Background: an optimization exercise with open tools, aiming at small area. Do not read the settings as production practice.
In this exercise RTL edits were held to simulation tests only and were not proved equivalent to the original.
The series may have gaps, and a smaller design here may also do less where the tests do not look.
Power figures rest on the tool's default switching activity, not on a simulated workload.

**flow/design.v**
```verilog
`timescale 1ns / 1ps
module Snake(input up, input down, input left, input right, input reset, input clk,
output reg B, output reg R, output VS, output HS, output reg G, output [3:0] AN, output [6:0] seven,
input speed1, input speed2, input level1, input level2);
wire [10:0] hcount, vcount;	 
wire blank;	 
wire snakehead;	 
wire food;
reg obstacle1, obstacle2, obstacle3, obstacle4;
wire [15:0] BCDcode;  
wire [3:0] smallbin;  
wire [15:0] scorewire;
wire clk1khz;  
reg snakesegment1, snakesegment2, snakesegment3, snakesegment4, snakesegment5, snakesegment6, snakesegment7, snakesegment8, snakesegment9, snakesegment10, snakesegment11, snakesegment12, snakesegment13, snakesegment14, snakesegment15, snakesegment16, snakesegment17, snakesegment18, snakesegment19, snakesegment20, snakesegment21, snakesegment22, snakesegment23, snakesegment24, snakesegment25;
reg letter1, letter2, letter3, letter4, letter5, letter6, letter7, letter8, letter9, letter10, letter11, letter12, letter13, letter14, letter15, letter16, letter17, letter18, letter19, letter20, letter21, letter22, letter23, letter24;
reg [15:0] score;
reg [15:0] sc;  
reg [10:0] foodx, foody; 
reg [15:0]foodxcount, foodycount;
reg [1:0] level;
reg [10:0] x, y, x1, y1, x2, y2, x3, y3, x4, y4, x5, y5, x6, y6, x7, y7, x8, y8, x9, y9, x10, y10, x11, y11, x12, y12, x13, y13, x14, y14, x15, y15, x16, y16, x17, y17, x18, y18, x19, y19, x20, y20, x21, y21, x22, y22, x23, y23, x24, y24, x25, y25;
reg [10:0] hx, hy;  
reg slow_clk, slow_clk_d;  
wire move_en;
reg [4:0] state, next_state;
reg d_up, d_down, d_left, d_right;  
reg lose; 
parameter S_IDLE = 0;  
parameter S_UP = 1;  
parameter S_DOWN = 2;  
parameter S_LEFT = 4;  
parameter S_RIGHT = 8;  
assign scorewire = score;
clk1khz clock(clk, reset, clk1khz);
BCD bro(scorewire,BCDcode);
sevenalternate brah(BCDcode, smallbin, AN, clk1khz, clk, reset);
binarytoseven broo(smallbin, seven);
reg [18:0] slow_count;
reg [18:0] slow_next;
always @ (posedge clk) begin
if (reset == 1'b1) begin
slow_count <= 19'd0;
slow_clk <= 1'b0;
slow_clk_d <= 1'b0;
end
else begin
slow_next = slow_count + 1'b1;
slow_count <= slow_next;
case ({speed1,speed2})
2'd0: slow_clk <= slow_next[18];
2'd1: slow_clk <= slow_next[17];
2'd2: slow_clk <= slow_next[16];
default: slow_clk <= slow_next[15];
endcase
slow_clk_d <= slow_clk;
end
level <= {level1,level2};
end
assign move_en = slow_clk & ~slow_clk_d;
always @ (posedge clk)begin
sc = score;
if (reset == 1'b1) begin  
d_up <=0; d_down<=0; d_left<=0; d_right <=0;
foodxcount = 16'd400;
foodycount = 16'd400;
foodx <= foodxcount[10:0];
foody <= foodycount[10:0];
sc = 1'b0;
lose=1'b0;
state <= 5'd0;
snakesegment1 = 1'b0;
snakesegment2 = 1'b0;
snakesegment3 = 1'b0;
snakesegment4 = 1'b0;
snakesegment5 = 1'b0;
snakesegment6 = 1'b0;
snakesegment7 = 1'b0;
snakesegment8 = 1'b0;
snakesegment9 = 1'b0;
snakesegment10 = 1'b0;
snakesegment11 = 1'b0;
snakesegment12 = 1'b0;
snakesegment13 = 1'b0;
snakesegment14 = 1'b0;
snakesegment15 = 1'b0;
snakesegment16 = 1'b0;
snakesegment17 = 1'b0;
snakesegment18 = 1'b0;
snakesegment19 = 1'b0;
snakesegment20 = 1'b0;
snakesegment21 = 1'b0;
snakesegment22 = 1'b0;
snakesegment23 = 1'b0;
snakesegment24 = 1'b0;
snakesegment25 = 1'b0;
letter1 = 1'b0;
letter2 = 1'b0;
letter3 = 1'b0;
letter4 = 1'b0;
letter5 = 1'b0;
letter6 = 1'b0;
letter7 = 1'b0;
letter8 = 1'b0;
letter9 = 1'b0;
letter10 = 1'b0;
letter11 = 1'b0;
letter12 = 1'b0;
letter13 = 1'b0;
letter14 = 1'b0;
letter15 = 1'b0;
letter16 = 1'b0;
letter17 = 1'b0;
letter18 = 1'b0;
letter19 = 1'b0;
letter20 = 1'b0;
letter21 = 1'b0;
letter22 = 1'b0;
letter23 = 1'b0;
letter24 = 1'b0;
obstacle1 = 1'b0; obstacle2 = 1'b0; obstacle3 = 1'b0; obstacle4 = 1'b0;
end
else if (lose==1'b1)begin  
d_up <=0; d_down<=0; d_left<=0; d_right <=0;
state<=next_state;
	letter1 = ~blank & (hcount >=210 & hcount <= 220 &vcount >= 180 & vcount <= 280);
	letter2 = ~blank & (hcount >=210 & hcount <= 240 &vcount >= 270 & vcount <= 280);
	letter3 = ~blank & (hcount >=250 & hcount <= 280 &vcount >= 180 & vcount <= 190);
	letter4 = ~blank & (hcount >=270 & hcount <= 280 &vcount >= 180 & vcount <= 280);
	letter5 = ~blank & (hcount >=250 & hcount <= 280 &vcount >= 270 & vcount <= 280);
	letter6 = ~blank & (hcount >=250 & hcount <= 260 &vcount >= 180 & vcount <= 280);
	letter7 = ~blank & (hcount >=290 & hcount <= 320 &vcount >= 180 & vcount <= 190);
	letter8 = ~blank & (hcount >=290 & hcount <= 300 &vcount >= 180 & vcount <= 230);
	letter9 = ~blank & (hcount >=290 & hcount <= 320 &vcount >= 225 & vcount <= 235);
	letter10 = ~blank & (hcount >=310 & hcount <= 320 &vcount >= 230 & vcount <= 280);
	letter11 = ~blank & (hcount >=290 & hcount <= 320 &vcount >= 270 & vcount <= 280);
	letter12 = ~blank & (hcount >=330 & hcount <= 360 &vcount >= 180 & vcount <= 190);
	letter13 = ~blank & (hcount >=330 & hcount <= 340 &vcount >= 180 & vcount <= 280);
	letter14 = ~blank & (hcount >=330 & hcount <= 360 &vcount >= 225 & vcount <= 235);
	letter15 = ~blank & (hcount >=330 & hcount <= 360 &vcount >= 270 & vcount <= 280);
	letter16 = ~blank & (hcount >=370 & hcount <= 425 &vcount >= 180 & vcount <= 190);
	letter17 = ~blank & (hcount >=415 & hcount <= 425 &vcount >= 180 & vcount <= 230);
	letter18 = ~blank & (hcount >=370 & hcount <= 425 &vcount >= 225 & vcount <= 235);
	letter19 = ~blank & (hcount >=370 & hcount <= 380 &vcount >= 180 & vcount <= 280);
	letter20 = ~blank & (hcount >=380 & hcount <= 390  &vcount >= 235  & vcount <= 245);
	letter21 = ~blank & (hcount >=390 & hcount <= 400  &vcount >= 245  & vcount <= 255);
	letter22 = ~blank & (hcount >=400 & hcount <= 410  &vcount >= 255  & vcount <= 265);
	letter23 = ~blank & (hcount >=410 & hcount <= 420  &vcount >= 265  & vcount <= 275);
	letter24 = ~blank & (hcount >=415 & hcount <= 425  &vcount >= 270  & vcount <= 280);
end
else begin
foodxcount = (foodxcount + 5'd20)%10'd600;
foodycount = (foodycount + 5'd20)%9'd420;
if (up==1'b1 && d_down == 1'b0) begin
d_up <=1; d_down<=0; d_left<=0; d_right <=0; 
state <= next_state;
end
else if (down==1'b1 && d_up== 1'b0) begin
d_up <=0; d_down<=1; d_left<=0; d_right <=0;
state <= next_state;
end
else if (left==1'b1 && d_right==1'b0) begin
d_up <=0; d_down<=0; d_left<=1; d_right <=0;
state <= next_state;
end
else if (right==1'b1 && d_left==1'b0) begin
d_up <=0; d_down<=0; d_left<=0; d_right <=1;
state <= next_state;
end
end
	if (sc > 0)
	snakesegment1 = ~blank & (hcount >=x1+1 & hcount <= x1 + 19 &vcount >= y1+1 & vcount <= y1+19);
	if (sc > 1)
	snakesegment2 = ~blank & (hcount >=x2+1 & hcount <= x2 + 19 &vcount >= y2+1 & vcount <= y2+19);
	if (sc > 2)
	snakesegment3 = ~blank & (hcount >=x3+1 & hcount <= x3 + 19 &vcount >= y3+1 & vcount <= y3+19);
	if (sc > 3)
	snakesegment4 = ~blank & (hcount >=x4+1 & hcount <= x4 + 19 &vcount >= y4+1 & vcount <= y4+19);
	if (sc > 4)
	snakesegment5 = ~blank & (hcount >=x5+1 & hcount <= x5 + 19 &vcount >= y5+1 & vcount <= y5+19);
	if (sc > 5)
	snakesegment6 = ~blank & (hcount >=x6+1 & hcount <= x6 + 19 &vcount >= y6+1 & vcount <= y6+19);
	if (sc > 6)
	snakesegment7 = ~blank & (hcount >=x7+1 & hcount <= x7 + 19 &vcount >= y7+1 & vcount <= y7+19);
	if (sc > 7)
	snakesegment8 = ~blank & (hcount >=x8+1 & hcount <= x8 + 19 &vcount >= y8+1 & vcount <= y8+19);
	if (sc > 8)
	snakesegment9 = ~blank & (hcount >=x9+1 & hcount <= x9 + 19 &vcount >= y9+1 & vcount <= y9+19);
	if (sc > 9)
	snakesegment10 = ~blank & (hcount >=x10+1 & hcount <= x10 + 19 &vcount >= y10+1 & vcount <= y10+19);
	if (sc > 10)
	snakesegment11 = ~blank & (hcount >=x11+1 & hcount <= x11 + 19 &vcount >= y11+1 & vcount <= y11+19);
	if (sc > 11)
	snakesegment12 = ~blank & (hcount >=x12+1 & hcount <= x12 + 19 &vcount >= y12+1 & vcount <= y12+19);
	if (sc > 12)
	snakesegment13 = ~blank & (hcount >=x13+1 & hcount <= x13 + 19 &vcount >= y13+1 & vcount <= y13+19);
	if (sc > 13)
	snakesegment14 = ~blank & (hcount >=x14+1 & hcount <= x14 + 19 &vcount >= y14+1 & vcount <= y14+19);
	if (sc > 14)
	snakesegment15 = ~blank & (hcount >=x15+1 & hcount <= x15 + 19 &vcount >= y15+1 & vcount <= y15+19);
	if (sc > 15)
	snakesegment16 = ~blank & (hcount >=x16+1 & hcount <= x16 + 19 &vcount >= y16+1 & vcount <= y16+19);
	if (sc > 16)
	snakesegment17 = ~blank & (hcount >=x17+1 & hcount <= x17 + 19 &vcount >= y17+1 & vcount <= y17+19);
	if (sc > 17)
	snakesegment18 = ~blank & (hcount >=x18+1 & hcount <= x18 + 19 &vcount >= y18+1 & vcount <= y18+19);
	if (sc > 18)
	snakesegment19 = ~blank & (hcount >=x19+1 & hcount <= x19 + 19 &vcount >= y19+1 & vcount <= y19+19);
	if (sc > 19)
	snakesegment20 = ~blank & (hcount >=x20+1 & hcount <= x20 + 19 &vcount >= y20+1 & vcount <= y20+19);
	if (sc > 20)
	snakesegment21 = ~blank & (hcount >=x21+1 & hcount <= x21 + 19 &vcount >= y21+1 & vcount <= y21+19);
	if (sc > 21)
	snakesegment22 = ~blank & (hcount >=x22+1 & hcount <= x22 + 19 &vcount >= y22+1 & vcount <= y22+19);
	if (sc > 22)
	snakesegment23 = ~blank & (hcount >=x23+1 & hcount <= x23 + 19 &vcount >= y23+1 & vcount <= y23+19);
	if (sc > 23)
	snakesegment24 = ~blank & (hcount >=x24+1 & hcount <= x24 + 19 &vcount >= y24+1 & vcount <= y24+19);
	if (sc > 24)
	snakesegment25 = ~blank & (hcount >=x25+1 & hcount <= x25 + 19 &vcount >= y25+1 & vcount <= y25+19);
	if (level == 2'd1)
	begin
	obstacle1= ~blank & (hcount >= 1 & hcount <= 639 & vcount >= 1 & vcount <= 19);
	obstacle2= ~blank & (hcount >= 1 & hcount <= 639 & vcount >= 461 & vcount <= 479);
	obstacle3= ~blank & (hcount >= 1 & hcount <= 19 & vcount >= 1 & vcount <= 479);
	obstacle4= ~blank & (hcount >= 621 & hcount <= 639 & vcount >= 1 & vcount <= 479);
	end
	else if (level == 2'd2)
	begin
	obstacle1= ~blank & (hcount >= 221 & hcount <= 419 & vcount >= 61 & vcount <= 79);
	obstacle2= ~blank & (hcount >= 521 & hcount <= 539 & vcount >= 161 & vcount <= 319);
	obstacle3= ~blank & (hcount >= 221 & hcount <= 419 & vcount >= 401 & vcount <= 419);
	obstacle4= ~blank & (hcount >= 101 & hcount <= 119 & vcount >= 161 & vcount <= 319);
	end
	else if (level == 2'd3)
	begin
	obstacle1= ~blank & (hcount >= 161 & hcount <= 479 & vcount >= 81 & vcount <= 99);
	obstacle2= ~blank & (hcount >= 161 & hcount <= 479 & vcount >= 181 & vcount <= 199);
	obstacle3= ~blank & (hcount >= 161 & hcount <= 479 & vcount >= 281 & vcount <= 299);
	obstacle4= ~blank & (hcount >= 161 & hcount <= 479 & vcount >= 381 & vcount <= 399);
	end
	else
	begin
	obstacle1 = 1'b0; obstacle2 = 1'b0; obstacle3 = 1'b0; obstacle4 = 1'b0;
	end
		if((snakehead && snakesegment2) ||
(snakehead && snakesegment3) ||
(snakehead && snakesegment4) ||
(snakehead && snakesegment5) ||
(snakehead && snakesegment6) ||
(snakehead && snakesegment7) ||
(snakehead && snakesegment8) ||
(snakehead && snakesegment9) ||
(snakehead && snakesegment10) ||
(snakehead && snakesegment11) ||
(snakehead && snakesegment12) ||
(snakehead && snakesegment13) ||
(snakehead && snakesegment14) ||
(snakehead && snakesegment15) ||
(snakehead && snakesegment16) ||
(snakehead && snakesegment17) ||
(snakehead && snakesegment18) ||
(snakehead && snakesegment19) ||
(snakehead && snakesegment20) ||
(snakehead && snakesegment21) ||
(snakehead && snakesegment22) ||
(snakehead && snakesegment23) ||
(snakehead && snakesegment24) ||
(snakehead && snakesegment25) ||
(snakehead && obstacle1) ||
(snakehead && obstacle2) ||
(snakehead && obstacle3) ||
(snakehead && obstacle4)) begin
		lose=1'b1;
		end
			if (snakehead && food) begin	 
			sc=sc+1'd1;
			foodx <= foodxcount[10:0];
			foody <= foodycount[10:0];
			end
			if ((food && obstacle1) ||
(food && obstacle2) ||
(food && obstacle3) ||
(food && obstacle4) ||
(food && snakesegment1) ||
(food && snakesegment2) ||
(food && snakesegment3) ||
(food && snakesegment4) ||
(food && snakesegment5) ||
(food && snakesegment6) ||
(food && snakesegment7) ||
(food && snakesegment8) ||
(food && snakesegment9) ||
(food && snakesegment10) ||
(food && snakesegment11) ||
(food && snakesegment12) ||
(food && snakesegment13) ||
(food && snakesegment14) ||
(food && snakesegment15) ||
(food && snakesegment16) ||
(food && snakesegment17) ||
(food && snakesegment18) ||
(food && snakesegment19) ||
(food && snakesegment20) ||
(food && snakesegment21) ||
(food && snakesegment22) ||
(food && snakesegment23) ||
(food && snakesegment24) ||
(food && snakesegment25)) begin
			foodx <= foodxcount[10:0];
			foody <= foodycount[10:0];
			end
			score <= sc;
		B <= food;
		G <= snakehead || snakesegment1 || snakesegment2 || snakesegment3 || snakesegment4 || snakesegment5 || snakesegment6 || snakesegment7 || snakesegment8 || snakesegment9 || snakesegment10 || snakesegment11 || snakesegment12 || snakesegment13 || snakesegment14 || snakesegment15 || snakesegment16 || snakesegment17 || snakesegment18 || snakesegment19 || snakesegment20 || snakesegment21 || snakesegment22 || snakesegment23 || snakesegment24 || snakesegment25;
		R <= obstacle1|| obstacle2|| obstacle3|| obstacle4||
		letter1|| letter2|| letter3|| letter4|| letter5|| letter6|| letter7|| letter8|| letter9|| letter10|| letter11|| letter12|| letter13|| letter14|| letter15|| letter16|| letter17|| letter18|| letter19|| letter20|| letter21|| letter22|| letter23|| letter24;
end
always @(posedge clk) begin
if (reset == 1'b1) begin  
x25 <= 11'd300; y25 <= 11'd0; x24 <= 11'd280; y24 <= 11'd0; x23 <= 11'd260; y23 <= 11'd0; x22 <= 11'd240; y22 <= 11'd0; x21 <= 11'd220; y21 <= 11'd0; x20 <= 11'd200; y20 <= 11'd0; x19 <= 11'd180; y19 <= 11'd0; x18 <= 11'd160; y18 <= 11'd0; x17 <= 11'd140; y17 <= 11'd0; x16 <= 11'd120; y16 <= 11'd0; x15 <= 11'd100; y15 <= 11'd0; x14 <= 11'd80; y14 <= 11'd0; x13 <= 11'd60; y13 <= 11'd0; x12 <= 11'd40; y12 <= 11'd0; x11 <= 11'd20; y11 <= 11'd0; x10 <= 11'd0; y10 <= 11'd0; x9 <= 11'd0; y9 <= 11'd20; x8 <= 11'd0; y8 <= 11'd40; x7 <= 11'd0; y7 <= 11'd60; x6 <= 11'd0; y6 <= 11'd80; x5 <= 11'd0; y5 <= 11'd100; x4 <= 11'd20; y4 <= 11'd100; x3 <= 11'd40; y3 <= 11'd100; x2 <= 11'd60; y2 <= 11'd100; x1 <= 11'd80; y1 <= 11'd100; x <= 11'd100; y <= 11'd100;
next_state <= 5'd0;
end
else if (move_en) begin
hx = x; hy = y;
case (hx)   
11'd640: hx = 11'd0;  
-11'd20: hx = 11'd640;  
default: ;
endcase
case (hy)  
11'd460: hy = 11'd0;  
-11'd20: hy = 11'd460;  
default: ;
endcase
if (state == S_UP || state == S_DOWN || state == S_LEFT || state == S_RIGHT) begin
x25 <= x24; y25 <= y24; x24 <= x23; y24 <= y23; x23 <= x22; y23 <= y22; x22 <= x21; y22 <= y21; x21 <= x20; y21 <= y20; x20 <= x19; y20 <= y19; x19 <= x18; y19 <= y18; x18 <= x17; y18 <= y17; x17 <= x16; y17 <= y16; x16 <= x15; y16 <= y15; x15 <= x14; y15 <= y14; x14 <= x13; y14 <= y13; x13 <= x12; y13 <= y12; x12 <= x11; y12 <= y11; x11 <= x10; y11 <= y10; x10 <= x9; y10 <= y9; x9 <= x8; y9 <= y8; x8 <= x7; y8 <= y7; x7 <= x6; y7 <= y6; x6 <= x5; y6 <= y5; x5 <= x4; y5 <= y4; x4 <= x3; y4 <= y3; x3 <= x2; y3 <= y2; x2 <= x1; y2 <= y1;
x1 <= hx; y1 <= hy;
end
case (state)  
S_UP: hy = hy - 11'd20;  
S_DOWN: hy = hy + 11'd20;  
S_LEFT: hx = hx - 11'd20;  
S_RIGHT: hx = hx + 11'd20;  
default: ;  
endcase
x <= hx; y <= hy;
next_state <= {1'b0, d_right , d_left, d_down, d_up};
end
end
		vga_controller_640_60 vc(
		.pixel_clk(clk), 
		.reset(reset),
		.HS(HS), 
		.VS(VS), 
		.hcounter(hcount), 
		.vcounter(vcount), 
		.blank(blank));
	assign snakehead = ~blank & (hcount >= x & hcount <= x+20 & vcount >= y & vcount <= y+20);
	assign food= ~blank & (hcount >=foodx + 5 & hcount <= foodx + 15 &vcount >= foody + 5 & vcount <= foody + 15);
	endmodule
module BCD (input [15:0] binary, output reg [15:0] BCDcode);
	reg [3:0] Thousands;
	reg [3:0] Hundreds;
	reg [3:0] Tens;
	reg [3:0] Ones;
integer i;
always @ (binary)
begin
	Thousands = 4'd0;
	Hundreds = 4'd0;
	Tens = 4'd0;
	Ones = 4'd0;
	for (i=10; i>=0; i = i-1)
	begin
		if (Thousands >= 5)
			Thousands = Thousands +3;
		if (Hundreds >= 5)
			Hundreds = Hundreds + 3;
		if (Tens >= 5)
			Tens = Tens + 3;
		if (Ones >= 5)
			Ones = Ones + 3;
			Thousands = Thousands << 1;
			Thousands[0] = Hundreds[3];
			Hundreds = Hundreds << 1;
			Hundreds[0] = Tens[3];
			Tens = Tens << 1;
			Tens[0] = Ones[3];
			Ones = Ones << 1;
			Ones[0] = binary[i];
		end
		BCDcode = {Thousands, Hundreds, Tens, Ones};
	end
endmodule
module binarytoseven(bin, seven);
	input [3:0] bin; 
	output reg [6:0] seven;
	always @ (*)
		case (bin)
		4'b0000: seven= 7'b1000000;
		4'b0001: seven= 7'b1111001;
		4'b0010: seven= 7'b0100100;
		4'b0011: seven= 7'b0110000;
		4'b0100: seven= 7'b0011001;
		4'b0101: seven= 7'b0010010;
		4'b0110: seven= 7'b0000010;
		4'b0111: seven= 7'b1111000;
		4'b1000: seven= 7'b0000000;
		4'b1001: seven= 7'b0010000;
		4'b1010: seven= 7'b0001000;
		4'b1011: seven= 7'b0000011;
		4'b1100: seven= 7'b1000110;
		4'b1101: seven= 7'b0100001;
		4'b1110: seven= 7'b0000110;
		4'b1111: seven= 7'b0001110;
		default: seven= 7'b1111111;
		endcase
endmodule
module sevenalternate(bigbin, smallbin, AN, clk1khz, clk, reset);
input [15:0] bigbin;
output reg [3:0] smallbin;
output reg [3:0] AN;
input clk1khz; 
input clk;
input reset;
reg [1:0] count; 
reg clk1khz_d;
always @(posedge clk) begin
	if (reset) begin
		AN <= 4'b0000;
		smallbin <= 4'b0000;
		count <= 2'b00;
		clk1khz_d <= 1'b0;
	end
	else begin
		clk1khz_d <= clk1khz;
		if (clk1khz & ~clk1khz_d) begin
			case (count)
			2'b00: begin 
				AN<=4'b1110;
				smallbin <= bigbin[3:0];
			end
			2'b01: begin 
				AN<=4'b1101;
				smallbin<=bigbin[7:4];
			end
			2'b10: begin 
				AN<=4'b1011;
				smallbin<=bigbin[11:8];
			end
			default: begin 
				AN<=4'b0111;
				smallbin<=bigbin[15:12];
			end
			endcase
			count <= count+1'b1;
		end
	end
end
endmodule
module clk1khz(clk, reset, oclk);
input clk;
input reset;
output reg oclk;
reg [15:0] count;  
always @ (posedge clk) begin
 if (reset) begin
  count <= 16'd0;
  oclk <= 1'b0;
 end
 else begin
  count<=count+ 1'b1;
  if (count >= 16'b1100001101010000)  
	oclk<=1'b1;
  else
	oclk<=1'b0;
 end
end
endmodule
module vga_controller_640_60 (pixel_clk,reset,HS,VS,hcounter,vcounter,blank);
	input pixel_clk;	 
	input reset;
	output reg HS, VS;
	output reg blank;	 
	output reg [10:0] hcounter, vcounter;	 
	parameter HMAX = 800; 	 
	parameter VMAX = 525; 	 
	parameter HLINES = 640;	 
	parameter HFP = 648; 	 
	parameter HSP = 744; 	 
	parameter VLINES = 480;	 
	parameter VFP = 482; 	 
	parameter VSP = 484; 	 
	parameter SPP = 0;		 
	wire video_enable;	 
	always@(posedge pixel_clk)begin
		if (reset) blank <= 1'b0;
		else blank <= ~video_enable; 
	end
	always@(posedge pixel_clk)begin
		if (reset) hcounter <= 0;
		else if(hcounter == HMAX) hcounter <= 0;
		else hcounter <= hcounter + 1'b1;
	end
	always@(posedge pixel_clk)begin
		if (reset) vcounter <= 0;
		else if(hcounter == HMAX) begin
			if(vcounter == VMAX) vcounter <= 0;
			else vcounter <= vcounter + 1'b1; 
		end
	end
	always@(posedge pixel_clk)begin
		if (reset) HS <= ~SPP;
		else if(hcounter >= HFP && hcounter < HSP) HS <= SPP;
		else HS <= ~SPP; 
	end
	always@(posedge pixel_clk)begin
		if (reset) VS <= ~SPP;
		else if(vcounter >= VFP && vcounter < VSP) VS <= SPP;
		else VS <= ~SPP; 
	end
	assign video_enable = (hcounter < HLINES && vcounter < VLINES) ? 1'b1 : 1'b0;
endmodule
```
**flow/constraint.sdc**
```tcl
create_clock -name core_clock -period 12.0 [get_ports {clk}]
set_input_delay 2.4000 -clock core_clock [delete_from_list [all_inputs] [get_ports {clk}]]
set_output_delay 2.4000 -clock core_clock [all_outputs]
set_load 0.01 [all_outputs]
```
**flow/run.sh**
```bash
#!/bin/bash
# synth_recipe.tcl (not shown) runs the flow's synth.tcl, then flattens the netlist and writes it again
# the make line also repeats each setting of config.mk as NAME=value (left out here)
make -C /OpenROAD-flow-scripts/flow DESIGN_CONFIG=/design/flow/config.mk WORK_HOME=/design/flow/orfs CLKGATE_MAP_FILE= SYNTH_SCRIPT=/design/flow/synth_recipe.tcl finish
```
**flow/config.mk**
```make
export PLATFORM = sky130hd
export DESIGN_NAME = Snake
export DESIGN_NICKNAME = Snake
export VERILOG_FILES = /design/flow/design.v
export SDC_FILE = /design/flow/constraint.sdc
export NUM_CORES = 4
export LEC_CHECK = 0
export CAP_MARGIN = 20
export CORE_MARGIN = 2
export CORE_UTILIZATION = 40
export SLEW_MARGIN = 20
```
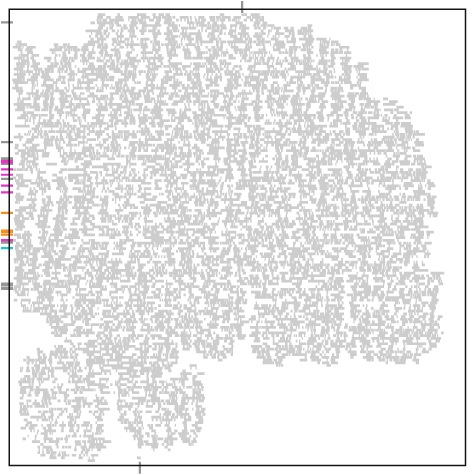
Fig. 1. Pin map (run 1).
(1 px per µm) Pins as bars across the die edge, other pins in grey.
[magenta] seven | pins: 7 | direction: output | edge: left
[cyan] G | pins: 1 | direction: output | edge: left
[orange] AN | pins: 4 | direction: output | edge: left
all pins by edge: 24 left, 1 bottom, 1 top
Die W: 454.8 µm
Die Y: 454.8 µm

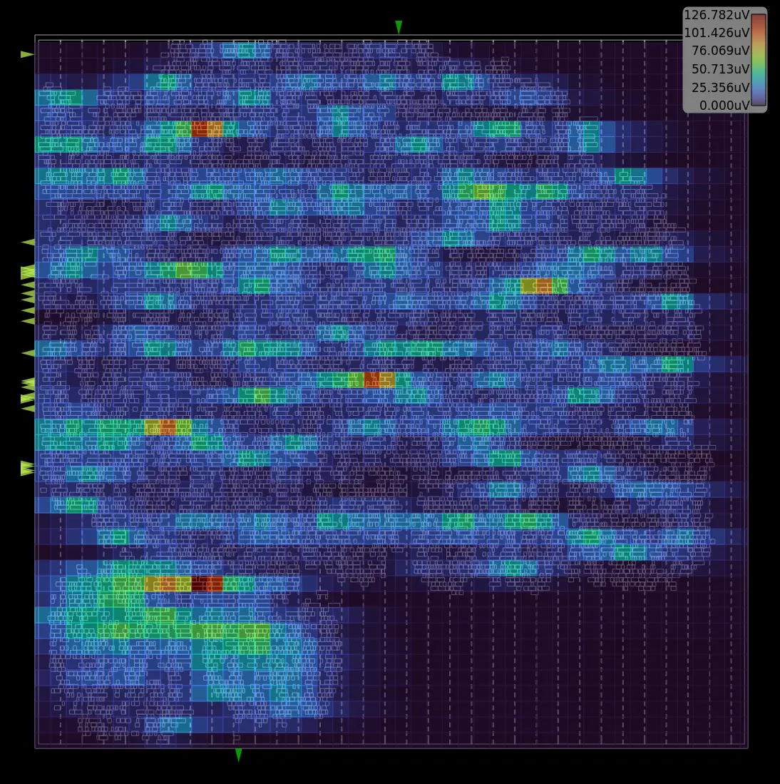
Fig. 2. IR drop map (run 1).
power density cells: 85.25 nW/µm²
Cell Int Power: 5083 µW

==> impl_metrics.yaml, run 1 <==
global_routing:
  antenna_found_initial: 5
  grt_pass1_vias: 70625
  grt_use_total_pct: 22.33
finish:
  largest_reg_flops: 19
  syn_to_final_growth_pct: 6.265
  nNetsFinal: 11598
  final_common_cell: "nand2_1"
  drive_above_1_share_pct: 3.729
run_status:
  status: "complete, no violations"
drt:
  wl_um: 236800
  viasPerCell: 5.669
  firstDrtPassIters: 6
  drtIter0Drc: 5254
  drtAntennaViolNets: 0
  post-route-drc-count: 0
  wl_per_cell_um: 18.18
clock_tree:
  numCtsBuffers: 99
  cts_root_buffer: "clkbuf_16"
  cts-resized-gates: 0
  clk_latency_ns: 0.75
  h-tree-depth: 3
  postCtsSetupBuffers: 0
critical_path:
  cp.depth: 37
  cpMostUsedCell: "ha_1"
  cpPeakStageDelay_ns: 0.67
  crit_required_ns: 12.62
  endpoint: "seven[3]$_DFF_P_"
  cp_top_family: "compound AO/OA/AOI/OAI gates"
  worstPathArrival_ns: 10.18
synthesis:
  synth_top_family_by_area: "simple AND/OR/NAND/NOR gates"
  synth_warnings: 6
  synthAdderAreaFrac_pct: 20.37
  ys_ff_latch: 790
  syn-instance-count: 10800
  synth.area.top_cells: "ha_1 (20%), dfxtp_1 (19%), nand2_1 (7.7%)"
  synth_area_um2: 81280
  ys_async_sr_fraction_pct: 0
  avgSynthCellArea_um2: 7.526
  synthMuxAreaShare_pct: 0.7574
  synth_most_common_cell: "nand2_1"
  synth_compound_area_share_pct: 18.05
  synthesis.nets: 12129
worst_hold_path:
  hold_end: "slow_count[0]$_SDFF_PP0_"
  hold_class: "flop to flop"
sta:
  fin_skew_ns: 0.05643
  timing.setup.tns_ns: 0
  layout_setup_ws_ns: 2.437
  maxSlewViolCount: 0
  setup_viol: 0
  rsz0062_at_grt: "false"
run:
  maxCapViolCount: 0
placement:
  pre_cts_ws_ns: 2.585
  place_hpwl_um: 169900
  portBuffers: 25
power_and_ir_drop:
  p_leak_uw: 0.03411
  ir_drop_mv: 0.1047
floorplanning:
  fp-row-count: 165
  num_io_pins: 26
  start_util_pct: 40.21
  coreArea_um2: 202100
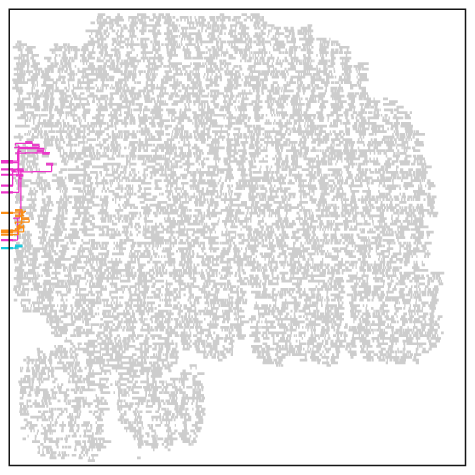
Fig. 3. I/O nets highlighted (run 1).
(1 px per µm)
[magenta] seven | bits: 7 | direction: output | edge: left | end cells: 7 | buffers: 7 | wire: 403 µm
[cyan] G | bits: 1 | direction: output | edge: left | end cells: 1 | buffers: 1 | wire: 17.2 µm
[orange] AN | bits: 4 | direction: output | edge: left | end cells: 4 | buffers: 4 | wire: 118 µm

run 1: power breakdown:
part / internal, µW / switching [µW]
clock network: 1950 / 1330
registers: 2660 / 97.1
logic: 478 / 850
total: 5080 / 2280
run 1: final cells by class:
type	count	area, µm²
inverters	279	1050
clock inverters	57	840.8
fillers	20363	115700
repair buffers	99	873.3
well taps	2672	3343
flip-flops and latches	790	16110
clock buffers	125	2749
multi-input cells	9000	61390
diodes	3	7.507
run 1: stage by stage:
step	util, %	instances	total power (µW)	hold slack, ns	area [µm²]
after global routing	42.73	13023	7688	0.4586	86370
final	42.73	13025	7363	0.4293	86370
after detailed placement	40.94	12839	4110	0.4204	82750
after floorplan	-	10800	3836	0.3979	81280
after CTS	42.72	13021	7408	0.4346	86340
after global placement	40.94	12839	4083	0.4105	82750
run 1: metal layers:
| layer | part of all wire [%] | vias to the layer above | GRT usage (%) |
|---|---|---|---|
| met1 | 48 | 35290 | 31.10 |
| met5 | 0.021 | - | 0 |
| met2 | 45 | 1598 | 36.62 |
| met4 | 2.2 | 6 | 5.365 |
| met3 | 4.5 | 304 | 2.544 |
| li1 | - | 36640 | - |
Fig. 4: run 1, zoomed window
Window x 212 to 242, y 121 to 151 µm. Cells in grey, sequential cells in the stronger grey; small squares are vias.
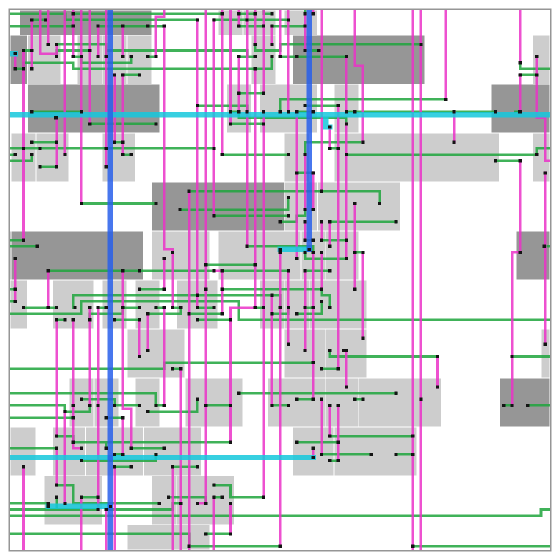

--- run 2 (changed files replaced; the others as in run 1) ---
==> flow/design.v <==
`timescale 1ns / 1ps
module Snake(input up, input down, input left, input right, input reset, input clk,
output reg B, output reg R, output VS, output HS, output reg G, output [3:0] AN, output [6:0] seven,
input speed1, input speed2, input level1, input level2);
reg [10:0] hc, vc;
reg blank, hs_r, vs_r;
assign HS = hs_r;
assign VS = vs_r;
wire h_end = (hc == 11'd800);
always @(posedge clk) begin
	if (reset) begin
		hc <= 11'd0; vc <= 11'd0; blank <= 1'b0; hs_r <= 1'b1; vs_r <= 1'b1;
	end else begin
		hc <= h_end ? 11'd0 : hc + 11'd1;
		if (h_end) vc <= (vc == 11'd525) ? 11'd0 : vc + 11'd1;
		blank <= ~(hc < 11'd640 && vc < 11'd480);
		hs_r <= ~(hc >= 11'd648 && hc < 11'd744);
		vs_r <= ~(vc >= 11'd482 && vc < 11'd484);
	end
end
wire vis = ~blank;
wire [8:0] hq = hc[10:2];
wire [1:0] hr = hc[1:0];
wire [8:0] vq = vc[10:2];
wire [1:0] vr = vc[1:0];
reg [18:0] slow_count;
reg slow_clk, slow_clk_d;
reg [1:0] level;
wire [18:0] slow_next = slow_count + 19'd1;
always @(posedge clk) begin
	if (reset) begin
		slow_count <= 19'd0; slow_clk <= 1'b0; slow_clk_d <= 1'b0;
	end else begin
		slow_count <= slow_next;
		case ({speed1,speed2})
		2'd0: slow_clk <= slow_next[18];
		2'd1: slow_clk <= slow_next[17];
		2'd2: slow_clk <= slow_next[16];
		default: slow_clk <= slow_next[15];
		endcase
		slow_clk_d <= slow_clk;
	end
	level <= {level1,level2};
end
wire move_en = slow_clk & ~slow_clk_d;
reg [3:0] d;           
reg [3:0] state, nstate;
reg lose;
always @(posedge clk) begin
	if (reset) begin
		d <= 4'd0; state <= 4'd0;
	end else if (lose) begin
		d <= 4'd0; state <= nstate;
	end else if (up & ~d[1]) begin
		d <= 4'b0001; state <= nstate;
	end else if (down & ~d[0]) begin
		d <= 4'b0010; state <= nstate;
	end else if (left & ~d[3]) begin
		d <= 4'b0100; state <= nstate;
	end else if (right & ~d[2]) begin
		d <= 4'b1000; state <= nstate;
	end
end
reg [8:0] px [0:25];   
reg [8:0] py [0:25];
wire [8:0] hx = (px[0] == 9'd160) ? 9'd0 : (px[0] == 9'd507) ? 9'd160 : px[0];
wire [8:0] hy = (py[0] == 9'd115) ? 9'd0 : (py[0] == 9'd507) ? 9'd115 : py[0];
wire moving = |state;
wire shift = move_en & moving;
integer k;
always @(posedge clk) begin
	if (reset) begin
		px[0] <= 9'd25; py[0] <= 9'd25;
		px[1] <= 9'd20; py[1] <= 9'd25;
		px[2] <= 9'd15; py[2] <= 9'd25;
		px[3] <= 9'd10; py[3] <= 9'd25;
		px[4] <= 9'd5;  py[4] <= 9'd25;
		px[5] <= 9'd0;  py[5] <= 9'd25;
		px[6] <= 9'd0;  py[6] <= 9'd20;
		px[7] <= 9'd0;  py[7] <= 9'd15;
		px[8] <= 9'd0;  py[8] <= 9'd10;
		px[9] <= 9'd0;  py[9] <= 9'd5;
		for (k = 10; k <= 25; k = k + 1) begin
			px[k] <= (k - 10) * 5; py[k] <= 9'd0;
		end
		nstate <= 4'd0;
	end else if (move_en) begin
		px[0] <= hx + (state[3] ? 9'd5 : state[2] ? -9'd5 : 9'd0);
		py[0] <= hy + (state[1] ? 9'd5 : state[0] ? -9'd5 : 9'd0);
		if (moving) begin
			px[1] <= hx; py[1] <= hy;
			for (k = 2; k <= 25; k = k + 1) begin
				px[k] <= px[k-1]; py[k] <= py[k-1];
			end
		end
		nstate <= d;
	end
end
reg [15:0] score;
reg [25:1] segq;
reg [25:1] seg;
wire [5:0] hqh = hq[8:3], vqh = vq[8:3];
wire [5:0] hqh1 = hqh - 6'd1, vqh1 = vqh - 6'd1;
wire hqz = (hqh == 6'd0), vqz = (vqh == 6'd0);
wire [4:0] hp = hc[4:0], vp = vc[4:0];
function automatic segA; input [2:0] xl; input [4:0] p;
	case (xl)
	3'd0: segA = (p >= 5'd1) & (p <= 5'd19);
	3'd1: segA = (p >= 5'd5) & (p <= 5'd23);
	3'd2: segA = (p >= 5'd9) & (p <= 5'd27);
	3'd3: segA = (p >= 5'd13);
	3'd4: segA = (p >= 5'd17);
	3'd5: segA = (p >= 5'd21);
	3'd6: segA = (p >= 5'd25);
	default: segA = (p >= 5'd29);
	endcase
endfunction
function automatic segB; input [2:0] xl; input [4:0] p;
	case (xl)
	3'd4: segB = (p <= 5'd3);
	3'd5: segB = (p <= 5'd7);
	3'd6: segB = (p <= 5'd11);
	3'd7: segB = (p <= 5'd15);
	default: segB = 1'b0;
	endcase
endfunction
function automatic headA; input [2:0] xl; input [4:0] p;
	case (xl)
	3'd0: headA = (p <= 5'd20);
	3'd1: headA = (p >= 5'd4) & (p <= 5'd24);
	3'd2: headA = (p >= 5'd8) & (p <= 5'd28);
	3'd3: headA = (p >= 5'd12);
	3'd4: headA = (p >= 5'd16);
	3'd5: headA = (p >= 5'd20);
	3'd6: headA = (p >= 5'd24);
	default: headA = (p >= 5'd28);
	endcase
endfunction
function automatic headB; input [2:0] xl; input [4:0] p;
	case (xl)
	3'd3: headB = (p <= 5'd0);
	3'd4: headB = (p <= 5'd4);
	3'd5: headB = (p <= 5'd8);
	3'd6: headB = (p <= 5'd12);
	3'd7: headB = (p <= 5'd16);
	default: headB = 1'b0;
	endcase
endfunction
function automatic swin;
	input [5:0] qh, qh1; input qz; input [4:0] p; input [8:0] x;
	swin = ((qh == x[8:3]) & segA(x[2:0], p)) | ((qh1 == x[8:3]) & ~qz & segB(x[2:0], p));
endfunction
function automatic hwin;
	input [5:0] qh, qh1; input qz; input [4:0] p; input [8:0] x;
	hwin = ((qh == x[8:3]) & headA(x[2:0], p)) | ((qh1 == x[8:3]) & ~qz & headB(x[2:0], p));
endfunction
always @(*) begin
	for (k = 1; k <= 25; k = k + 1) begin
		if (reset)
			seg[k] = 1'b0;
		else if (score > k - 1)
			seg[k] = vis & swin(hqh, hqh1, hqz, hp, px[k]) & swin(vqh, vqh1, vqz, vp, py[k]);
		else
			seg[k] = segq[k];
	end
end
wire snakehead = vis & hwin(hqh, hqh1, hqz, hp, px[0]) & hwin(vqh, vqh1, vqz, vp, py[0]);
reg [4:0] fi, fj, fci, fcj;
wire [10:0] fx0 = {fi, 4'b0} + {fi, 2'b0} + 11'd5;
wire [10:0] fy0 = {fj, 4'b0} + {fj, 2'b0} + 11'd5;
wire [10:0] fdx = hc - fx0;
wire [10:0] fdy = vc - fy0;
wire food = vis & (hc >= fx0) & (fdx <= 11'd10) & (vc >= fy0) & (fdy <= 11'd10);
reg [3:0] obst;
always @(*) begin
	case (level)
	2'd1: obst = {
		vis & (hc >= 1 & hc <= 639 & vc >= 1 & vc <= 19),
		vis & (hc >= 1 & hc <= 639 & vc >= 461 & vc <= 479),
		vis & (hc >= 1 & hc <= 19 & vc >= 1 & vc <= 479),
		vis & (hc >= 621 & hc <= 639 & vc >= 1 & vc <= 479)};
	2'd2: obst = {
		vis & (hc >= 221 & hc <= 419 & vc >= 61 & vc <= 79),
		vis & (hc >= 521 & hc <= 539 & vc >= 161 & vc <= 319),
		vis & (hc >= 221 & hc <= 419 & vc >= 401 & vc <= 419),
		vis & (hc >= 101 & hc <= 119 & vc >= 161 & vc <= 319)};
	2'd3: obst = {
		vis & (hc >= 161 & hc <= 479 & vc >= 81 & vc <= 99),
		vis & (hc >= 161 & hc <= 479 & vc >= 181 & vc <= 199),
		vis & (hc >= 161 & hc <= 479 & vc >= 281 & vc <= 299),
		vis & (hc >= 161 & hc <= 479 & vc >= 381 & vc <= 399)};
	default: obst = 4'd0;
	endcase
end
wire obstacle = |obst;
wire [10:0] h = hc, v = vc;
wire letters = vis & (
	(h >=210 & h <= 220 & v >= 180 & v <= 280) |
	(h >=210 & h <= 240 & v >= 270 & v <= 280) |
	(h >=250 & h <= 280 & v >= 180 & v <= 190) |
	(h >=270 & h <= 280 & v >= 180 & v <= 280) |
	(h >=250 & h <= 280 & v >= 270 & v <= 280) |
	(h >=250 & h <= 260 & v >= 180 & v <= 280) |
	(h >=290 & h <= 320 & v >= 180 & v <= 190) |
	(h >=290 & h <= 300 & v >= 180 & v <= 230) |
	(h >=290 & h <= 320 & v >= 225 & v <= 235) |
	(h >=310 & h <= 320 & v >= 230 & v <= 280) |
	(h >=290 & h <= 320 & v >= 270 & v <= 280) |
	(h >=330 & h <= 360 & v >= 180 & v <= 190) |
	(h >=330 & h <= 340 & v >= 180 & v <= 280) |
	(h >=330 & h <= 360 & v >= 225 & v <= 235) |
	(h >=330 & h <= 360 & v >= 270 & v <= 280) |
	(h >=370 & h <= 425 & v >= 180 & v <= 190) |
	(h >=415 & h <= 425 & v >= 180 & v <= 230) |
	(h >=370 & h <= 425 & v >= 225 & v <= 235) |
	(h >=370 & h <= 380 & v >= 180 & v <= 280) |
	(h >=380 & h <= 390 & v >= 235 & v <= 245) |
	(h >=390 & h <= 400 & v >= 245 & v <= 255) |
	(h >=400 & h <= 410 & v >= 255 & v <= 265) |
	(h >=410 & h <= 420 & v >= 265 & v <= 275) |
	(h >=415 & h <= 425 & v >= 270 & v <= 280));
wire show_letters = ~reset & lose & letters;
wire hit = snakehead & (obstacle | (|seg[25:2]));
wire eat = snakehead & food;
wire relocate = eat | (food & (obstacle | (|seg)));
wire [4:0] fci_n = (fci == 5'd29) ? 5'd0 : fci + 5'd1;
wire [4:0] fcj_n = (fcj == 5'd20) ? 5'd0 : fcj + 5'd1;
always @(posedge clk) begin
	segq <= seg;
	lose <= (~reset & lose) | hit;
	score <= (reset ? 16'd0 : score) + eat;
	if (reset) begin
		fci <= 5'd20; fcj <= 5'd20; fi <= 5'd20; fj <= 5'd20;
	end else begin
		if (~lose) begin
			fci <= fci_n; fcj <= fcj_n;
		end
		if (relocate) begin
			fi <= lose ? fci : fci_n;
			fj <= lose ? fcj : fcj_n;
		end
	end
	B <= food;
	G <= snakehead | (|seg);
	R <= obstacle | show_letters;
end
reg [15:0] kcount;
reg [1:0] dcount;
reg [3:0] an_r;
reg [3:0] smallbin;
assign AN = an_r;
reg [3:0] th, hu, te, on;
integer i;
always @(*) begin
	th = 4'd0; hu = 4'd0; te = 4'd0; on = 4'd0;
	for (i = 10; i >= 0; i = i - 1) begin
		if (th >= 5) th = th + 3;
		if (hu >= 5) hu = hu + 3;
		if (te >= 5) te = te + 3;
		if (on >= 5) on = on + 3;
		th = {th[2:0], hu[3]};
		hu = {hu[2:0], te[3]};
		te = {te[2:0], on[3]};
		on = {on[2:0], score[i]};
	end
end
wire tick = (kcount == 16'd50001);
always @(posedge clk) begin
	if (reset) begin
		kcount <= 16'd0; dcount <= 2'd0; an_r <= 4'b0000; smallbin <= 4'd0;
	end else begin
		kcount <= kcount + 16'd1;
		if (tick) begin
			case (dcount)
			2'd0: begin an_r <= 4'b1110; smallbin <= on; end
			2'd1: begin an_r <= 4'b1101; smallbin <= te; end
			2'd2: begin an_r <= 4'b1011; smallbin <= hu; end
			default: begin an_r <= 4'b0111; smallbin <= th; end
			endcase
			dcount <= dcount + 2'd1;
		end
	end
end
reg [6:0] seg7;
assign seven = seg7;
always @(*)
	case (smallbin)
	4'h0: seg7 = 7'b1000000;
	4'h1: seg7 = 7'b1111001;
	4'h2: seg7 = 7'b0100100;
	4'h3: seg7 = 7'b0110000;
	4'h4: seg7 = 7'b0011001;
	4'h5: seg7 = 7'b0010010;
	4'h6: seg7 = 7'b0000010;
	4'h7: seg7 = 7'b1111000;
	4'h8: seg7 = 7'b0000000;
	4'h9: seg7 = 7'b0010000;
	4'ha: seg7 = 7'b0001000;
	4'hb: seg7 = 7'b0000011;
	4'hc: seg7 = 7'b1000110;
	4'hd: seg7 = 7'b0100001;
	4'he: seg7 = 7'b0000110;
	default: seg7 = 7'b0001110;
	endcase
endmodule
==> flow/config.mk <==
export PLATFORM = sky130hd
export DESIGN_NAME = Snake
export DESIGN_NICKNAME = Snake
export VERILOG_FILES = /design/flow/design.v
export SDC_FILE = /design/flow/constraint.sdc
export NUM_CORES = 4
export LEC_CHECK = 0
export ABC_AREA = 1
export CAP_MARGIN = 20
export CORE_MARGIN = 2
export CORE_UTILIZATION = 40
export SLEW_MARGIN = 20
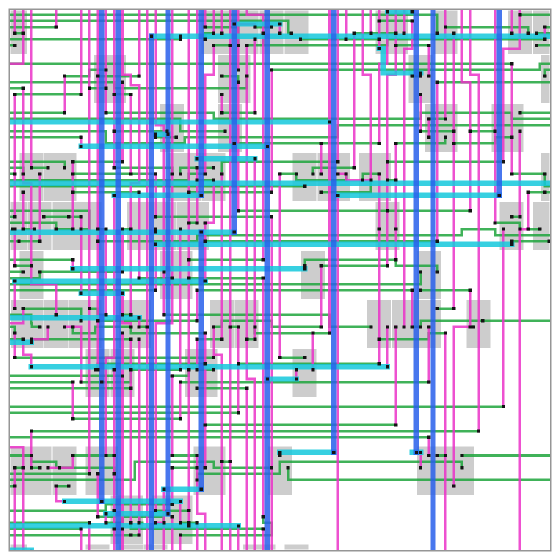
Fig. 5. Zoomed window (run 2).
Window x 149 to 179, y 84 to 114 µm. Cells in grey, sequential cells in the stronger grey; small squares are vias.
[green] metal 1
[magenta] metal 2
[blue] metal 4
[cyan] metal 3
most frequent: nor2_1 (11), inv_1 (9), nand2_1 (8)
sequential cells in the window: 0
cells with their middle in the window: 55

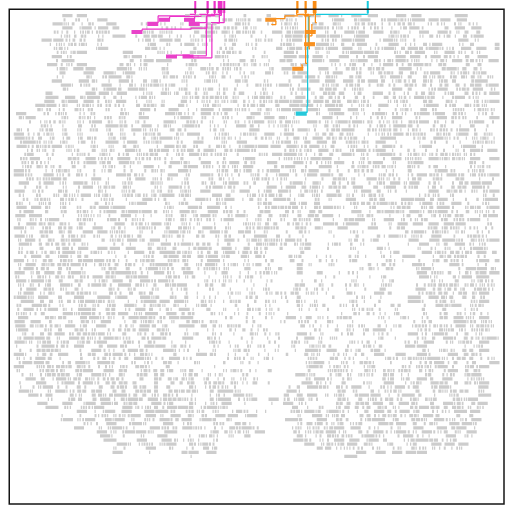
Fig. 6. I/O nets highlighted (run 2).
(1.5 px per µm)
num ports: 26
port bufs: 25

==> run 2 against run 1 <==
Still clean on timing, DRC and antenna; via count shrank 40%; worst hold slack better by 0.012 ns; first-iteration DRC count down 18%; maximum frequency up 31%; die area fell by 48%; design area down 47%; critical endpoint unchanged; largest power group unchanged; highest routed layer unchanged.
==> impl_metrics.yaml, run 2 <==
drt:
  drtAntennaViolNets: 0
  wl_met3_um: 10240
  wl_met2_um: 73140
  viasPerCell: 5.768
  wl_per_cell_um: 21.31
  drtIter0Drc: 4314
  wl_um: 163100
  firstDrtPassIters: 9
  wl_met1_um: 68160
  routed.top_layer: "met5"
  post-route-drc-count: 0
global_routing:
  grt_use_total_pct: 29.29
  met2_usage_pct: 47.58
  grt_pass1_vias: 41103
  grtUsageMet3_pct: 3.883
  antenna_found_initial: 5
  grtUsageMet1_pct: 36.59
  gr-max-usage-layer: "met2"
  grt_pass1_wl_um: 246600
clock_tree:
  cts_hold_buf: 0
  postCtsSetupBuffers: 0
  cts-resized-gates: 0
  clk_latency_ns: 0.65
  numCtsBuffers: 75
  h-tree-depth: 3
  cts_root_buffer: "clkbuf_16"
power_and_ir_drop:
  pg_clk_uw: 2410
  sw_frac_of_total_pct: 24.97
  p_leak_uw: 0.01908
  powerComb_uw: 262
  ir_drop_mv: 0.1200
  p_clk_share_pct: 50.5
  pwr_density_cell_nw_per_um2: 103.4
  power_leader: "clock"
  p_seq_uw: 2100
  seq_power_share_pct: 44.0
  pwr-share-comb_pct: 5.5
sta:
  worstMarginPinSlew_ns: 1.143
  whs_ns: 0.4414
  rsz0062_at_grt: "false"
  setup_viol: 0
  timing.setup.tns_ns: 0
  finalCriticalPeriod_ns: 7.321
  maxSlewViolCount: 0
  layout_setup_ws_ns: 4.679
  fin_skew_ns: 0.02523
synthesis:
  ys_async_sr_fraction_pct: 0
  ys_ff_latch: 626
  synth.area.top_cells: "dfxtp_1 (30%), nand2_1 (8.8%), nor2_1 (7.9%)"
  synth_area_um2: 42210
  synth_warnings: 3
  avgSynthCellArea_um2: 6.648
  syn-instance-count: 6350
  synth_most_common_cell: "nand2_1"
  synthesis.nets: 6459
worst_hold_path:
  hold_class: "flop to flop"
finish:
  post-route-util_pct: 43.99
  nMultiInputCombCells: 4766
  clock_area_share_pct: 5.550
  drive_above_1_share_pct: 5.189
  seqAreaFraction_pct: 27.17
  nNetsFinal: 6311
  clkbuf_count: 111
  nNonClkInverters: 632
  layout.nonclk_buf_share_pct: 1.854
  dominant_cells: "multi-input combinational cells"
  multi_input_area_share_pct: 56.48
  n_all_buffers: 101
  diodes: 1
  multiInputGateArea_um2: 26080
  final_common_cell: "nand2_1"
  register_area_um2: 12550
  fill_cells: 11056
  design_area_um2: 46170
  seq_cells: 626
  final_cells: 7655
  syn_to_final_growth_pct: 9.381
critical_path:
  worstPathArrival_ns: 7.85
  cpMostUsedCell: "nand2_1"
  worstSetupStartpointType: "flop"
  cp_top_family: "simple AND/OR/NAND/NOR gates"
  cpPeakStageDelay_ns: 0.39
  crit_path_end_kind: "flop"
  crit_required_ns: 12.53
placement:
  pre_cts_ws_ns: 4.730
  place_hpwl_um: 113100
  dpl_cell_area_um2: 43600
  dp_cells: 7516
floorplanning:
  die_x_um: 328.9
  start_util_pct: 40.21
  nWellTaps: 1391
  die-height_um: 328.9
  fp-row-count: 119
  coreArea_um2: 105000
run:
  maxCapViolCount: 0
run_status:
  status: "complete, no violations"
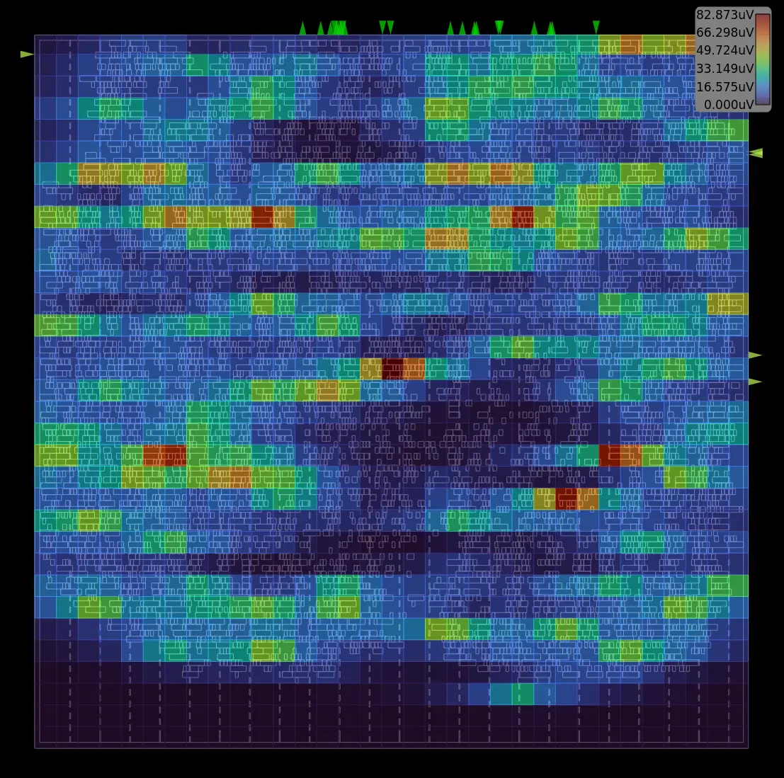
Fig. 7. IR drop map (run 2).
switching power: 1192 µW
Cell Int Power: 3582 µW
Total Power: 4774 µW

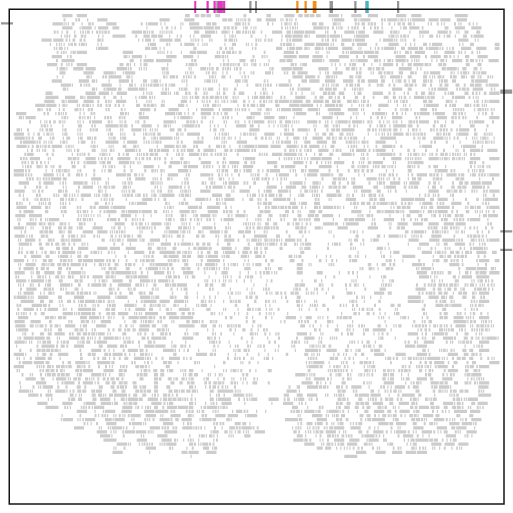
Fig. 8. Pin map (run 2).
(1.5 px per µm) Pins as bars across the die edge, other pins in grey.
[cyan] G | pins: 1 | direction: output | edge: top
[orange] AN | pins: 4 | direction: output | edge: top
[magenta] seven | pins: 7 | direction: output | edge: top

[run 2: cell types whose count changed in the layout (fill, tap and decap cells not counted), moves of 129 or more]
cell and delta:
nor2b_1 -319, and3_1 -129, nor2_1 +304, a21oi_1 -528, dfxtp_1 -133, xnor2_1 -234
o21a_1 -187, ha_1 -1220, xor2_1 -391, nand2_1 -689, nand2b_1 -314, inv_1 +330
a21o_1 -170, nand3_1 -229
[run 2: worst paths after layout]
path | start | to | slack, ns | cells past startpoint
setup / recovery | score[9]$_DFF_P_ | seven[3]$_DFF_P_ | 4.68 | 59
hold / removal | slow_count[0]$_SDFF_PP0_ | slow_count[0]$_SDFF_PP0_ | 0.44 | 1
setup reg to reg | score[9]$_DFF_P_ | seven[3]$_DFF_P_ | 4.68 | 59
hold reg to reg | slow_count[0]$_SDFF_PP0_ | slow_count[0]$_SDFF_PP0_ | 0.44 | 1
[run 2: cells by family after synthesis]
logic type / Yosys count / share of synthesized area (%)
AO/OA/AOI/OAI: 1489 / 20.94
XOR/XNOR: 491 / 10.21
adder cells (fa/ha/maj): 99 / 2.970
buffers and inverters: 958 / 8.738
flip-flops: 626 / 29.69
AND/OR/NAND/NOR: 2687 / 27.46
Fig. 9: run 2, sequential cells coloured by netlist name
(2 px per µm)
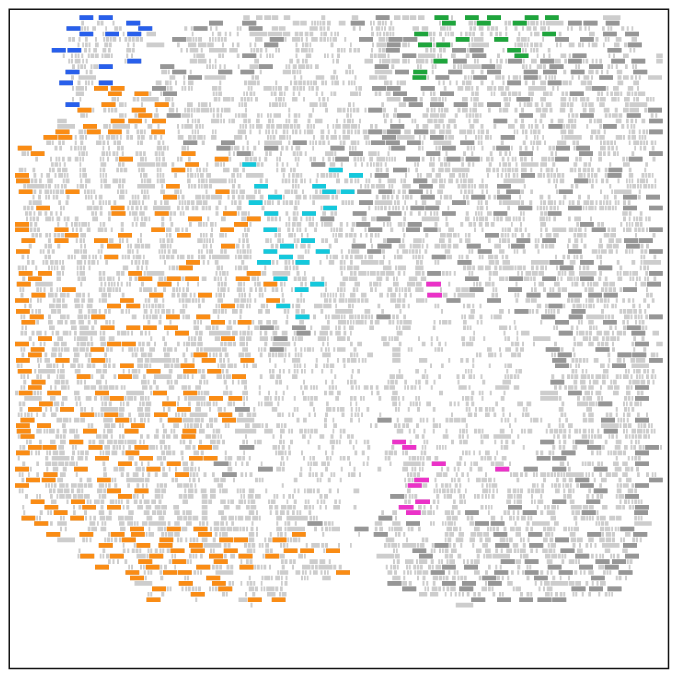

## Run 3: what changed since run 2
--- a/flow/design.v
+++ b/flow/design.v
@@ -98,3 +98,9 @@
 end
-reg [15:0] score;
+reg [4:0] sc_hi;
+reg [1:0] sc_th;
+reg [3:0] sc_hu, sc_te, sc_on;
+wire sc_big = (sc_hi != 5'd0) | (sc_th != 2'd0) | (sc_hu != 4'd0);
+function automatic sc_ge; input integer n;
+	sc_ge = sc_big | (sc_te > n / 10) | ((sc_te == n / 10) & (sc_on >= n % 10));
+endfunction
 reg [25:1] segq;
@@ -148,2 +154,9 @@
 endfunction
+function automatic swinc; input [10:0] c; input [8:0] x;
+	reg [5:0] qh, qh1;
+	begin
+		qh = c[10:5]; qh1 = qh - 6'd1;
+		swinc = ((qh == x[8:3]) & segA(x[2:0], c[4:0])) | ((qh1 == x[8:3]) & (qh != 6'd0) & segB(x[2:0], c[4:0]));
+	end
+endfunction
 function automatic swin;
@@ -156,2 +169,29 @@
 endfunction
+wire [10:0] hc_n = h_end ? 11'd0 : hc + 11'd1;
+wire [10:0] vc_n = (vc == 11'd525) ? 11'd0 : vc + 11'd1;
+wire [8:0] cmpx = (hc_n[1:0] == 2'd1) ? hc_n[10:2] : hc_n[10:2] - 9'd5;
+wire [8:0] cmpy = (vc_n[1:0] == 2'd1) ? vc_n[10:2] : vc_n[10:2] - 9'd5;
+wire opx = (hc_n[1:0] == 2'd1), clx = (hc_n[1:0] == 2'd0);
+wire opy = (vc_n[1:0] == 2'd1), cly = (vc_n[1:0] == 2'd0);
+wire vwrap = (vc == 11'd525);
+reg [25:1] nx, my;
+reg [25:1] ex, ey, nx_s, my_s;
+always @(*) begin
+	for (k = 1; k <= 25; k = k + 1) begin
+		ex[k] = (px[k] == cmpx);
+		ey[k] = (py[k] == cmpy);
+		nx_s[k] = ~h_end & ((ex[k] & opx) | (nx[k] & ~(ex[k] & clx)));
+		my_s[k] = h_end ? (~vwrap & ((ey[k] & opy) | (my[k] & ~(ey[k] & cly)))) : my[k];
+	end
+end
+always @(posedge clk) begin
+	if (reset) begin
+		nx <= 25'd0; my <= 25'd0;
+	end else if (shift) begin
+		nx <= {nx_s[24:1], swinc(hc_n, hx)};
+		my <= {my_s[24:1], swinc(h_end ? vc_n : vc, hy)};
+	end else begin
+		nx <= nx_s; my <= my_s;
+	end
+end
 always @(*) begin
@@ -160,4 +200,4 @@
 			seg[k] = 1'b0;
-		else if (score > k - 1)
-			seg[k] = vis & swin(hqh, hqh1, hqz, hp, px[k]) & swin(vqh, vqh1, vqz, vp, py[k]);
+		else if (sc_ge(k))
+			seg[k] = vis & nx[k] & my[k];
 		else
@@ -230,3 +270,19 @@
 	lose <= (~reset & lose) | hit;
-	score <= (reset ? 16'd0 : score) + eat;
+	if (reset) begin
+		sc_hi <= 5'd0; sc_th <= 2'd0; sc_hu <= 4'd0; sc_te <= 4'd0; sc_on <= {3'd0, eat};
+	end else if (eat) begin
+		if (sc_th == 2'd2 && sc_hu == 4'd0 && sc_te == 4'd4 && sc_on == 4'd7) begin
+			sc_hi <= sc_hi + 5'd1; sc_th <= 2'd0; sc_hu <= 4'd0; sc_te <= 4'd0; sc_on <= 4'd0;
+		end else if (sc_on != 4'd9) begin
+			sc_on <= sc_on + 4'd1;
+		end else begin
+			sc_on <= 4'd0;
+			if (sc_te != 4'd9) sc_te <= sc_te + 4'd1;
+			else begin
+				sc_te <= 4'd0;
+				if (sc_hu != 4'd9) sc_hu <= sc_hu + 4'd1;
+				else begin sc_hu <= 4'd0; sc_th <= sc_th + 2'd1; end
+			end
+		end
+	end
 	if (reset) begin
@@ -246,3 +302,2 @@
 end
-reg [15:0] kcount;
 reg [1:0] dcount;
@@ -251,32 +306,14 @@
 assign AN = an_r;
-reg [3:0] th, hu, te, on;
-integer i;
-always @(*) begin
-	th = 4'd0; hu = 4'd0; te = 4'd0; on = 4'd0;
-	for (i = 10; i >= 0; i = i - 1) begin
-		if (th >= 5) th = th + 3;
-		if (hu >= 5) hu = hu + 3;
-		if (te >= 5) te = te + 3;
-		if (on >= 5) on = on + 3;
-		th = {th[2:0], hu[3]};
-		hu = {hu[2:0], te[3]};
-		te = {te[2:0], on[3]};
-		on = {on[2:0], score[i]};
-	end
-end
-wire tick = (kcount == 16'd50001);
+wire tick = (slow_count[15:0] == 16'd50001);
 always @(posedge clk) begin
 	if (reset) begin
-		kcount <= 16'd0; dcount <= 2'd0; an_r <= 4'b0000; smallbin <= 4'd0;
-	end else begin
-		kcount <= kcount + 16'd1;
-		if (tick) begin
-			case (dcount)
-			2'd0: begin an_r <= 4'b1110; smallbin <= on; end
-			2'd1: begin an_r <= 4'b1101; smallbin <= te; end
-			2'd2: begin an_r <= 4'b1011; smallbin <= hu; end
-			default: begin an_r <= 4'b0111; smallbin <= th; end
-			endcase
-			dcount <= dcount + 2'd1;
-		end
+		dcount <= 2'd0; an_r <= 4'b0000; smallbin <= 4'd0;
+	end else if (tick) begin
+		case (dcount)
+		2'd0: begin an_r <= 4'b1110; smallbin <= sc_on; end
+		2'd1: begin an_r <= 4'b1101; smallbin <= sc_te; end
+		2'd2: begin an_r <= 4'b1011; smallbin <= sc_hu; end
+		default: begin an_r <= 4'b0111; smallbin <= {2'b00, sc_th}; end
+		endcase
+		dcount <= dcount + 2'd1;
 	end
==> flow/flow/run.sh (new file) <==
#!/bin/bash
# Layout flow: the standard synthesis, then the combinational logic between the
# registers is re-mapped with an area-oriented ABC script (registers, their names and
# cell types are kept as the standard synthesis made them), then the standard layout.
# Each tool's output goes to a log file of its own in the work folder.
set -euo pipefail
WORK=$(pwd)
R=$WORK/orfs/results/$FLOW_PLATFORM/Snake/base
LIB=$FLOW_HOME/platforms/$FLOW_PLATFORM/lib/sky130_fd_sc_hd__tt_025C_1v80.lib

bash standard.sh synth > $WORK/flow_synth.log 2>&1

cp $R/1_2_yosys.v $WORK/standard_1_2_yosys.v
sed -e "s#@LIB@#$LIB#g" -e "s#@IN@#$WORK/standard_1_2_yosys.v#g" -e "s#@OUT@#$WORK/reopt.v#g" \
    -e "s#@ABC@#$WORK/flow/area.abc#g" $WORK/flow/reopt.ys > $WORK/reopt_run.ys
yosys -s $WORK/reopt_run.ys > $WORK/flow_reopt.log 2>&1

cp $WORK/reopt.v $R/1_2_yosys.v
rm -f $R/1_synth.odb $R/1_synth.sdc
bash standard.sh finish > $WORK/flow_finish.log 2>&1
==> flow/flow/area.abc (new file) <==
strash; ifraig; scorr; dc2; strash; balance; rewrite; refactor; balance; rewrite; rewrite -z; balance; refactor -z; rewrite -z; balance; dch -f; amap; topo
==> flow/flow/reopt.ys (new file) <==
read_liberty -ignore_miss_func @LIB@
read_verilog @IN@
hierarchy -top Snake
setattr -mod -set keep_hierarchy 1 sky130_fd_sc_hd__dfxtp_1 sky130_fd_sc_hd__dfrtp_1 sky130_fd_sc_hd__dfstp_1 sky130_fd_sc_hd__edfxtp_1 sky130_fd_sc_hd__dfxbp_1
tee -o @OUT@.before.stat stat -liberty @LIB@
flatten
opt_clean
abc -liberty @LIB@ -dont_use sky130_fd_sc_hd__lpflow_bleeder_1 -dont_use sky130_fd_sc_hd__lpflow_clkbufkapwr_1 -dont_use sky130_fd_sc_hd__lpflow_clkbufkapwr_16 -dont_use sky130_fd_sc_hd__lpflow_clkbufkapwr_2 -dont_use sky130_fd_sc_hd__lpflow_clkbufkapwr_4 -dont_use sky130_fd_sc_hd__lpflow_clkbufkapwr_8 -dont_use sky130_fd_sc_hd__lpflow_clkinvkapwr_1 -dont_use sky130_fd_sc_hd__lpflow_clkinvkapwr_16 -dont_use sky130_fd_sc_hd__lpflow_clkinvkapwr_2 -dont_use sky130_fd_sc_hd__lpflow_clkinvkapwr_4 -dont_use sky130_fd_sc_hd__lpflow_clkinvkapwr_8 -dont_use sky130_fd_sc_hd__lpflow_decapkapwr_12 -dont_use sky130_fd_sc_hd__lpflow_decapkapwr_3 -dont_use sky130_fd_sc_hd__lpflow_decapkapwr_4 -dont_use sky130_fd_sc_hd__lpflow_decapkapwr_6 -dont_use sky130_fd_sc_hd__lpflow_decapkapwr_8 -dont_use sky130_fd_sc_hd__lpflow_inputiso0n_1 -dont_use sky130_fd_sc_hd__lpflow_inputiso0p_1 -dont_use sky130_fd_sc_hd__lpflow_inputiso1n_1 -dont_use sky130_fd_sc_hd__lpflow_inputiso1p_1 -dont_use sky130_fd_sc_hd__lpflow_inputisolatch_1 -dont_use sky130_fd_sc_hd__lpflow_isobufsrc_1 -dont_use sky130_fd_sc_hd__lpflow_isobufsrc_16 -dont_use sky130_fd_sc_hd__lpflow_isobufsrc_2 -dont_use sky130_fd_sc_hd__lpflow_isobufsrc_4 -dont_use sky130_fd_sc_hd__lpflow_isobufsrc_8 -dont_use sky130_fd_sc_hd__lpflow_isobufsrckapwr_16 -dont_use sky130_fd_sc_hd__lpflow_lsbuf_lh_hl_isowell_tap_1 -dont_use sky130_fd_sc_hd__lpflow_lsbuf_lh_hl_isowell_tap_2 -dont_use sky130_fd_sc_hd__lpflow_lsbuf_lh_hl_isowell_tap_4 -dont_use sky130_fd_sc_hd__lpflow_lsbuf_lh_isowell_4 -dont_use sky130_fd_sc_hd__lpflow_lsbuf_lh_isowell_tap_1 -dont_use sky130_fd_sc_hd__lpflow_lsbuf_lh_isowell_tap_2 -dont_use sky130_fd_sc_hd__lpflow_lsbuf_lh_isowell_tap_4 -dont_use sky130_fd_sc_hd__probe_p_8 -dont_use sky130_fd_sc_hd__probec_p_8  -script @ABC@
opt_clean -purge
setundef -zero
hilomap -singleton -hicell sky130_fd_sc_hd__conb_1 HI -locell sky130_fd_sc_hd__conb_1 LO
insbuf -buf sky130_fd_sc_hd__buf_4 A X
splitnets
opt_clean -purge
tee -o @OUT@.after.stat stat -liberty @LIB@
select Snake
write_verilog -noattr -nohex -nodec -selected @OUT@
==> flow/standard.sh (new file) <==
#!/bin/bash
# synth_recipe.tcl (not shown) runs the flow's synth.tcl, then flattens the netlist and writes it again
# the make line also repeats each setting of config.mk as NAME=value (left out here)
make -C /OpenROAD-flow-scripts/flow DESIGN_CONFIG=/design/flow/config.mk WORK_HOME=/design/flow/orfs CLKGATE_MAP_FILE= SYNTH_SCRIPT=/design/flow/synth_recipe.tcl "${@:-finish}"
removed: flow/run.sh
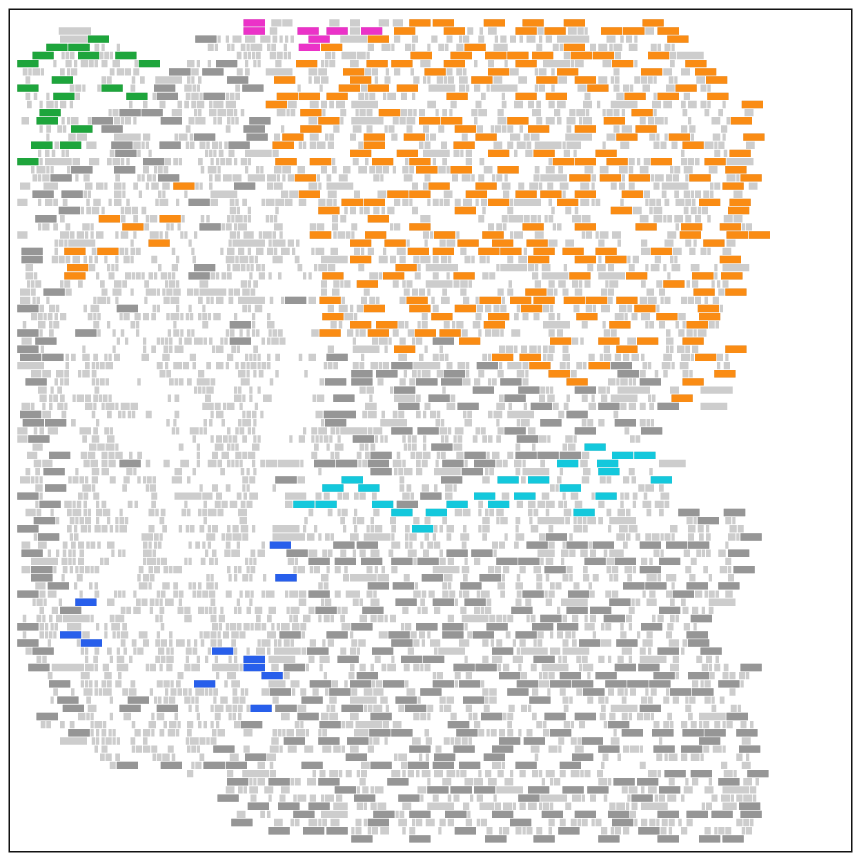
Fig. 10. Sequential cells coloured by netlist name (run 3).
(3 px per µm)
[cyan] my | sequential cells: 25
[orange] px | sequential cells: 234
[blue] vc | sequential cells: 11
[green] slow_count | sequential cells: 19 | where: top left
[magenta] seven | sequential cells: 7
not coloured: 367

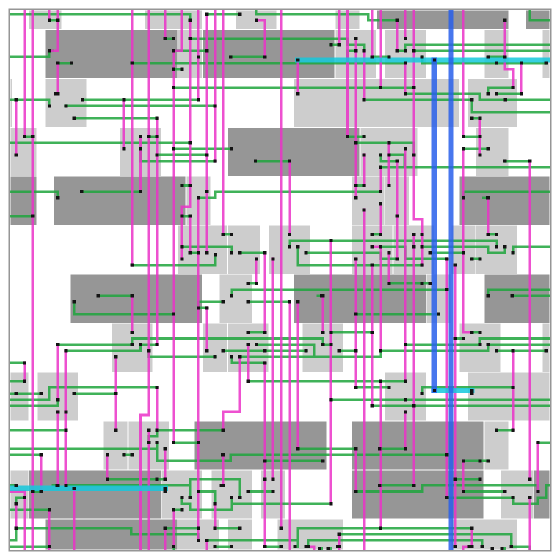
Fig. 11. Zoomed window (run 3).
Window x 125 to 155, y 69 to 99 µm. Cells in grey, sequential cells in the stronger grey; small squares are vias.
[blue] metal 4
[cyan] metal 3
[magenta] metal 2
[green] metal 1
sequential cells in the window: 12
cells with their middle in the window: 53
most frequent: o22ai_1 (18), clkinv_1 (12), dfxtp_1 (12)
netlist names of flops here include: py (12)

==> run 3 against run 2 <==
Register-to-register slack better by 0.68 ns; combinational power increased by 23%; area after synthesis shrank 28%; first-iteration DRC count fell by 42%; maximum frequency up 10%; largest cell class unchanged; wire length shrank 42%; largest power group unchanged; core utilization up 2.2 points; sequential share of layout area up 11 points; sequential power rose by 7%; via count is 31% lower.
==> impl_metrics.yaml, run 3 <==
run_status:
  status: "complete, no violations"
power_and_ir_drop:
  p_leak_uw: 0.01118
  finalPower_uw: 4927
  p_clk_share_pct: 47.8
  p_seq_uw: 2250
  p_int_uw: 3716
  pwr-share-comb_pct: 6.6
  sw_frac_of_total_pct: 24.57
  powerComb_uw: 323
global_routing:
  grtUsageMet1_pct: 31.58
  gr-max-usage-layer: "met2"
  grt_pass1_vias: 27576
  grtUsageMet3_pct: 3.098
  grt_pass1_wl_um: 150900
  grt_use_total_pct: 23.46
  antenna_found_initial: 1
clock_tree:
  postCtsSetupBuffers: 0
  numCtsBuffers: 74
  clk_latency_ns: 0.63
  cts-resized-gates: 0
sta:
  worstMarginPinSlew_ns: 1.366
  maxSlewViolCount: 0
  rsz0062_at_grt: "false"
  setup_viol: 0
  layout_setup_ws_ns: 5.356
  timing.setup.tns_ns: 0
placement:
  dp_cells: 4877
  pre_cts_ws_ns: 5.471
  dpl_cell_area_um2: 32470
  portBuffers: 25
  place_hpwl_um: 65590
floorplanning:
  coreArea_um2: 75820
  start_util_pct: 40.29
  num_io_pins: 26
  fp-row-count: 101
drt:
  wl_per_cell_um: 18.76
  wl_met3_um: 4985
  post-route-drc-count: 0
  drtAntennaViolNets: 0
  routed.top_layer: "met5"
  firstDrtPassIters: 5
  wl_um: 94050
  drtIter0Drc: 2511
  wl_met1_um: 42610
  wl_met2_um: 43870
synthesis:
  avgSynthCellArea_um2: 7.975
  syn-instance-count: 3831
  synthesis.nets: 3841
  synth_area_um2: 30550
  synth_warnings: 3
critical_path:
  rr_startpoint: "vc[5]$_SDFF_PP0_"
  worstPathArrival_ns: 7.08
  crit_required_ns: 12.44
  worstSetupStartpointType: "flop"
  crit_path_end_kind: "flop"
  reg2reg_slack_ns: 5.36
  critPathLaunch: "vc[5]$_SDFF_PP0_"
finish:
  drive_above_1_share_pct: 4.611
  post-route-util_pct: 46.17
  fill_cells: 7713
  nNetsFinal: 3985
run:
  maxCapViolCount: 0
worst_hold_path:
  hold_depth: 2
  hold_end: "slow_clk_d$_SDFF_PP0_"
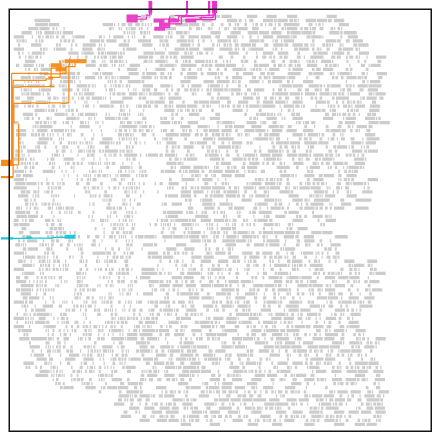
Fig. 12. I/O nets highlighted (run 3).
(1.5 px per µm)

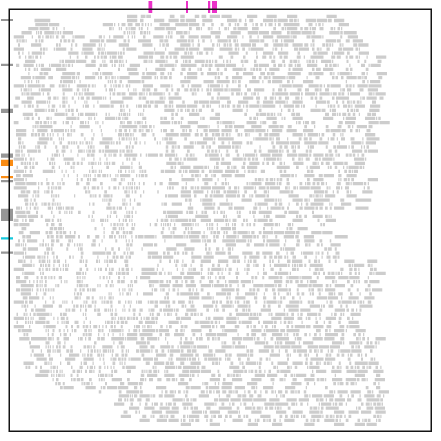
Fig. 13. Pin map (run 3).
(1.5 px per µm) Pins as bars across the die edge, other pins in grey.
[orange] AN | pins: 4 | direction: output | edge: left
[cyan] G | pins: 1 | direction: output | edge: left
[magenta] seven | pins: 7 | direction: output | edge: top
Die W: 280.4 µm
Die Y: 280.4 µm

[run 3: worst max-delay path, stage by stage, from the launching register on]
cell       delay, ns
dfxtp_1         0.50
nor2_1          0.26
clkinv_1        0.21
nor2_1          0.24
clkinv_1        0.21
nor4_1          0.95
nor3_1          0.25
nor3_1          0.33
a21oi_1         0.11
nor2_1          0.25
nand2_1         0.13
clkinv_1        0.09
nand2_1         0.08
o21ai_2         0.07
buf_4           0.33
clkinv_1        0.63
a222oi_1        0.52
o2111ai_1       0.19
a221oi_1        0.27
o221ai_1        0.20
o21a_1          0.20
nor2_1          0.09
nor2_1          0.05
a21oi_1         0.17
o22ai_1         0.09
[run 3: layout make-up]
| cell class | instances | area (µm²) | share of cell area, % |
|---|---|---|---|
| well taps | 978 | 1224 | 3.496 |
| flip-flops and latches | 663 | 13280 | 37.94 |
| repair buffers | 72 | 625.6 | 1.787 |
| multi-input cells | 2506 | 14870 | 42.47 |
| clock buffers | 107 | 2127 | 6.076 |
| clock inverters | 28 | 411.6 | 1.176 |
| inverters | 658 | 2470 | 7.056 |
Fig. 14: run 3, IR drop map
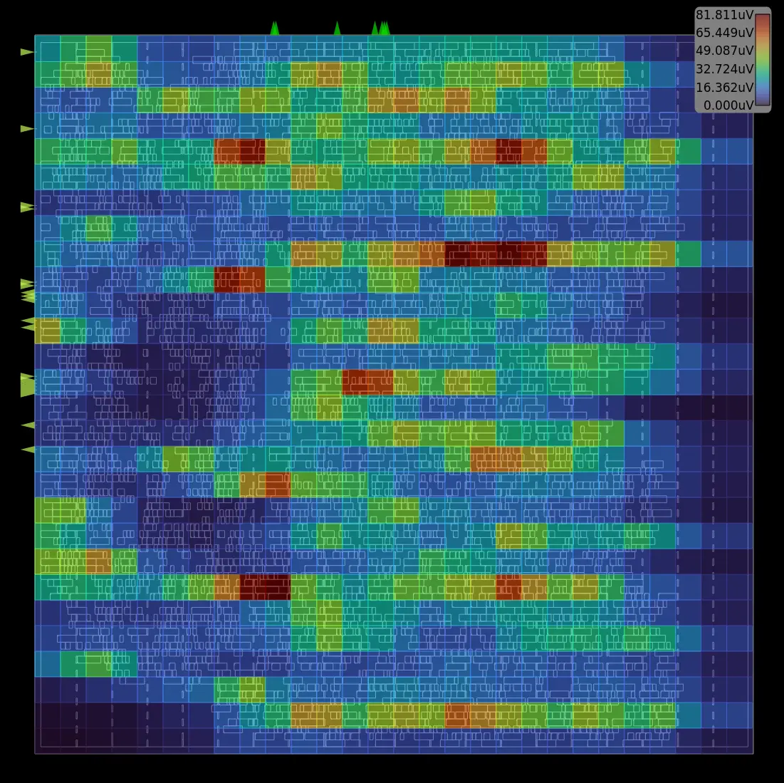

## Run 4: what changed since run 3
--- a/flow/design.v
+++ b/flow/design.v
@@ -4,3 +4,5 @@
 input speed1, input speed2, input level1, input level2);
-reg [10:0] hc, vc;
+reg [9:0] hc_r, vc_r;    
+wire [10:0] hc = {1'b0, hc_r};
+wire [10:0] vc = {1'b0, vc_r};
 reg blank, hs_r, vs_r;
@@ -11,6 +13,6 @@
 	if (reset) begin
-		hc <= 11'd0; vc <= 11'd0; blank <= 1'b0; hs_r <= 1'b1; vs_r <= 1'b1;
+		hc_r <= 10'd0; vc_r <= 10'd0; blank <= 1'b0; hs_r <= 1'b1; vs_r <= 1'b1;
 	end else begin
-		hc <= h_end ? 11'd0 : hc + 11'd1;
-		if (h_end) vc <= (vc == 11'd525) ? 11'd0 : vc + 11'd1;
+		hc_r <= h_end ? 10'd0 : hc_r + 10'd1;
+		if (h_end) vc_r <= (vc_r == 10'd525) ? 10'd0 : vc_r + 10'd1;
 		blank <= ~(hc < 11'd640 && vc < 11'd480);
@@ -63,6 +65,9 @@
 end
-reg [8:0] px [0:25];   
-reg [8:0] py [0:25];
-wire [8:0] hx = (px[0] == 9'd160) ? 9'd0 : (px[0] == 9'd507) ? 9'd160 : px[0];
-wire [8:0] hy = (py[0] == 9'd115) ? 9'd0 : (py[0] == 9'd507) ? 9'd115 : py[0];
+reg [8:0] px0, py0;
+reg [7:0] sx [1:25];
+reg [6:0] sy [1:25];
+wire [8:0] hx = (px0 == 9'd160) ? 9'd0 : (px0 == 9'd507) ? 9'd160 : px0;
+wire [8:0] hy = (py0 == 9'd115) ? 9'd0 : (py0 == 9'd507) ? 9'd115 : py0;
+wire [7:0] hx_s = (hx >= 9'd160) ? 8'd160 : hx[7:0];
+wire [6:0] hy_s = (hy >= 9'd120) ? 7'd120 : hy[6:0];
 wire moving = |state;
@@ -72,14 +77,14 @@
 	if (reset) begin
-		px[0] <= 9'd25; py[0] <= 9'd25;
-		px[1] <= 9'd20; py[1] <= 9'd25;
-		px[2] <= 9'd15; py[2] <= 9'd25;
-		px[3] <= 9'd10; py[3] <= 9'd25;
-		px[4] <= 9'd5;  py[4] <= 9'd25;
-		px[5] <= 9'd0;  py[5] <= 9'd25;
-		px[6] <= 9'd0;  py[6] <= 9'd20;
-		px[7] <= 9'd0;  py[7] <= 9'd15;
-		px[8] <= 9'd0;  py[8] <= 9'd10;
-		px[9] <= 9'd0;  py[9] <= 9'd5;
+		px0 <= 9'd25; py0 <= 9'd25;
+		sx[1] <= 8'd20; sy[1] <= 7'd25;
+		sx[2] <= 8'd15; sy[2] <= 7'd25;
+		sx[3] <= 8'd10; sy[3] <= 7'd25;
+		sx[4] <= 8'd5;  sy[4] <= 7'd25;
+		sx[5] <= 8'd0;  sy[5] <= 7'd25;
+		sx[6] <= 8'd0;  sy[6] <= 7'd20;
+		sx[7] <= 8'd0;  sy[7] <= 7'd15;
+		sx[8] <= 8'd0;  sy[8] <= 7'd10;
+		sx[9] <= 8'd0;  sy[9] <= 7'd5;
 		for (k = 10; k <= 25; k = k + 1) begin
-			px[k] <= (k - 10) * 5; py[k] <= 9'd0;
+			sx[k] <= (k - 10) * 5; sy[k] <= 7'd0;
 		end
@@ -87,8 +92,8 @@
 	end else if (move_en) begin
-		px[0] <= hx + (state[3] ? 9'd5 : state[2] ? -9'd5 : 9'd0);
-		py[0] <= hy + (state[1] ? 9'd5 : state[0] ? -9'd5 : 9'd0);
+		px0 <= hx + (state[3] ? 9'd5 : state[2] ? -9'd5 : 9'd0);
+		py0 <= hy + (state[1] ? 9'd5 : state[0] ? -9'd5 : 9'd0);
 		if (moving) begin
-			px[1] <= hx; py[1] <= hy;
+			sx[1] <= hx_s; sy[1] <= hy_s;
 			for (k = 2; k <= 25; k = k + 1) begin
-				px[k] <= px[k-1]; py[k] <= py[k-1];
+				sx[k] <= sx[k-1]; sy[k] <= sy[k-1];
 			end
@@ -180,4 +185,4 @@
 	for (k = 1; k <= 25; k = k + 1) begin
-		ex[k] = (px[k] == cmpx);
-		ey[k] = (py[k] == cmpy);
+		ex[k] = ({1'b0, sx[k]} == cmpx);
+		ey[k] = ({2'b0, sy[k]} == cmpy);
 		nx_s[k] = ~h_end & ((ex[k] & opx) | (nx[k] & ~(ex[k] & clx)));
@@ -190,4 +195,4 @@
 	end else if (shift) begin
-		nx <= {nx_s[24:1], swinc(hc_n, hx)};
-		my <= {my_s[24:1], swinc(h_end ? vc_n : vc, hy)};
+		nx <= {nx_s[24:1], swinc(hc_n, {1'b0, hx_s})};
+		my <= {my_s[24:1], swinc(h_end ? vc_n : vc, {2'b0, hy_s})};
 	end else begin
@@ -206,3 +211,3 @@
 end
-wire snakehead = vis & hwin(hqh, hqh1, hqz, hp, px[0]) & hwin(vqh, vqh1, vqz, vp, py[0]);
+wire snakehead = vis & hwin(hqh, hqh1, hqz, hp, px0) & hwin(vqh, vqh1, vqz, vp, py0);
 reg [4:0] fi, fj, fci, fcj;
@@ -303,5 +308,5 @@
 reg [1:0] dcount;
-reg [3:0] an_r;
+reg an_on;             
 reg [3:0] smallbin;
-assign AN = an_r;
+assign AN = an_on ? ~(4'b0001 << (dcount - 2'd1)) : 4'b0000;
 wire tick = (slow_count[15:0] == 16'd50001);
@@ -309,10 +314,11 @@
 	if (reset) begin
-		dcount <= 2'd0; an_r <= 4'b0000; smallbin <= 4'd0;
+		dcount <= 2'd0; an_on <= 1'b0; smallbin <= 4'd0;
 	end else if (tick) begin
 		case (dcount)
-		2'd0: begin an_r <= 4'b1110; smallbin <= sc_on; end
-		2'd1: begin an_r <= 4'b1101; smallbin <= sc_te; end
-		2'd2: begin an_r <= 4'b1011; smallbin <= sc_hu; end
-		default: begin an_r <= 4'b0111; smallbin <= {2'b00, sc_th}; end
+		2'd0: smallbin <= sc_on;
+		2'd1: smallbin <= sc_te;
+		2'd2: smallbin <= sc_hu;
+		default: smallbin <= {2'b00, sc_th};
 		endcase
+		an_on <= 1'b1;
 		dcount <= dcount + 2'd1;
--- a/flow/config.mk
+++ b/flow/config.mk
@@ -10,3 +10,5 @@
 export CORE_MARGIN = 2
-export CORE_UTILIZATION = 40
+export CORE_UTILIZATION = 60
+export CTS_BUF_LIST = sky130_fd_sc_hd__clkbuf_8
+export CTS_CLUSTER_SIZE = 30
 export SLEW_MARGIN = 20
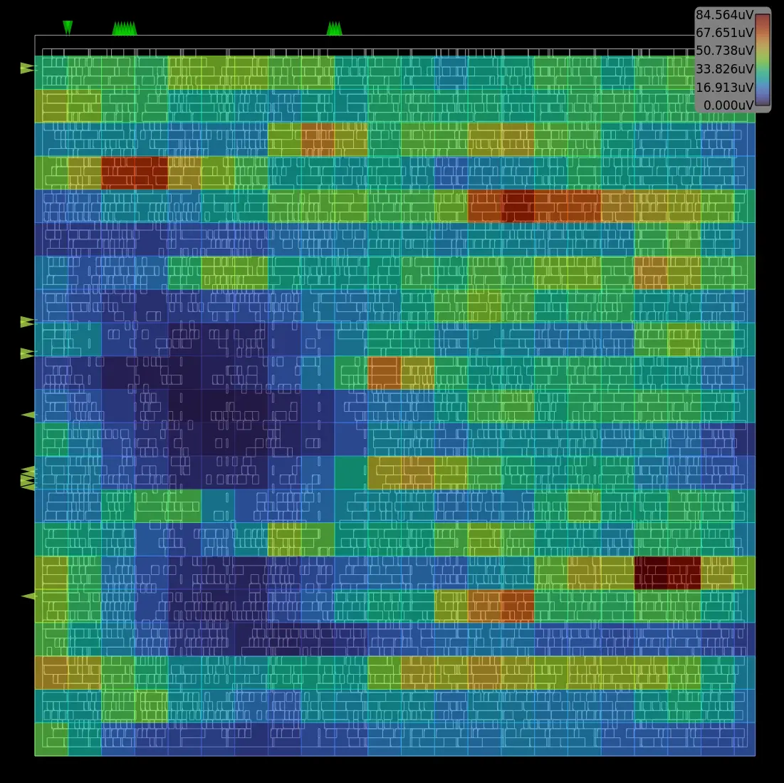
Fig. 15. IR drop map (run 4).
Total Power: 4037 µW
power density cells: 132.8 nW/µm²
Cell Int Power: 2993 µW
switching power: 1044 µW

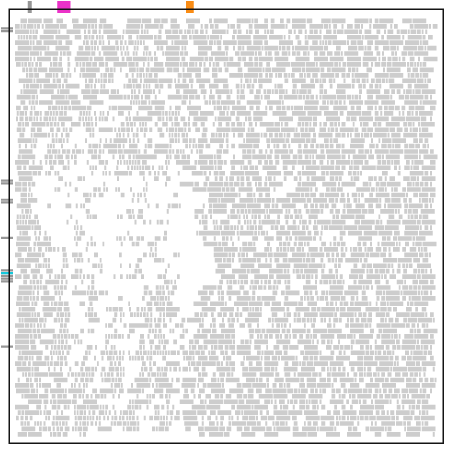
Fig. 16. Pin map (run 4).
(2 px per µm) Pins as bars across the die edge, other pins in grey.
[magenta] seven | pins: 7 | direction: output | edge: top
[orange] AN | pins: 4 | direction: output | edge: top
[cyan] G | pins: 1 | direction: output | edge: left
Die Y: 216.3 µm
Die W: 216.3 µm

==> run 4 against run 3 <==
Count of clock-buffer cells in the layout grew 13; sequential share of layout area increased by 0.47 points; clock skew rose by 0.0036 ns; critical endpoint is now nx[1]$_SDFF_PP0_; wire length shrank 11%; power down 18%; setup slack worse by 0.15 ns; core utilization rose by 22 points; still clean on timing, DRC and antenna; die area decreased by 41%; largest cell class unchanged; clock power shrank 26%.
==> impl_metrics.yaml, run 4 <==
drt:
  drtIter0Drc: 2829
  viasPerCell: 6.602
  wl_per_cell_um: 19.79
  wl_met3_um: 5938
  wl_um: 83540
  drtAntennaViolNets: 0
  routed.top_layer: "met4"
  post-route-drc-count: 0
  wl_met1_um: 34480
  wl_met2_um: 39840
  firstDrtPassIters: 6
sta:
  rsz0062_at_grt: "false"
  worstMarginPinSlew_ns: 1.126
  timing.setup.tns_ns: 0
  layout_setup_ws_ns: 5.206
  maxSlewViolCount: 0
  setup_viol: 0
clock_tree:
  postCtsSetupBuffers: 0
  numCtsBuffers: 95
  cts-resized-gates: 0
synthesis:
  syn-instance-count: 3402
  avgSynthCellArea_um2: 7.946
  synth_area_um2: 27030
  synthesis.nets: 3412
  synth_warnings: 3
placement:
  place_hpwl_um: 57090
  portBuffers: 25
  dp_cells: 4060
  pre_cts_ws_ns: 5.026
  dpl_cell_area_um2: 28460
power_and_ir_drop:
  p_leak_uw: 0.009996
  pwr-share-comb_pct: 7.9
  p_seq_uw: 1980
  powerComb_uw: 320
  sw_frac_of_total_pct: 25.86
critical_path:
  cpMostUsedCell: "clkinv_1"
  worstPathArrival_ns: 7.35
  crit_path_cell_trace: "clkinv_1 > nor2_1 > clkinv_1 > nor2_1 > clkinv_1 > nor2_1 > clkinv_1 > nor2_1 > clkinv_1 > nor2_1 > clkinv_1 > o21ai_0 > nand2_1 > nor2_1 > nand2_1 > a21oi_4 > clkinv_1 > a2111oi_0 > o211ai_1 > o21ai_0 > o21ai_0 > nand2_1 > o21ai_0 > nor2b_1"
  worstSetupStartpointType: "flop"
  cpPeakStageDelay_ns: 0.87
  crit_path_end_kind: "flop"
  cp_slowest_cell: "clkinv_1"
global_routing:
  grt_pass1_wl_um: 134700
  grt_use_total_pct: 34.86
  grtUsageMet3_pct: 5.432
  grtUsageMet1_pct: 44.05
  antenna_found_initial: 0
  gr-max-usage-layer: "met2"
finish:
  post-route-util_pct: 68.61
  drive_above_1_share_pct: 5.537
  nNetsFinal: 3576
  fill_cells: 3593
floorplanning:
  fp-row-count: 77
  start_util_pct: 60.99
  num_io_pins: 26
  coreArea_um2: 44320
run_status:
  status: "complete, no violations"
run:
  maxCapViolCount: 0
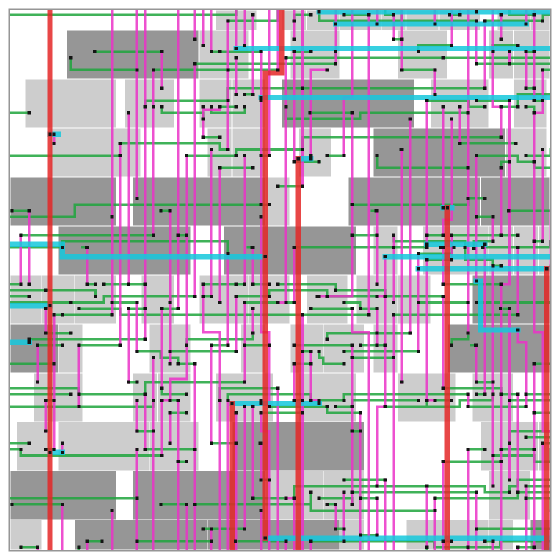
Fig. 17. Zoomed window (run 4).
Window x 93 to 123, y 50 to 80 µm. Cells in grey, sequential cells in the stronger grey; small squares are vias.
[magenta] metal 2
[red] metal 4
[green] metal 1
[cyan] metal 3
cells with their middle in the window: 71
sequential cells in the window: 16
most frequent: dfxtp_1 (16), o22ai_1 (12), clkinv_1 (8)
netlist names of flops here include: sy (13), my (3)

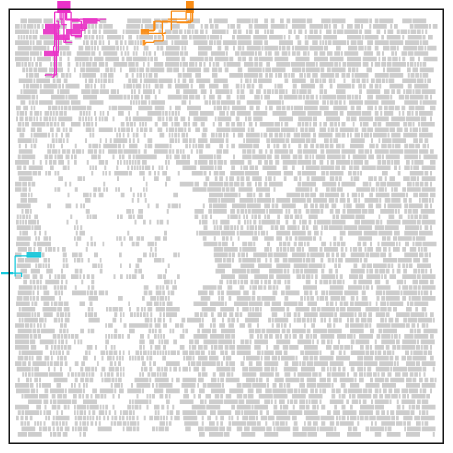
Fig. 18. I/O nets highlighted (run 4).
(2 px per µm)
[orange] AN | bits: 4 | direction: output | edge: top | end cells: 4 | buffers: 4 | wire: 126 µm
[cyan] G | bits: 1 | direction: output | edge: left | end cells: 1 | buffers: 1 | wire: 30.6 µm
[magenta] seven | bits: 7 | direction: output | edge: top | end cells: 7 | buffers: 7 | wire: 198 µm

run 4: path summary, 6_finish.rpt:
check / endpoint / start / slack (ns) / cells past startpoint
min reg2reg: slow_clk_d$_SDFF_PP0_ / slow_clk$_SDFF_PP0_ / 0.44 / 2
min: slow_clk_d$_SDFF_PP0_ / slow_clk$_SDFF_PP0_ / 0.44 / 2
max: nx[1]$_SDFF_PP0_ / hc_r[3]$_SDFF_PP0_ / 5.21 / 24
max reg2reg: nx[1]$_SDFF_PP0_ / hc_r[3]$_SDFF_PP0_ / 5.21 / 24
run 4: final cells by class:
cell class / count / area [µm²] / share of cell area, %
clock inverters: 41 / 259.0 / 0.8517
repair buffers: 67 / 611.8 / 2.012
multi-input cells: 2271 / 13410 / 44.09
clock buffers: 120 / 1652 / 5.431
well taps: 592 / 740.7 / 2.436
inverters: 548 / 2057 / 6.765
flip-flops and latches: 583 / 11680 / 38.42
run 4: critical path: cells and delay by family, from the launching register on:
family          cells  cell delay, ns
buf+inv             7            1.90
simple gates       10            2.06
compound gates      7            2.02
flops               1            0.66
Fig. 19: run 4, sequential cells coloured by netlist name
(4 px per µm)
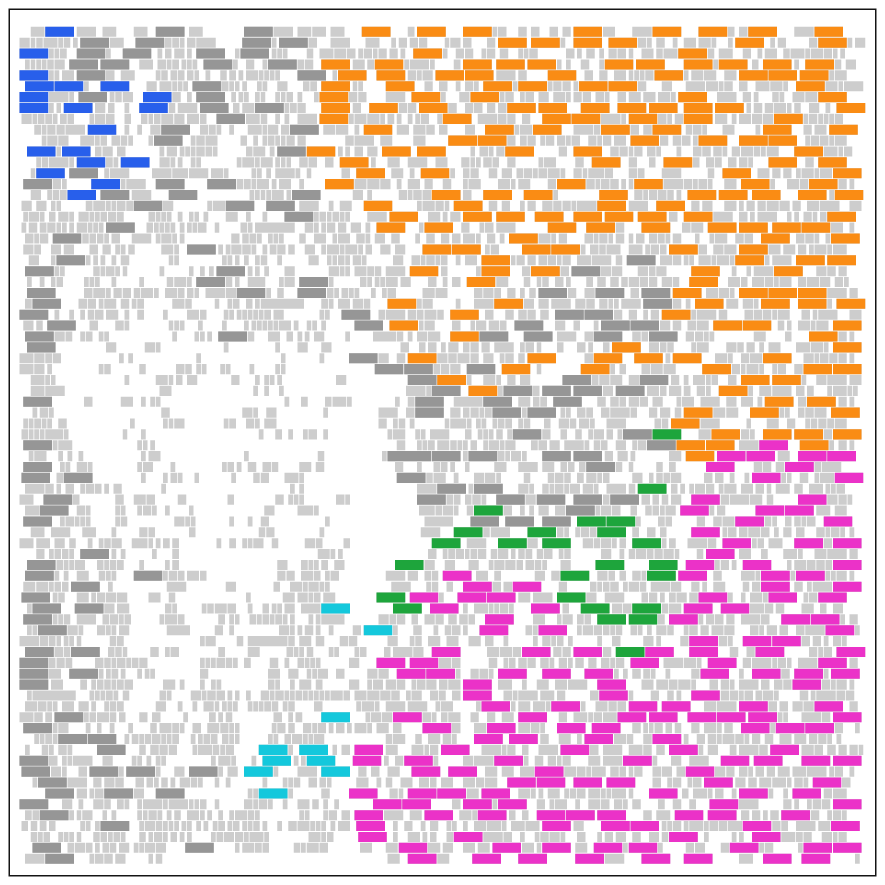

## Run 5: what changed since run 4
--- a/flow/config.mk
+++ b/flow/config.mk
@@ -11,4 +11,4 @@
 export CORE_UTILIZATION = 60
-export CTS_BUF_LIST = sky130_fd_sc_hd__clkbuf_8
-export CTS_CLUSTER_SIZE = 30
+export CTS_BUF_LIST = sky130_fd_sc_hd__clkbuf_4
+export CTS_CLUSTER_SIZE = 20
 export SLEW_MARGIN = 20
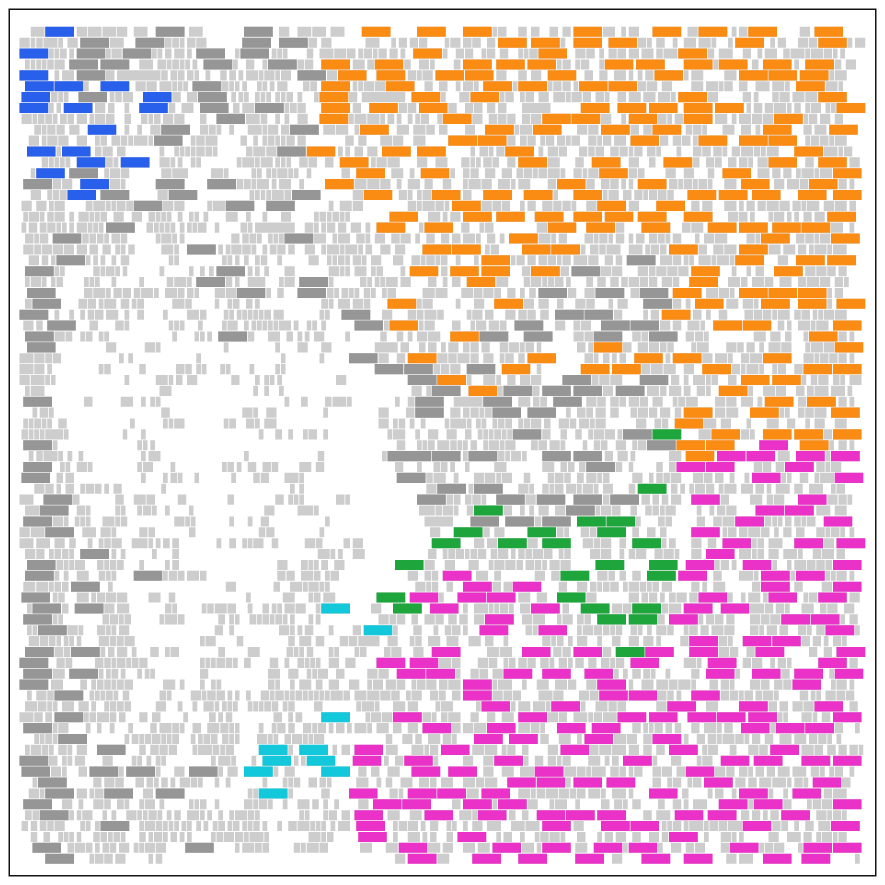
Fig. 20. Sequential cells coloured by netlist name (run 5).
(4 px per µm)
[green] my | sequential cells: 25
[magenta] sy | sequential cells: 175
[blue] slow_count | sequential cells: 19 | where: top left
[orange] sx | sequential cells: 200
[cyan] vc_r | sequential cells: 10
Final Util: 68.50%
sequential cell area: 11680 µm²

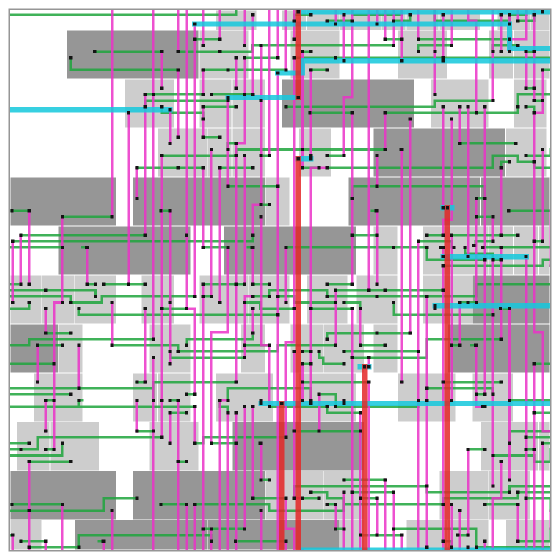
Fig. 21. Zoomed window (run 5).
Window x 93 to 123, y 50 to 80 µm. Cells in grey, sequential cells in the stronger grey; small squares are vias.

==> run 5 against run 4 <==
Still clean on timing, DRC and antenna; setup slack got worse by 0.031 ns; worst hold slack worse by 0.019 ns; final cell count grew 2.4%; critical path depth unchanged; largest cell class unchanged.
==> impl_metrics.yaml, run 5 <==
sta:
  finalCriticalPeriod_ns: 6.825
  hold_viol: 0
  layout_setup_ws_ns: 5.175
  worstMarginPinSlew_ns: 1.094
  maxSlewViolCount: 0
  setup_viol: 0
  timing.setup.tns_ns: 0
  whs_ns: 0.4169
  min_period_over_period_pct: 56.88
  rsz0062_at_grt: "false"
floorplanning:
  die_x_um: 216.3
  coreArea_um2: 44320
  fp-row-count: 77
  die-height_um: 216.3
  num_io_pins: 26
  start_util_pct: 60.99
  nWellTaps: 592
placement:
  portBuffers: 25
  dpl_cell_area_um2: 28460
  dp_cells: 4060
  pre_cts_ws_ns: 5.026
  gp_congestion: 0.9851
  place_hpwl_um: 57090
global_routing:
  grt_pass1_wl_um: 135100
  antenna_found_initial: 2
  grt_overflow: 0
  grt_use_total_pct: 35.14
synthesis:
  synth_warnings: 3
  avgSynthCellArea_um2: 7.946
  synth_area_um2: 27030
  synthesis.nets: 3412
  syn-instance-count: 3402
worst_hold_path:
  hold_depth: 2
drt:
  viasPerCell: 6.573
  drtIter0Drc: 2945
  wl_um: 83700
  drtAntennaViolNets: 0
  vias: 28413
  post-route-drc-count: 0
  wl_per_cell_um: 19.36
  firstDrtPassIters: 7
critical_path:
  cpPeakStageDelay_ns: 0.87
  worstPathArrival_ns: 7.72
  worstSetupStartpointType: "flop"
  crit_path_cell_trace: "clkinv_1 > nor2_1 > clkinv_1 > nor2_1 > clkinv_1 > nor2_1 > clkinv_1 > nor2_1 > clkinv_1 > nor2_1 > clkinv_1 > o21ai_0 > nand2_1 > nor2_1 > nand2_1 > a21oi_4 > clkinv_1 > a2111oi_0 > o211ai_1 > o21ai_0 > o21ai_0 > nand2_1 > o21ai_0 > nor2b_1"
  cp_slowest_cell: "clkinv_1"
  crit_required_ns: 12.89
  crit_path_end_kind: "flop"
  r2r_cells: 24
  cpMostUsedCell: "clkinv_1"
finish:
  drive_above_1_share_pct: 7.893
  nNetsFinal: 3634
  dominant_cells: "multi-input combinational cells"
  reg.largest.list: "sx x200, sy x175"
  nNonClkInverters: 548
  multi_input_area_share_pct: 44.16
  fill_cells: 3642
  clock_area_share_pct: 6.063
  multiInputGateArea_um2: 13410
  seq_cells: 583
  clkbuf_count: 214
  layout.nonclk_buf_share_pct: 2.028
  n_all_buffers: 68
  regMostFlops: "sx"
  nMultiInputCombCells: 2271
  largest_reg_flops: 200
  seqAreaFraction_pct: 38.48
clock_tree:
  numCtsBuffers: 152
  cts-resized-gates: 0
  postCtsSetupBuffers: 0
  cts_max_path_buffers: 3
run:
  maxCapViolCount: 0
power_and_ir_drop:
  p_leak_uw: 0.01001
run_status:
  status: "complete, no violations"
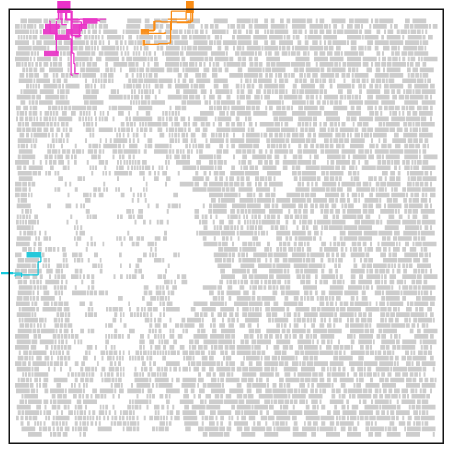
Fig. 22. I/O nets highlighted (run 5).
(2 px per µm)
[orange] AN | bits: 4 | direction: output | edge: top | end cells: 4 | buffers: 4 | wire: 126 µm
[cyan] G | bits: 1 | direction: output | edge: left | end cells: 1 | buffers: 1 | wire: 29.9 µm
[magenta] seven | bits: 7 | direction: output | edge: top | end cells: 7 | buffers: 7 | wire: 185 µm

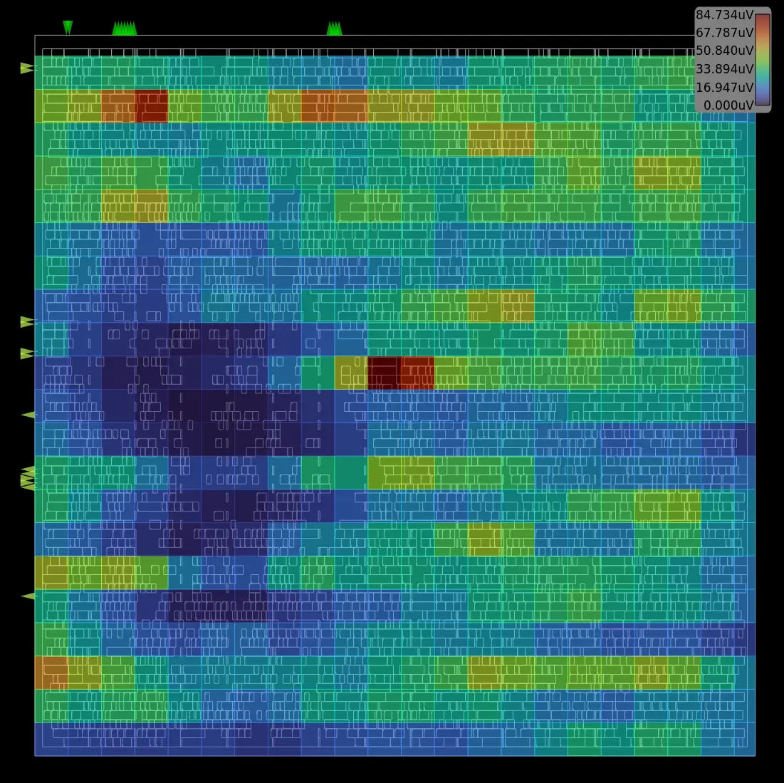
Fig. 23. IR drop map (run 5).
Total Power: 3983 µW
switching power: 1070 µW
Cell Int Power: 2913 µW
power density cells: 131.2 nW/µm²

## run 5: changes by cell type in the layout (fill, tap and decap cells not counted), sizes merged
cell      delta
clkbuf      +94
clkinv      +21
clkinvlp     +2
inv         -23
diode        +6
buf          +1
## run 5: path summary, 6_finish.rpt
check	from	to	slack, ns
hold reg to reg	sx[5][7]$_SDFFE_PP0P_	sx[6][7]$_SDFFE_PP0P_	0.42
setup reg to reg	hc_r[3]$_SDFF_PP0_	nx[1]$_SDFF_PP0_	5.17
setup / recovery	hc_r[3]$_SDFF_PP0_	nx[1]$_SDFF_PP0_	5.17
hold / removal	sx[5][7]$_SDFFE_PP0P_	sx[6][7]$_SDFFE_PP0P_	0.42
## run 5: per-layer routing
metal	track usage (%)	vias up	routed length (µm)
met5	0	-	0
met4	17.05	0	3483
met3	6.989	243	6407
met2	58.72	1302	39850
met1	43.44	13328	33960
li1	-	13540	-
## run 5: power by group
part           internal, µW  switching (µW)
combinational          91.9             227
clock                   862             823
sequential             1960            18.6
## run 5: worst max-delay path: cells and delay by family, from the launching register on
kind | cells | cell delay (ns)
and+or+nand+nor | 10 | 2.10
DFF | 1 | 0.66
AOI/OAI and AO/OA | 7 | 2.05
buffers and inverters | 7 | 1.90
Fig. 24: run 5, pin map
(2 px per µm) Pins as bars across the die edge, other pins in grey.
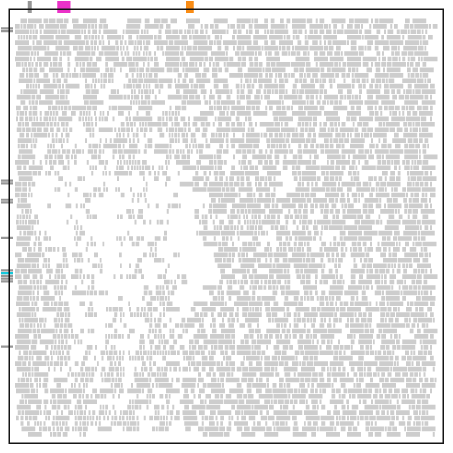

## Run 6: what changed since run 5
==> flow/flow/run.sh (replaced) <==
#!/bin/bash
# Layout flow: the standard synthesis; then the combinational logic between the
# registers is re-mapped with area-oriented ABC scripts (the registers, their names
# and cell types stay as the standard synthesis made them) and the smallest result is
# kept; then the standard layout, with a clock tree built from fewer, larger clusters.
# Each tool's output goes to a log file of its own in the work folder.
set -euo pipefail
WORK=$(pwd)
R=$WORK/orfs/results/$FLOW_PLATFORM/Snake/base
LIB=$FLOW_HOME/platforms/$FLOW_PLATFORM/lib/sky130_fd_sc_hd__tt_025C_1v80.lib

bash standard.sh synth > $WORK/flow_synth.log 2>&1
cp $R/1_2_yosys.v $WORK/standard_1_2_yosys.v

best=""; best_area=""
pids=()
for s in $WORK/flow/*.abc; do
  n=$(basename $s .abc)
  sed -e "s#@LIB@#$LIB#g" -e "s#@IN@#$WORK/standard_1_2_yosys.v#g" -e "s#@OUT@#$WORK/reopt_$n.v#g" \
      -e "s#@ABC@#$s#g" $WORK/flow/reopt.ys > $WORK/reopt_$n.ys
  ( timeout 1200 yosys -s $WORK/reopt_$n.ys > $WORK/flow_reopt_$n.log 2>&1 || true ) &
  pids+=($!)
done
for p in "${pids[@]}"; do wait $p || true; done
for s in $WORK/flow/*.abc; do
  n=$(basename $s .abc)
  f=$WORK/reopt_$n.v.after.stat
  [[ -s $WORK/reopt_$n.v && -f $f ]] || continue
  a=$(grep "Chip area for top module" $f | awk '{print $NF}')
  echo "$n $a" >> $WORK/reopt_areas.txt
  if [[ -z "$best_area" ]] || awk "BEGIN{exit !($a < $best_area)}"; then best=$n; best_area=$a; fi
done
echo "chosen: $best $best_area" >> $WORK/reopt_areas.txt
if [[ -n "$best" ]]; then
  cp $WORK/reopt_$best.v $R/1_2_yosys.v
  rm -f $R/1_synth.odb $R/1_synth.sdc
fi

if [[ -f $WORK/flow/cts_args.txt ]]; then
  export CTS_ARGS="$(cat $WORK/flow/cts_args.txt)"
fi
bash standard.sh finish > $WORK/flow_finish.log 2>&1
==> flow/flow/cts_args.txt (new file) <==
-sink_clustering_enable -repair_clock_nets -dont_use_dummy_load -buf_list sky130_fd_sc_hd__clkbuf_16 -sink_clustering_size 30 -sink_clustering_max_diameter 60
==> flow/flow/k.abc (new file) <==
strash; ifraig; scorr; dc2; strash; balance; rewrite; refactor; balance; rewrite; rewrite -z; balance; refactor -z; rewrite -z; balance; dch -f; amap; topo
--- a/flow/config.mk
+++ b/flow/config.mk
@@ -11,4 +11,2 @@
 export CORE_UTILIZATION = 60
-export CTS_BUF_LIST = sky130_fd_sc_hd__clkbuf_4
-export CTS_CLUSTER_SIZE = 20
 export SLEW_MARGIN = 20
removed: flow/flow/area.abc
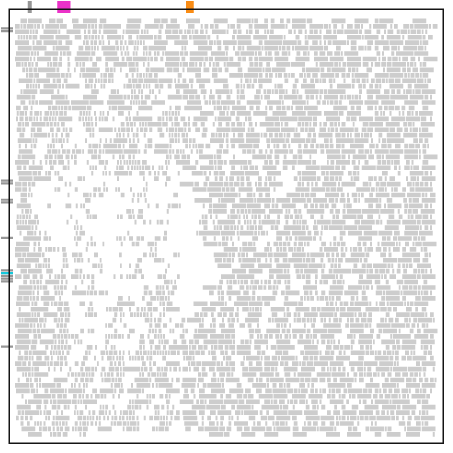
Fig. 25. Pin map (run 6).
(2 px per µm) Pins as bars across the die edge, other pins in grey.
[orange] AN | pins: 4 | direction: output | edge: top
[magenta] seven | pins: 7 | direction: output | edge: top
[cyan] G | pins: 1 | direction: output | edge: left
all pins by edge: 13 top, 13 left

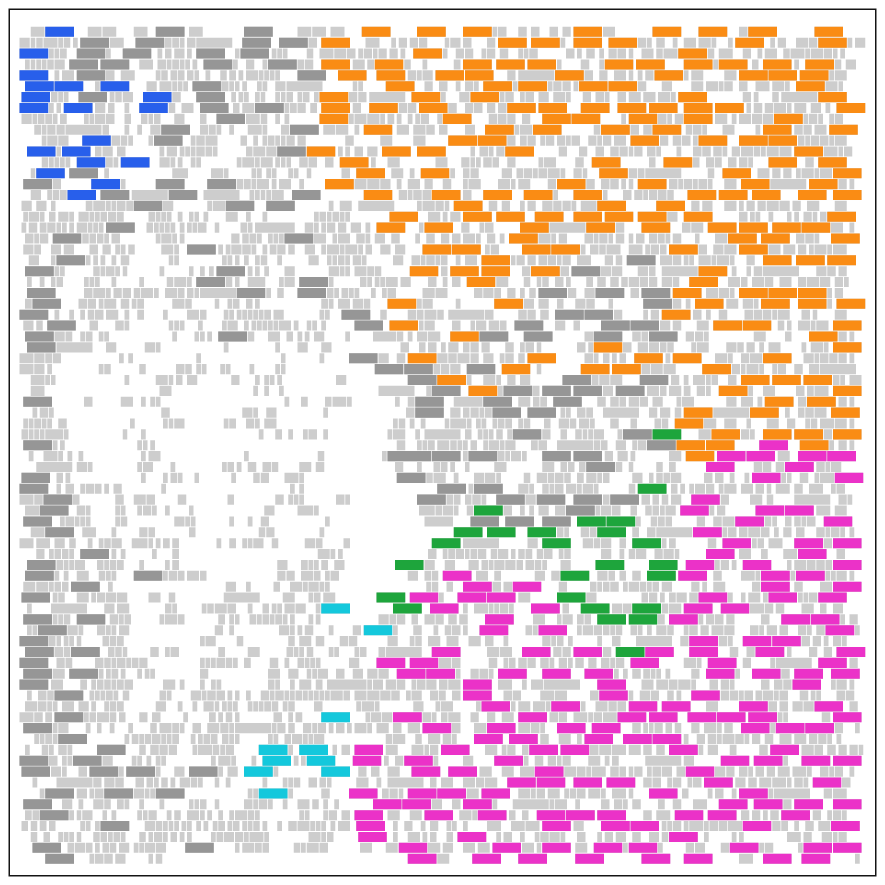
Fig. 26. Sequential cells coloured by netlist name (run 6).
(4 px per µm)
[cyan] vc_r | sequential cells: 10
[magenta] sy | sequential cells: 175
[orange] sx | sequential cells: 200
[blue] slow_count | sequential cells: 19 | where: top left
[green] my | sequential cells: 25

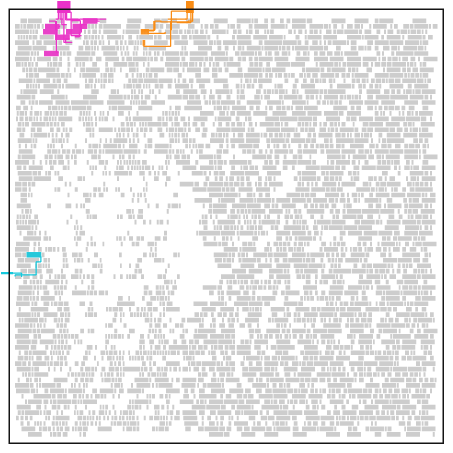
Fig. 27. I/O nets highlighted (run 6).
(2 px per µm)
[cyan] G | bits: 1 | direction: output | edge: left | end cells: 1 | buffers: 1 | wire: 29.9 µm
[magenta] seven | bits: 7 | direction: output | edge: top | end cells: 7 | buffers: 7 | wire: 149 µm
[orange] AN | bits: 4 | direction: output | edge: top | end cells: 4 | buffers: 4 | wire: 128 µm

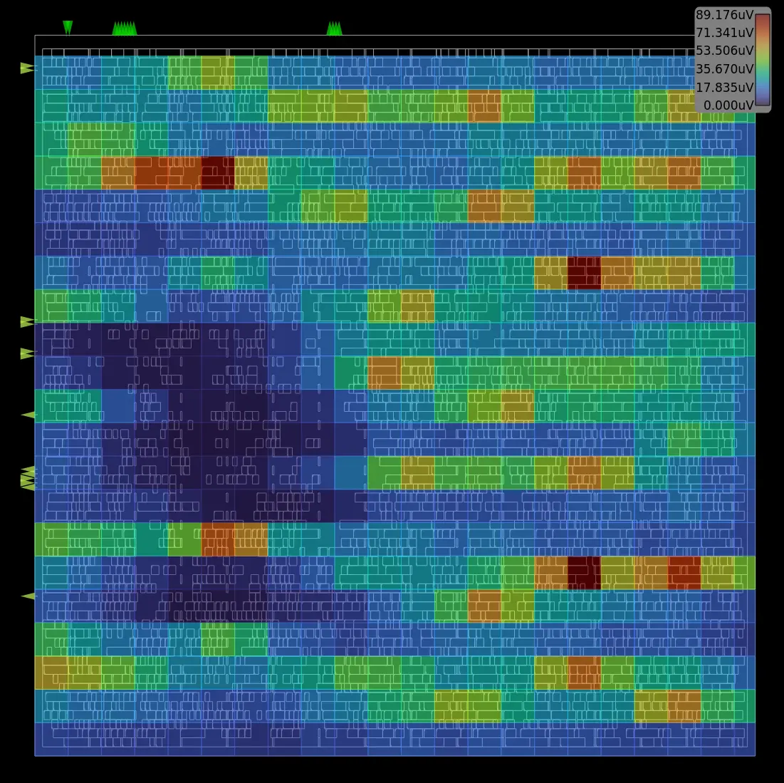
Fig. 28. IR drop map (run 6).
Total Power: 3511 µW
Cell Int Power: 2625 µW
power density cells: 119.1 nW/µm²

==> run 6 against run 5 <==
Synthesized cell count is the same; design area down 2.9%; first-iteration DRC count up 0.10%; count of clock-buffer cells in the layout shrank 175; sequential power barely moved; wire length decreased by 2.0%; sequential share of layout area increased by 1.2 points; worst hold slack better by 0.0068 ns; power fell by 12%; critical path depth unchanged; critical path type unchanged; highest routed layer unchanged.
==> impl_metrics.yaml, run 6 <==
power_and_ir_drop:
  pwr-share-comb_pct: 9.0
  seq_power_share_pct: 56.3
  sw_frac_of_total_pct: 25.23
  p_sw_uw: 885.7
  p_clk_share_pct: 34.6
  p_leak_uw: 0.009395
critical_path:
  path_buf_inv: 7
  cpMostUsedCell: "clkinv_1"
  crit_path_end_kind: "flop"
  worstSetupStartpointType: "flop"
  crit_required_ns: 12.47
  worstPathArrival_ns: 7.18
  cp_slowest_cell: "clkinv_1"
  cp_top_family: "simple AND/OR/NAND/NOR gates"
  crit_path_cell_trace: "clkinv_1 > nor2_1 > clkinv_1 > nor2_1 > clkinv_1 > nor2_1 > clkinv_1 > nor2_1 > clkinv_1 > nor2_1 > clkinv_1 > o21ai_0 > nand2_1 > nor2_1 > nand2_1 > a21oi_4 > clkinv_1 > a2111oi_0 > o211ai_1 > o21ai_0 > o21ai_0 > nand2_1 > o21ai_0 > nor2b_1"
  cpPeakStageDelay_ns: 0.84
drt:
  drtAntennaViolNets: 0
  routed.top_layer: "met4"
  wl_per_cell_um: 20.00
  viasPerCell: 6.715
  post-route-drc-count: 0
  firstDrtPassIters: 9
  wl_met3_um: 5558
  wl_um: 82010
  wl_met1_um: 33810
  vias: 27532
  drtIter0Drc: 2948
placement:
  place_hpwl_um: 57090
  dp_cells: 4060
  pre_cts_ws_ns: 5.026
  portBuffers: 25
  dpl_cell_area_um2: 28460
finish:
  nNetsFinal: 3520
  multiInputGateArea_um2: 13410
  post-route-util_pct: 66.50
  drive_above_1_share_pct: 2.936
  register_area_um2: 11680
  regMostFlops: "sx"
  reg.largest.list: "sx x200, sy x175"
  largest_reg_flops: 200
  fill_cells: 3702
sta:
  rsz0062_at_grt: "false"
  worstMarginPinSlew_ns: 1.106
  setup_viol: 0
  min_period_over_period_pct: 55.93
  hold_viol: 0
  whs_ns: 0.4238
  timing.setup.tns_ns: 0
  finalCriticalPeriod_ns: 6.712
  maxSlewViolCount: 0
  layout_setup_ws_ns: 5.288
synthesis:
  synthesis.nets: 3412
  avgSynthCellArea_um2: 7.946
  synth_warnings: 3
  syn-instance-count: 3402
  synth_area_um2: 27030
clock_tree:
  cts-resized-gates: 0
  numCtsBuffers: 39
  postCtsSetupBuffers: 0
  cts_max_path_buffers: 3
  cts_hold_buf: 0
run:
  maxCapViolCount: 0
floorplanning:
  coreArea_um2: 44320
  num_io_pins: 26
  start_util_pct: 60.99
  die_x_um: 216.3
  fp-row-count: 77
global_routing:
  grtUsageMet1_pct: 44.30
  gr-max-usage-layer: "met2"
  grt_pass1_wl_um: 132700
  grtUsageMet3_pct: 3.818
  met2_usage_pct: 59.01
run_status:
  status: "complete, no violations"
==> run 6: cell count changes in the layout (fill, tap and decap cells not counted), sizes merged <==
cell	before	now
clkbuf	214	39
clkinv	579	548
diode	6	0
inv	5	0
clkinvlp	3	0
bufinv	2	0
buf	44	43
==> run 6: final cells by class <==
cell class	instances	share of cell area, %
clock buffer	39	3.311
inverter	548	6.979
multi-input combinational	2271	45.49
sequential	583	39.63
tap	592	2.513
timing repair buffer	67	2.076
==> run 6: path summary, 6_finish.rpt <==
path,startpoint,endpoint,slack [ns],cells past startpoint
max,hc_r[3]$_SDFF_PP0_,nx[1]$_SDFF_PP0_,5.29,24
min,sy[4][6]$_SDFFE_PP0P_,sy[5][6]$_SDFFE_PP0P_,0.42,2
max reg2reg,hc_r[3]$_SDFF_PP0_,nx[1]$_SDFF_PP0_,5.29,24
min reg2reg,sy[4][6]$_SDFFE_PP0P_,sy[5][6]$_SDFFE_PP0P_,0.42,2
==> run 6: power groups by stage <==
stage / sequential [µW] / clock, µW / combinational, µW
detailed placement: 2020 / 0 / 307
floorplan: 2020 / 0 / 204
global route: 1980 / 1300 / 346
global placement: 2020 / 0 / 300
CTS: 1980 / 1230 / 309
finish: 1980 / 1220 / 318

[afterwards: timing with drivers on the ports]
In the flow no input, the clock included, has a driving cell. The finished layouts below were timed again as built, in two steps. Step 1 sets driving cells, clkbuf_16 on the clock port and buf_2 on the other inputs (assumed; they add their load-dependent delay and slew). Step 2 also shifts input and output timing later by t, the mid clock arrival at the registers, as if the neighbouring blocks saw the same clock. Three values: ideal, step 1, step 2; two values: the first two.
run	t, ns	setup WS [ns]	hold slack, ns
run 1	0.817	2.437 / 2.437 / 2.437	0.429 / 0.429 / 0.429
run 2	0.708	4.679 / 4.679 / 4.679	0.441 / 0.441 / 0.441
run 3	0.680	5.356 / 5.356 / 5.356	0.429 / 0.429 / 0.429
run 4	0.747	5.206 / 5.206 / 5.206	0.436 / 0.436 / 0.436
run 5	1.044	5.175 / 5.175 / 5.175	0.417 / 0.417 / 0.417
run 6	0.629	5.288 / 5.288 / 5.288	0.424 / 0.424 / 0.424
After both steps every run listed still meets setup and hold.
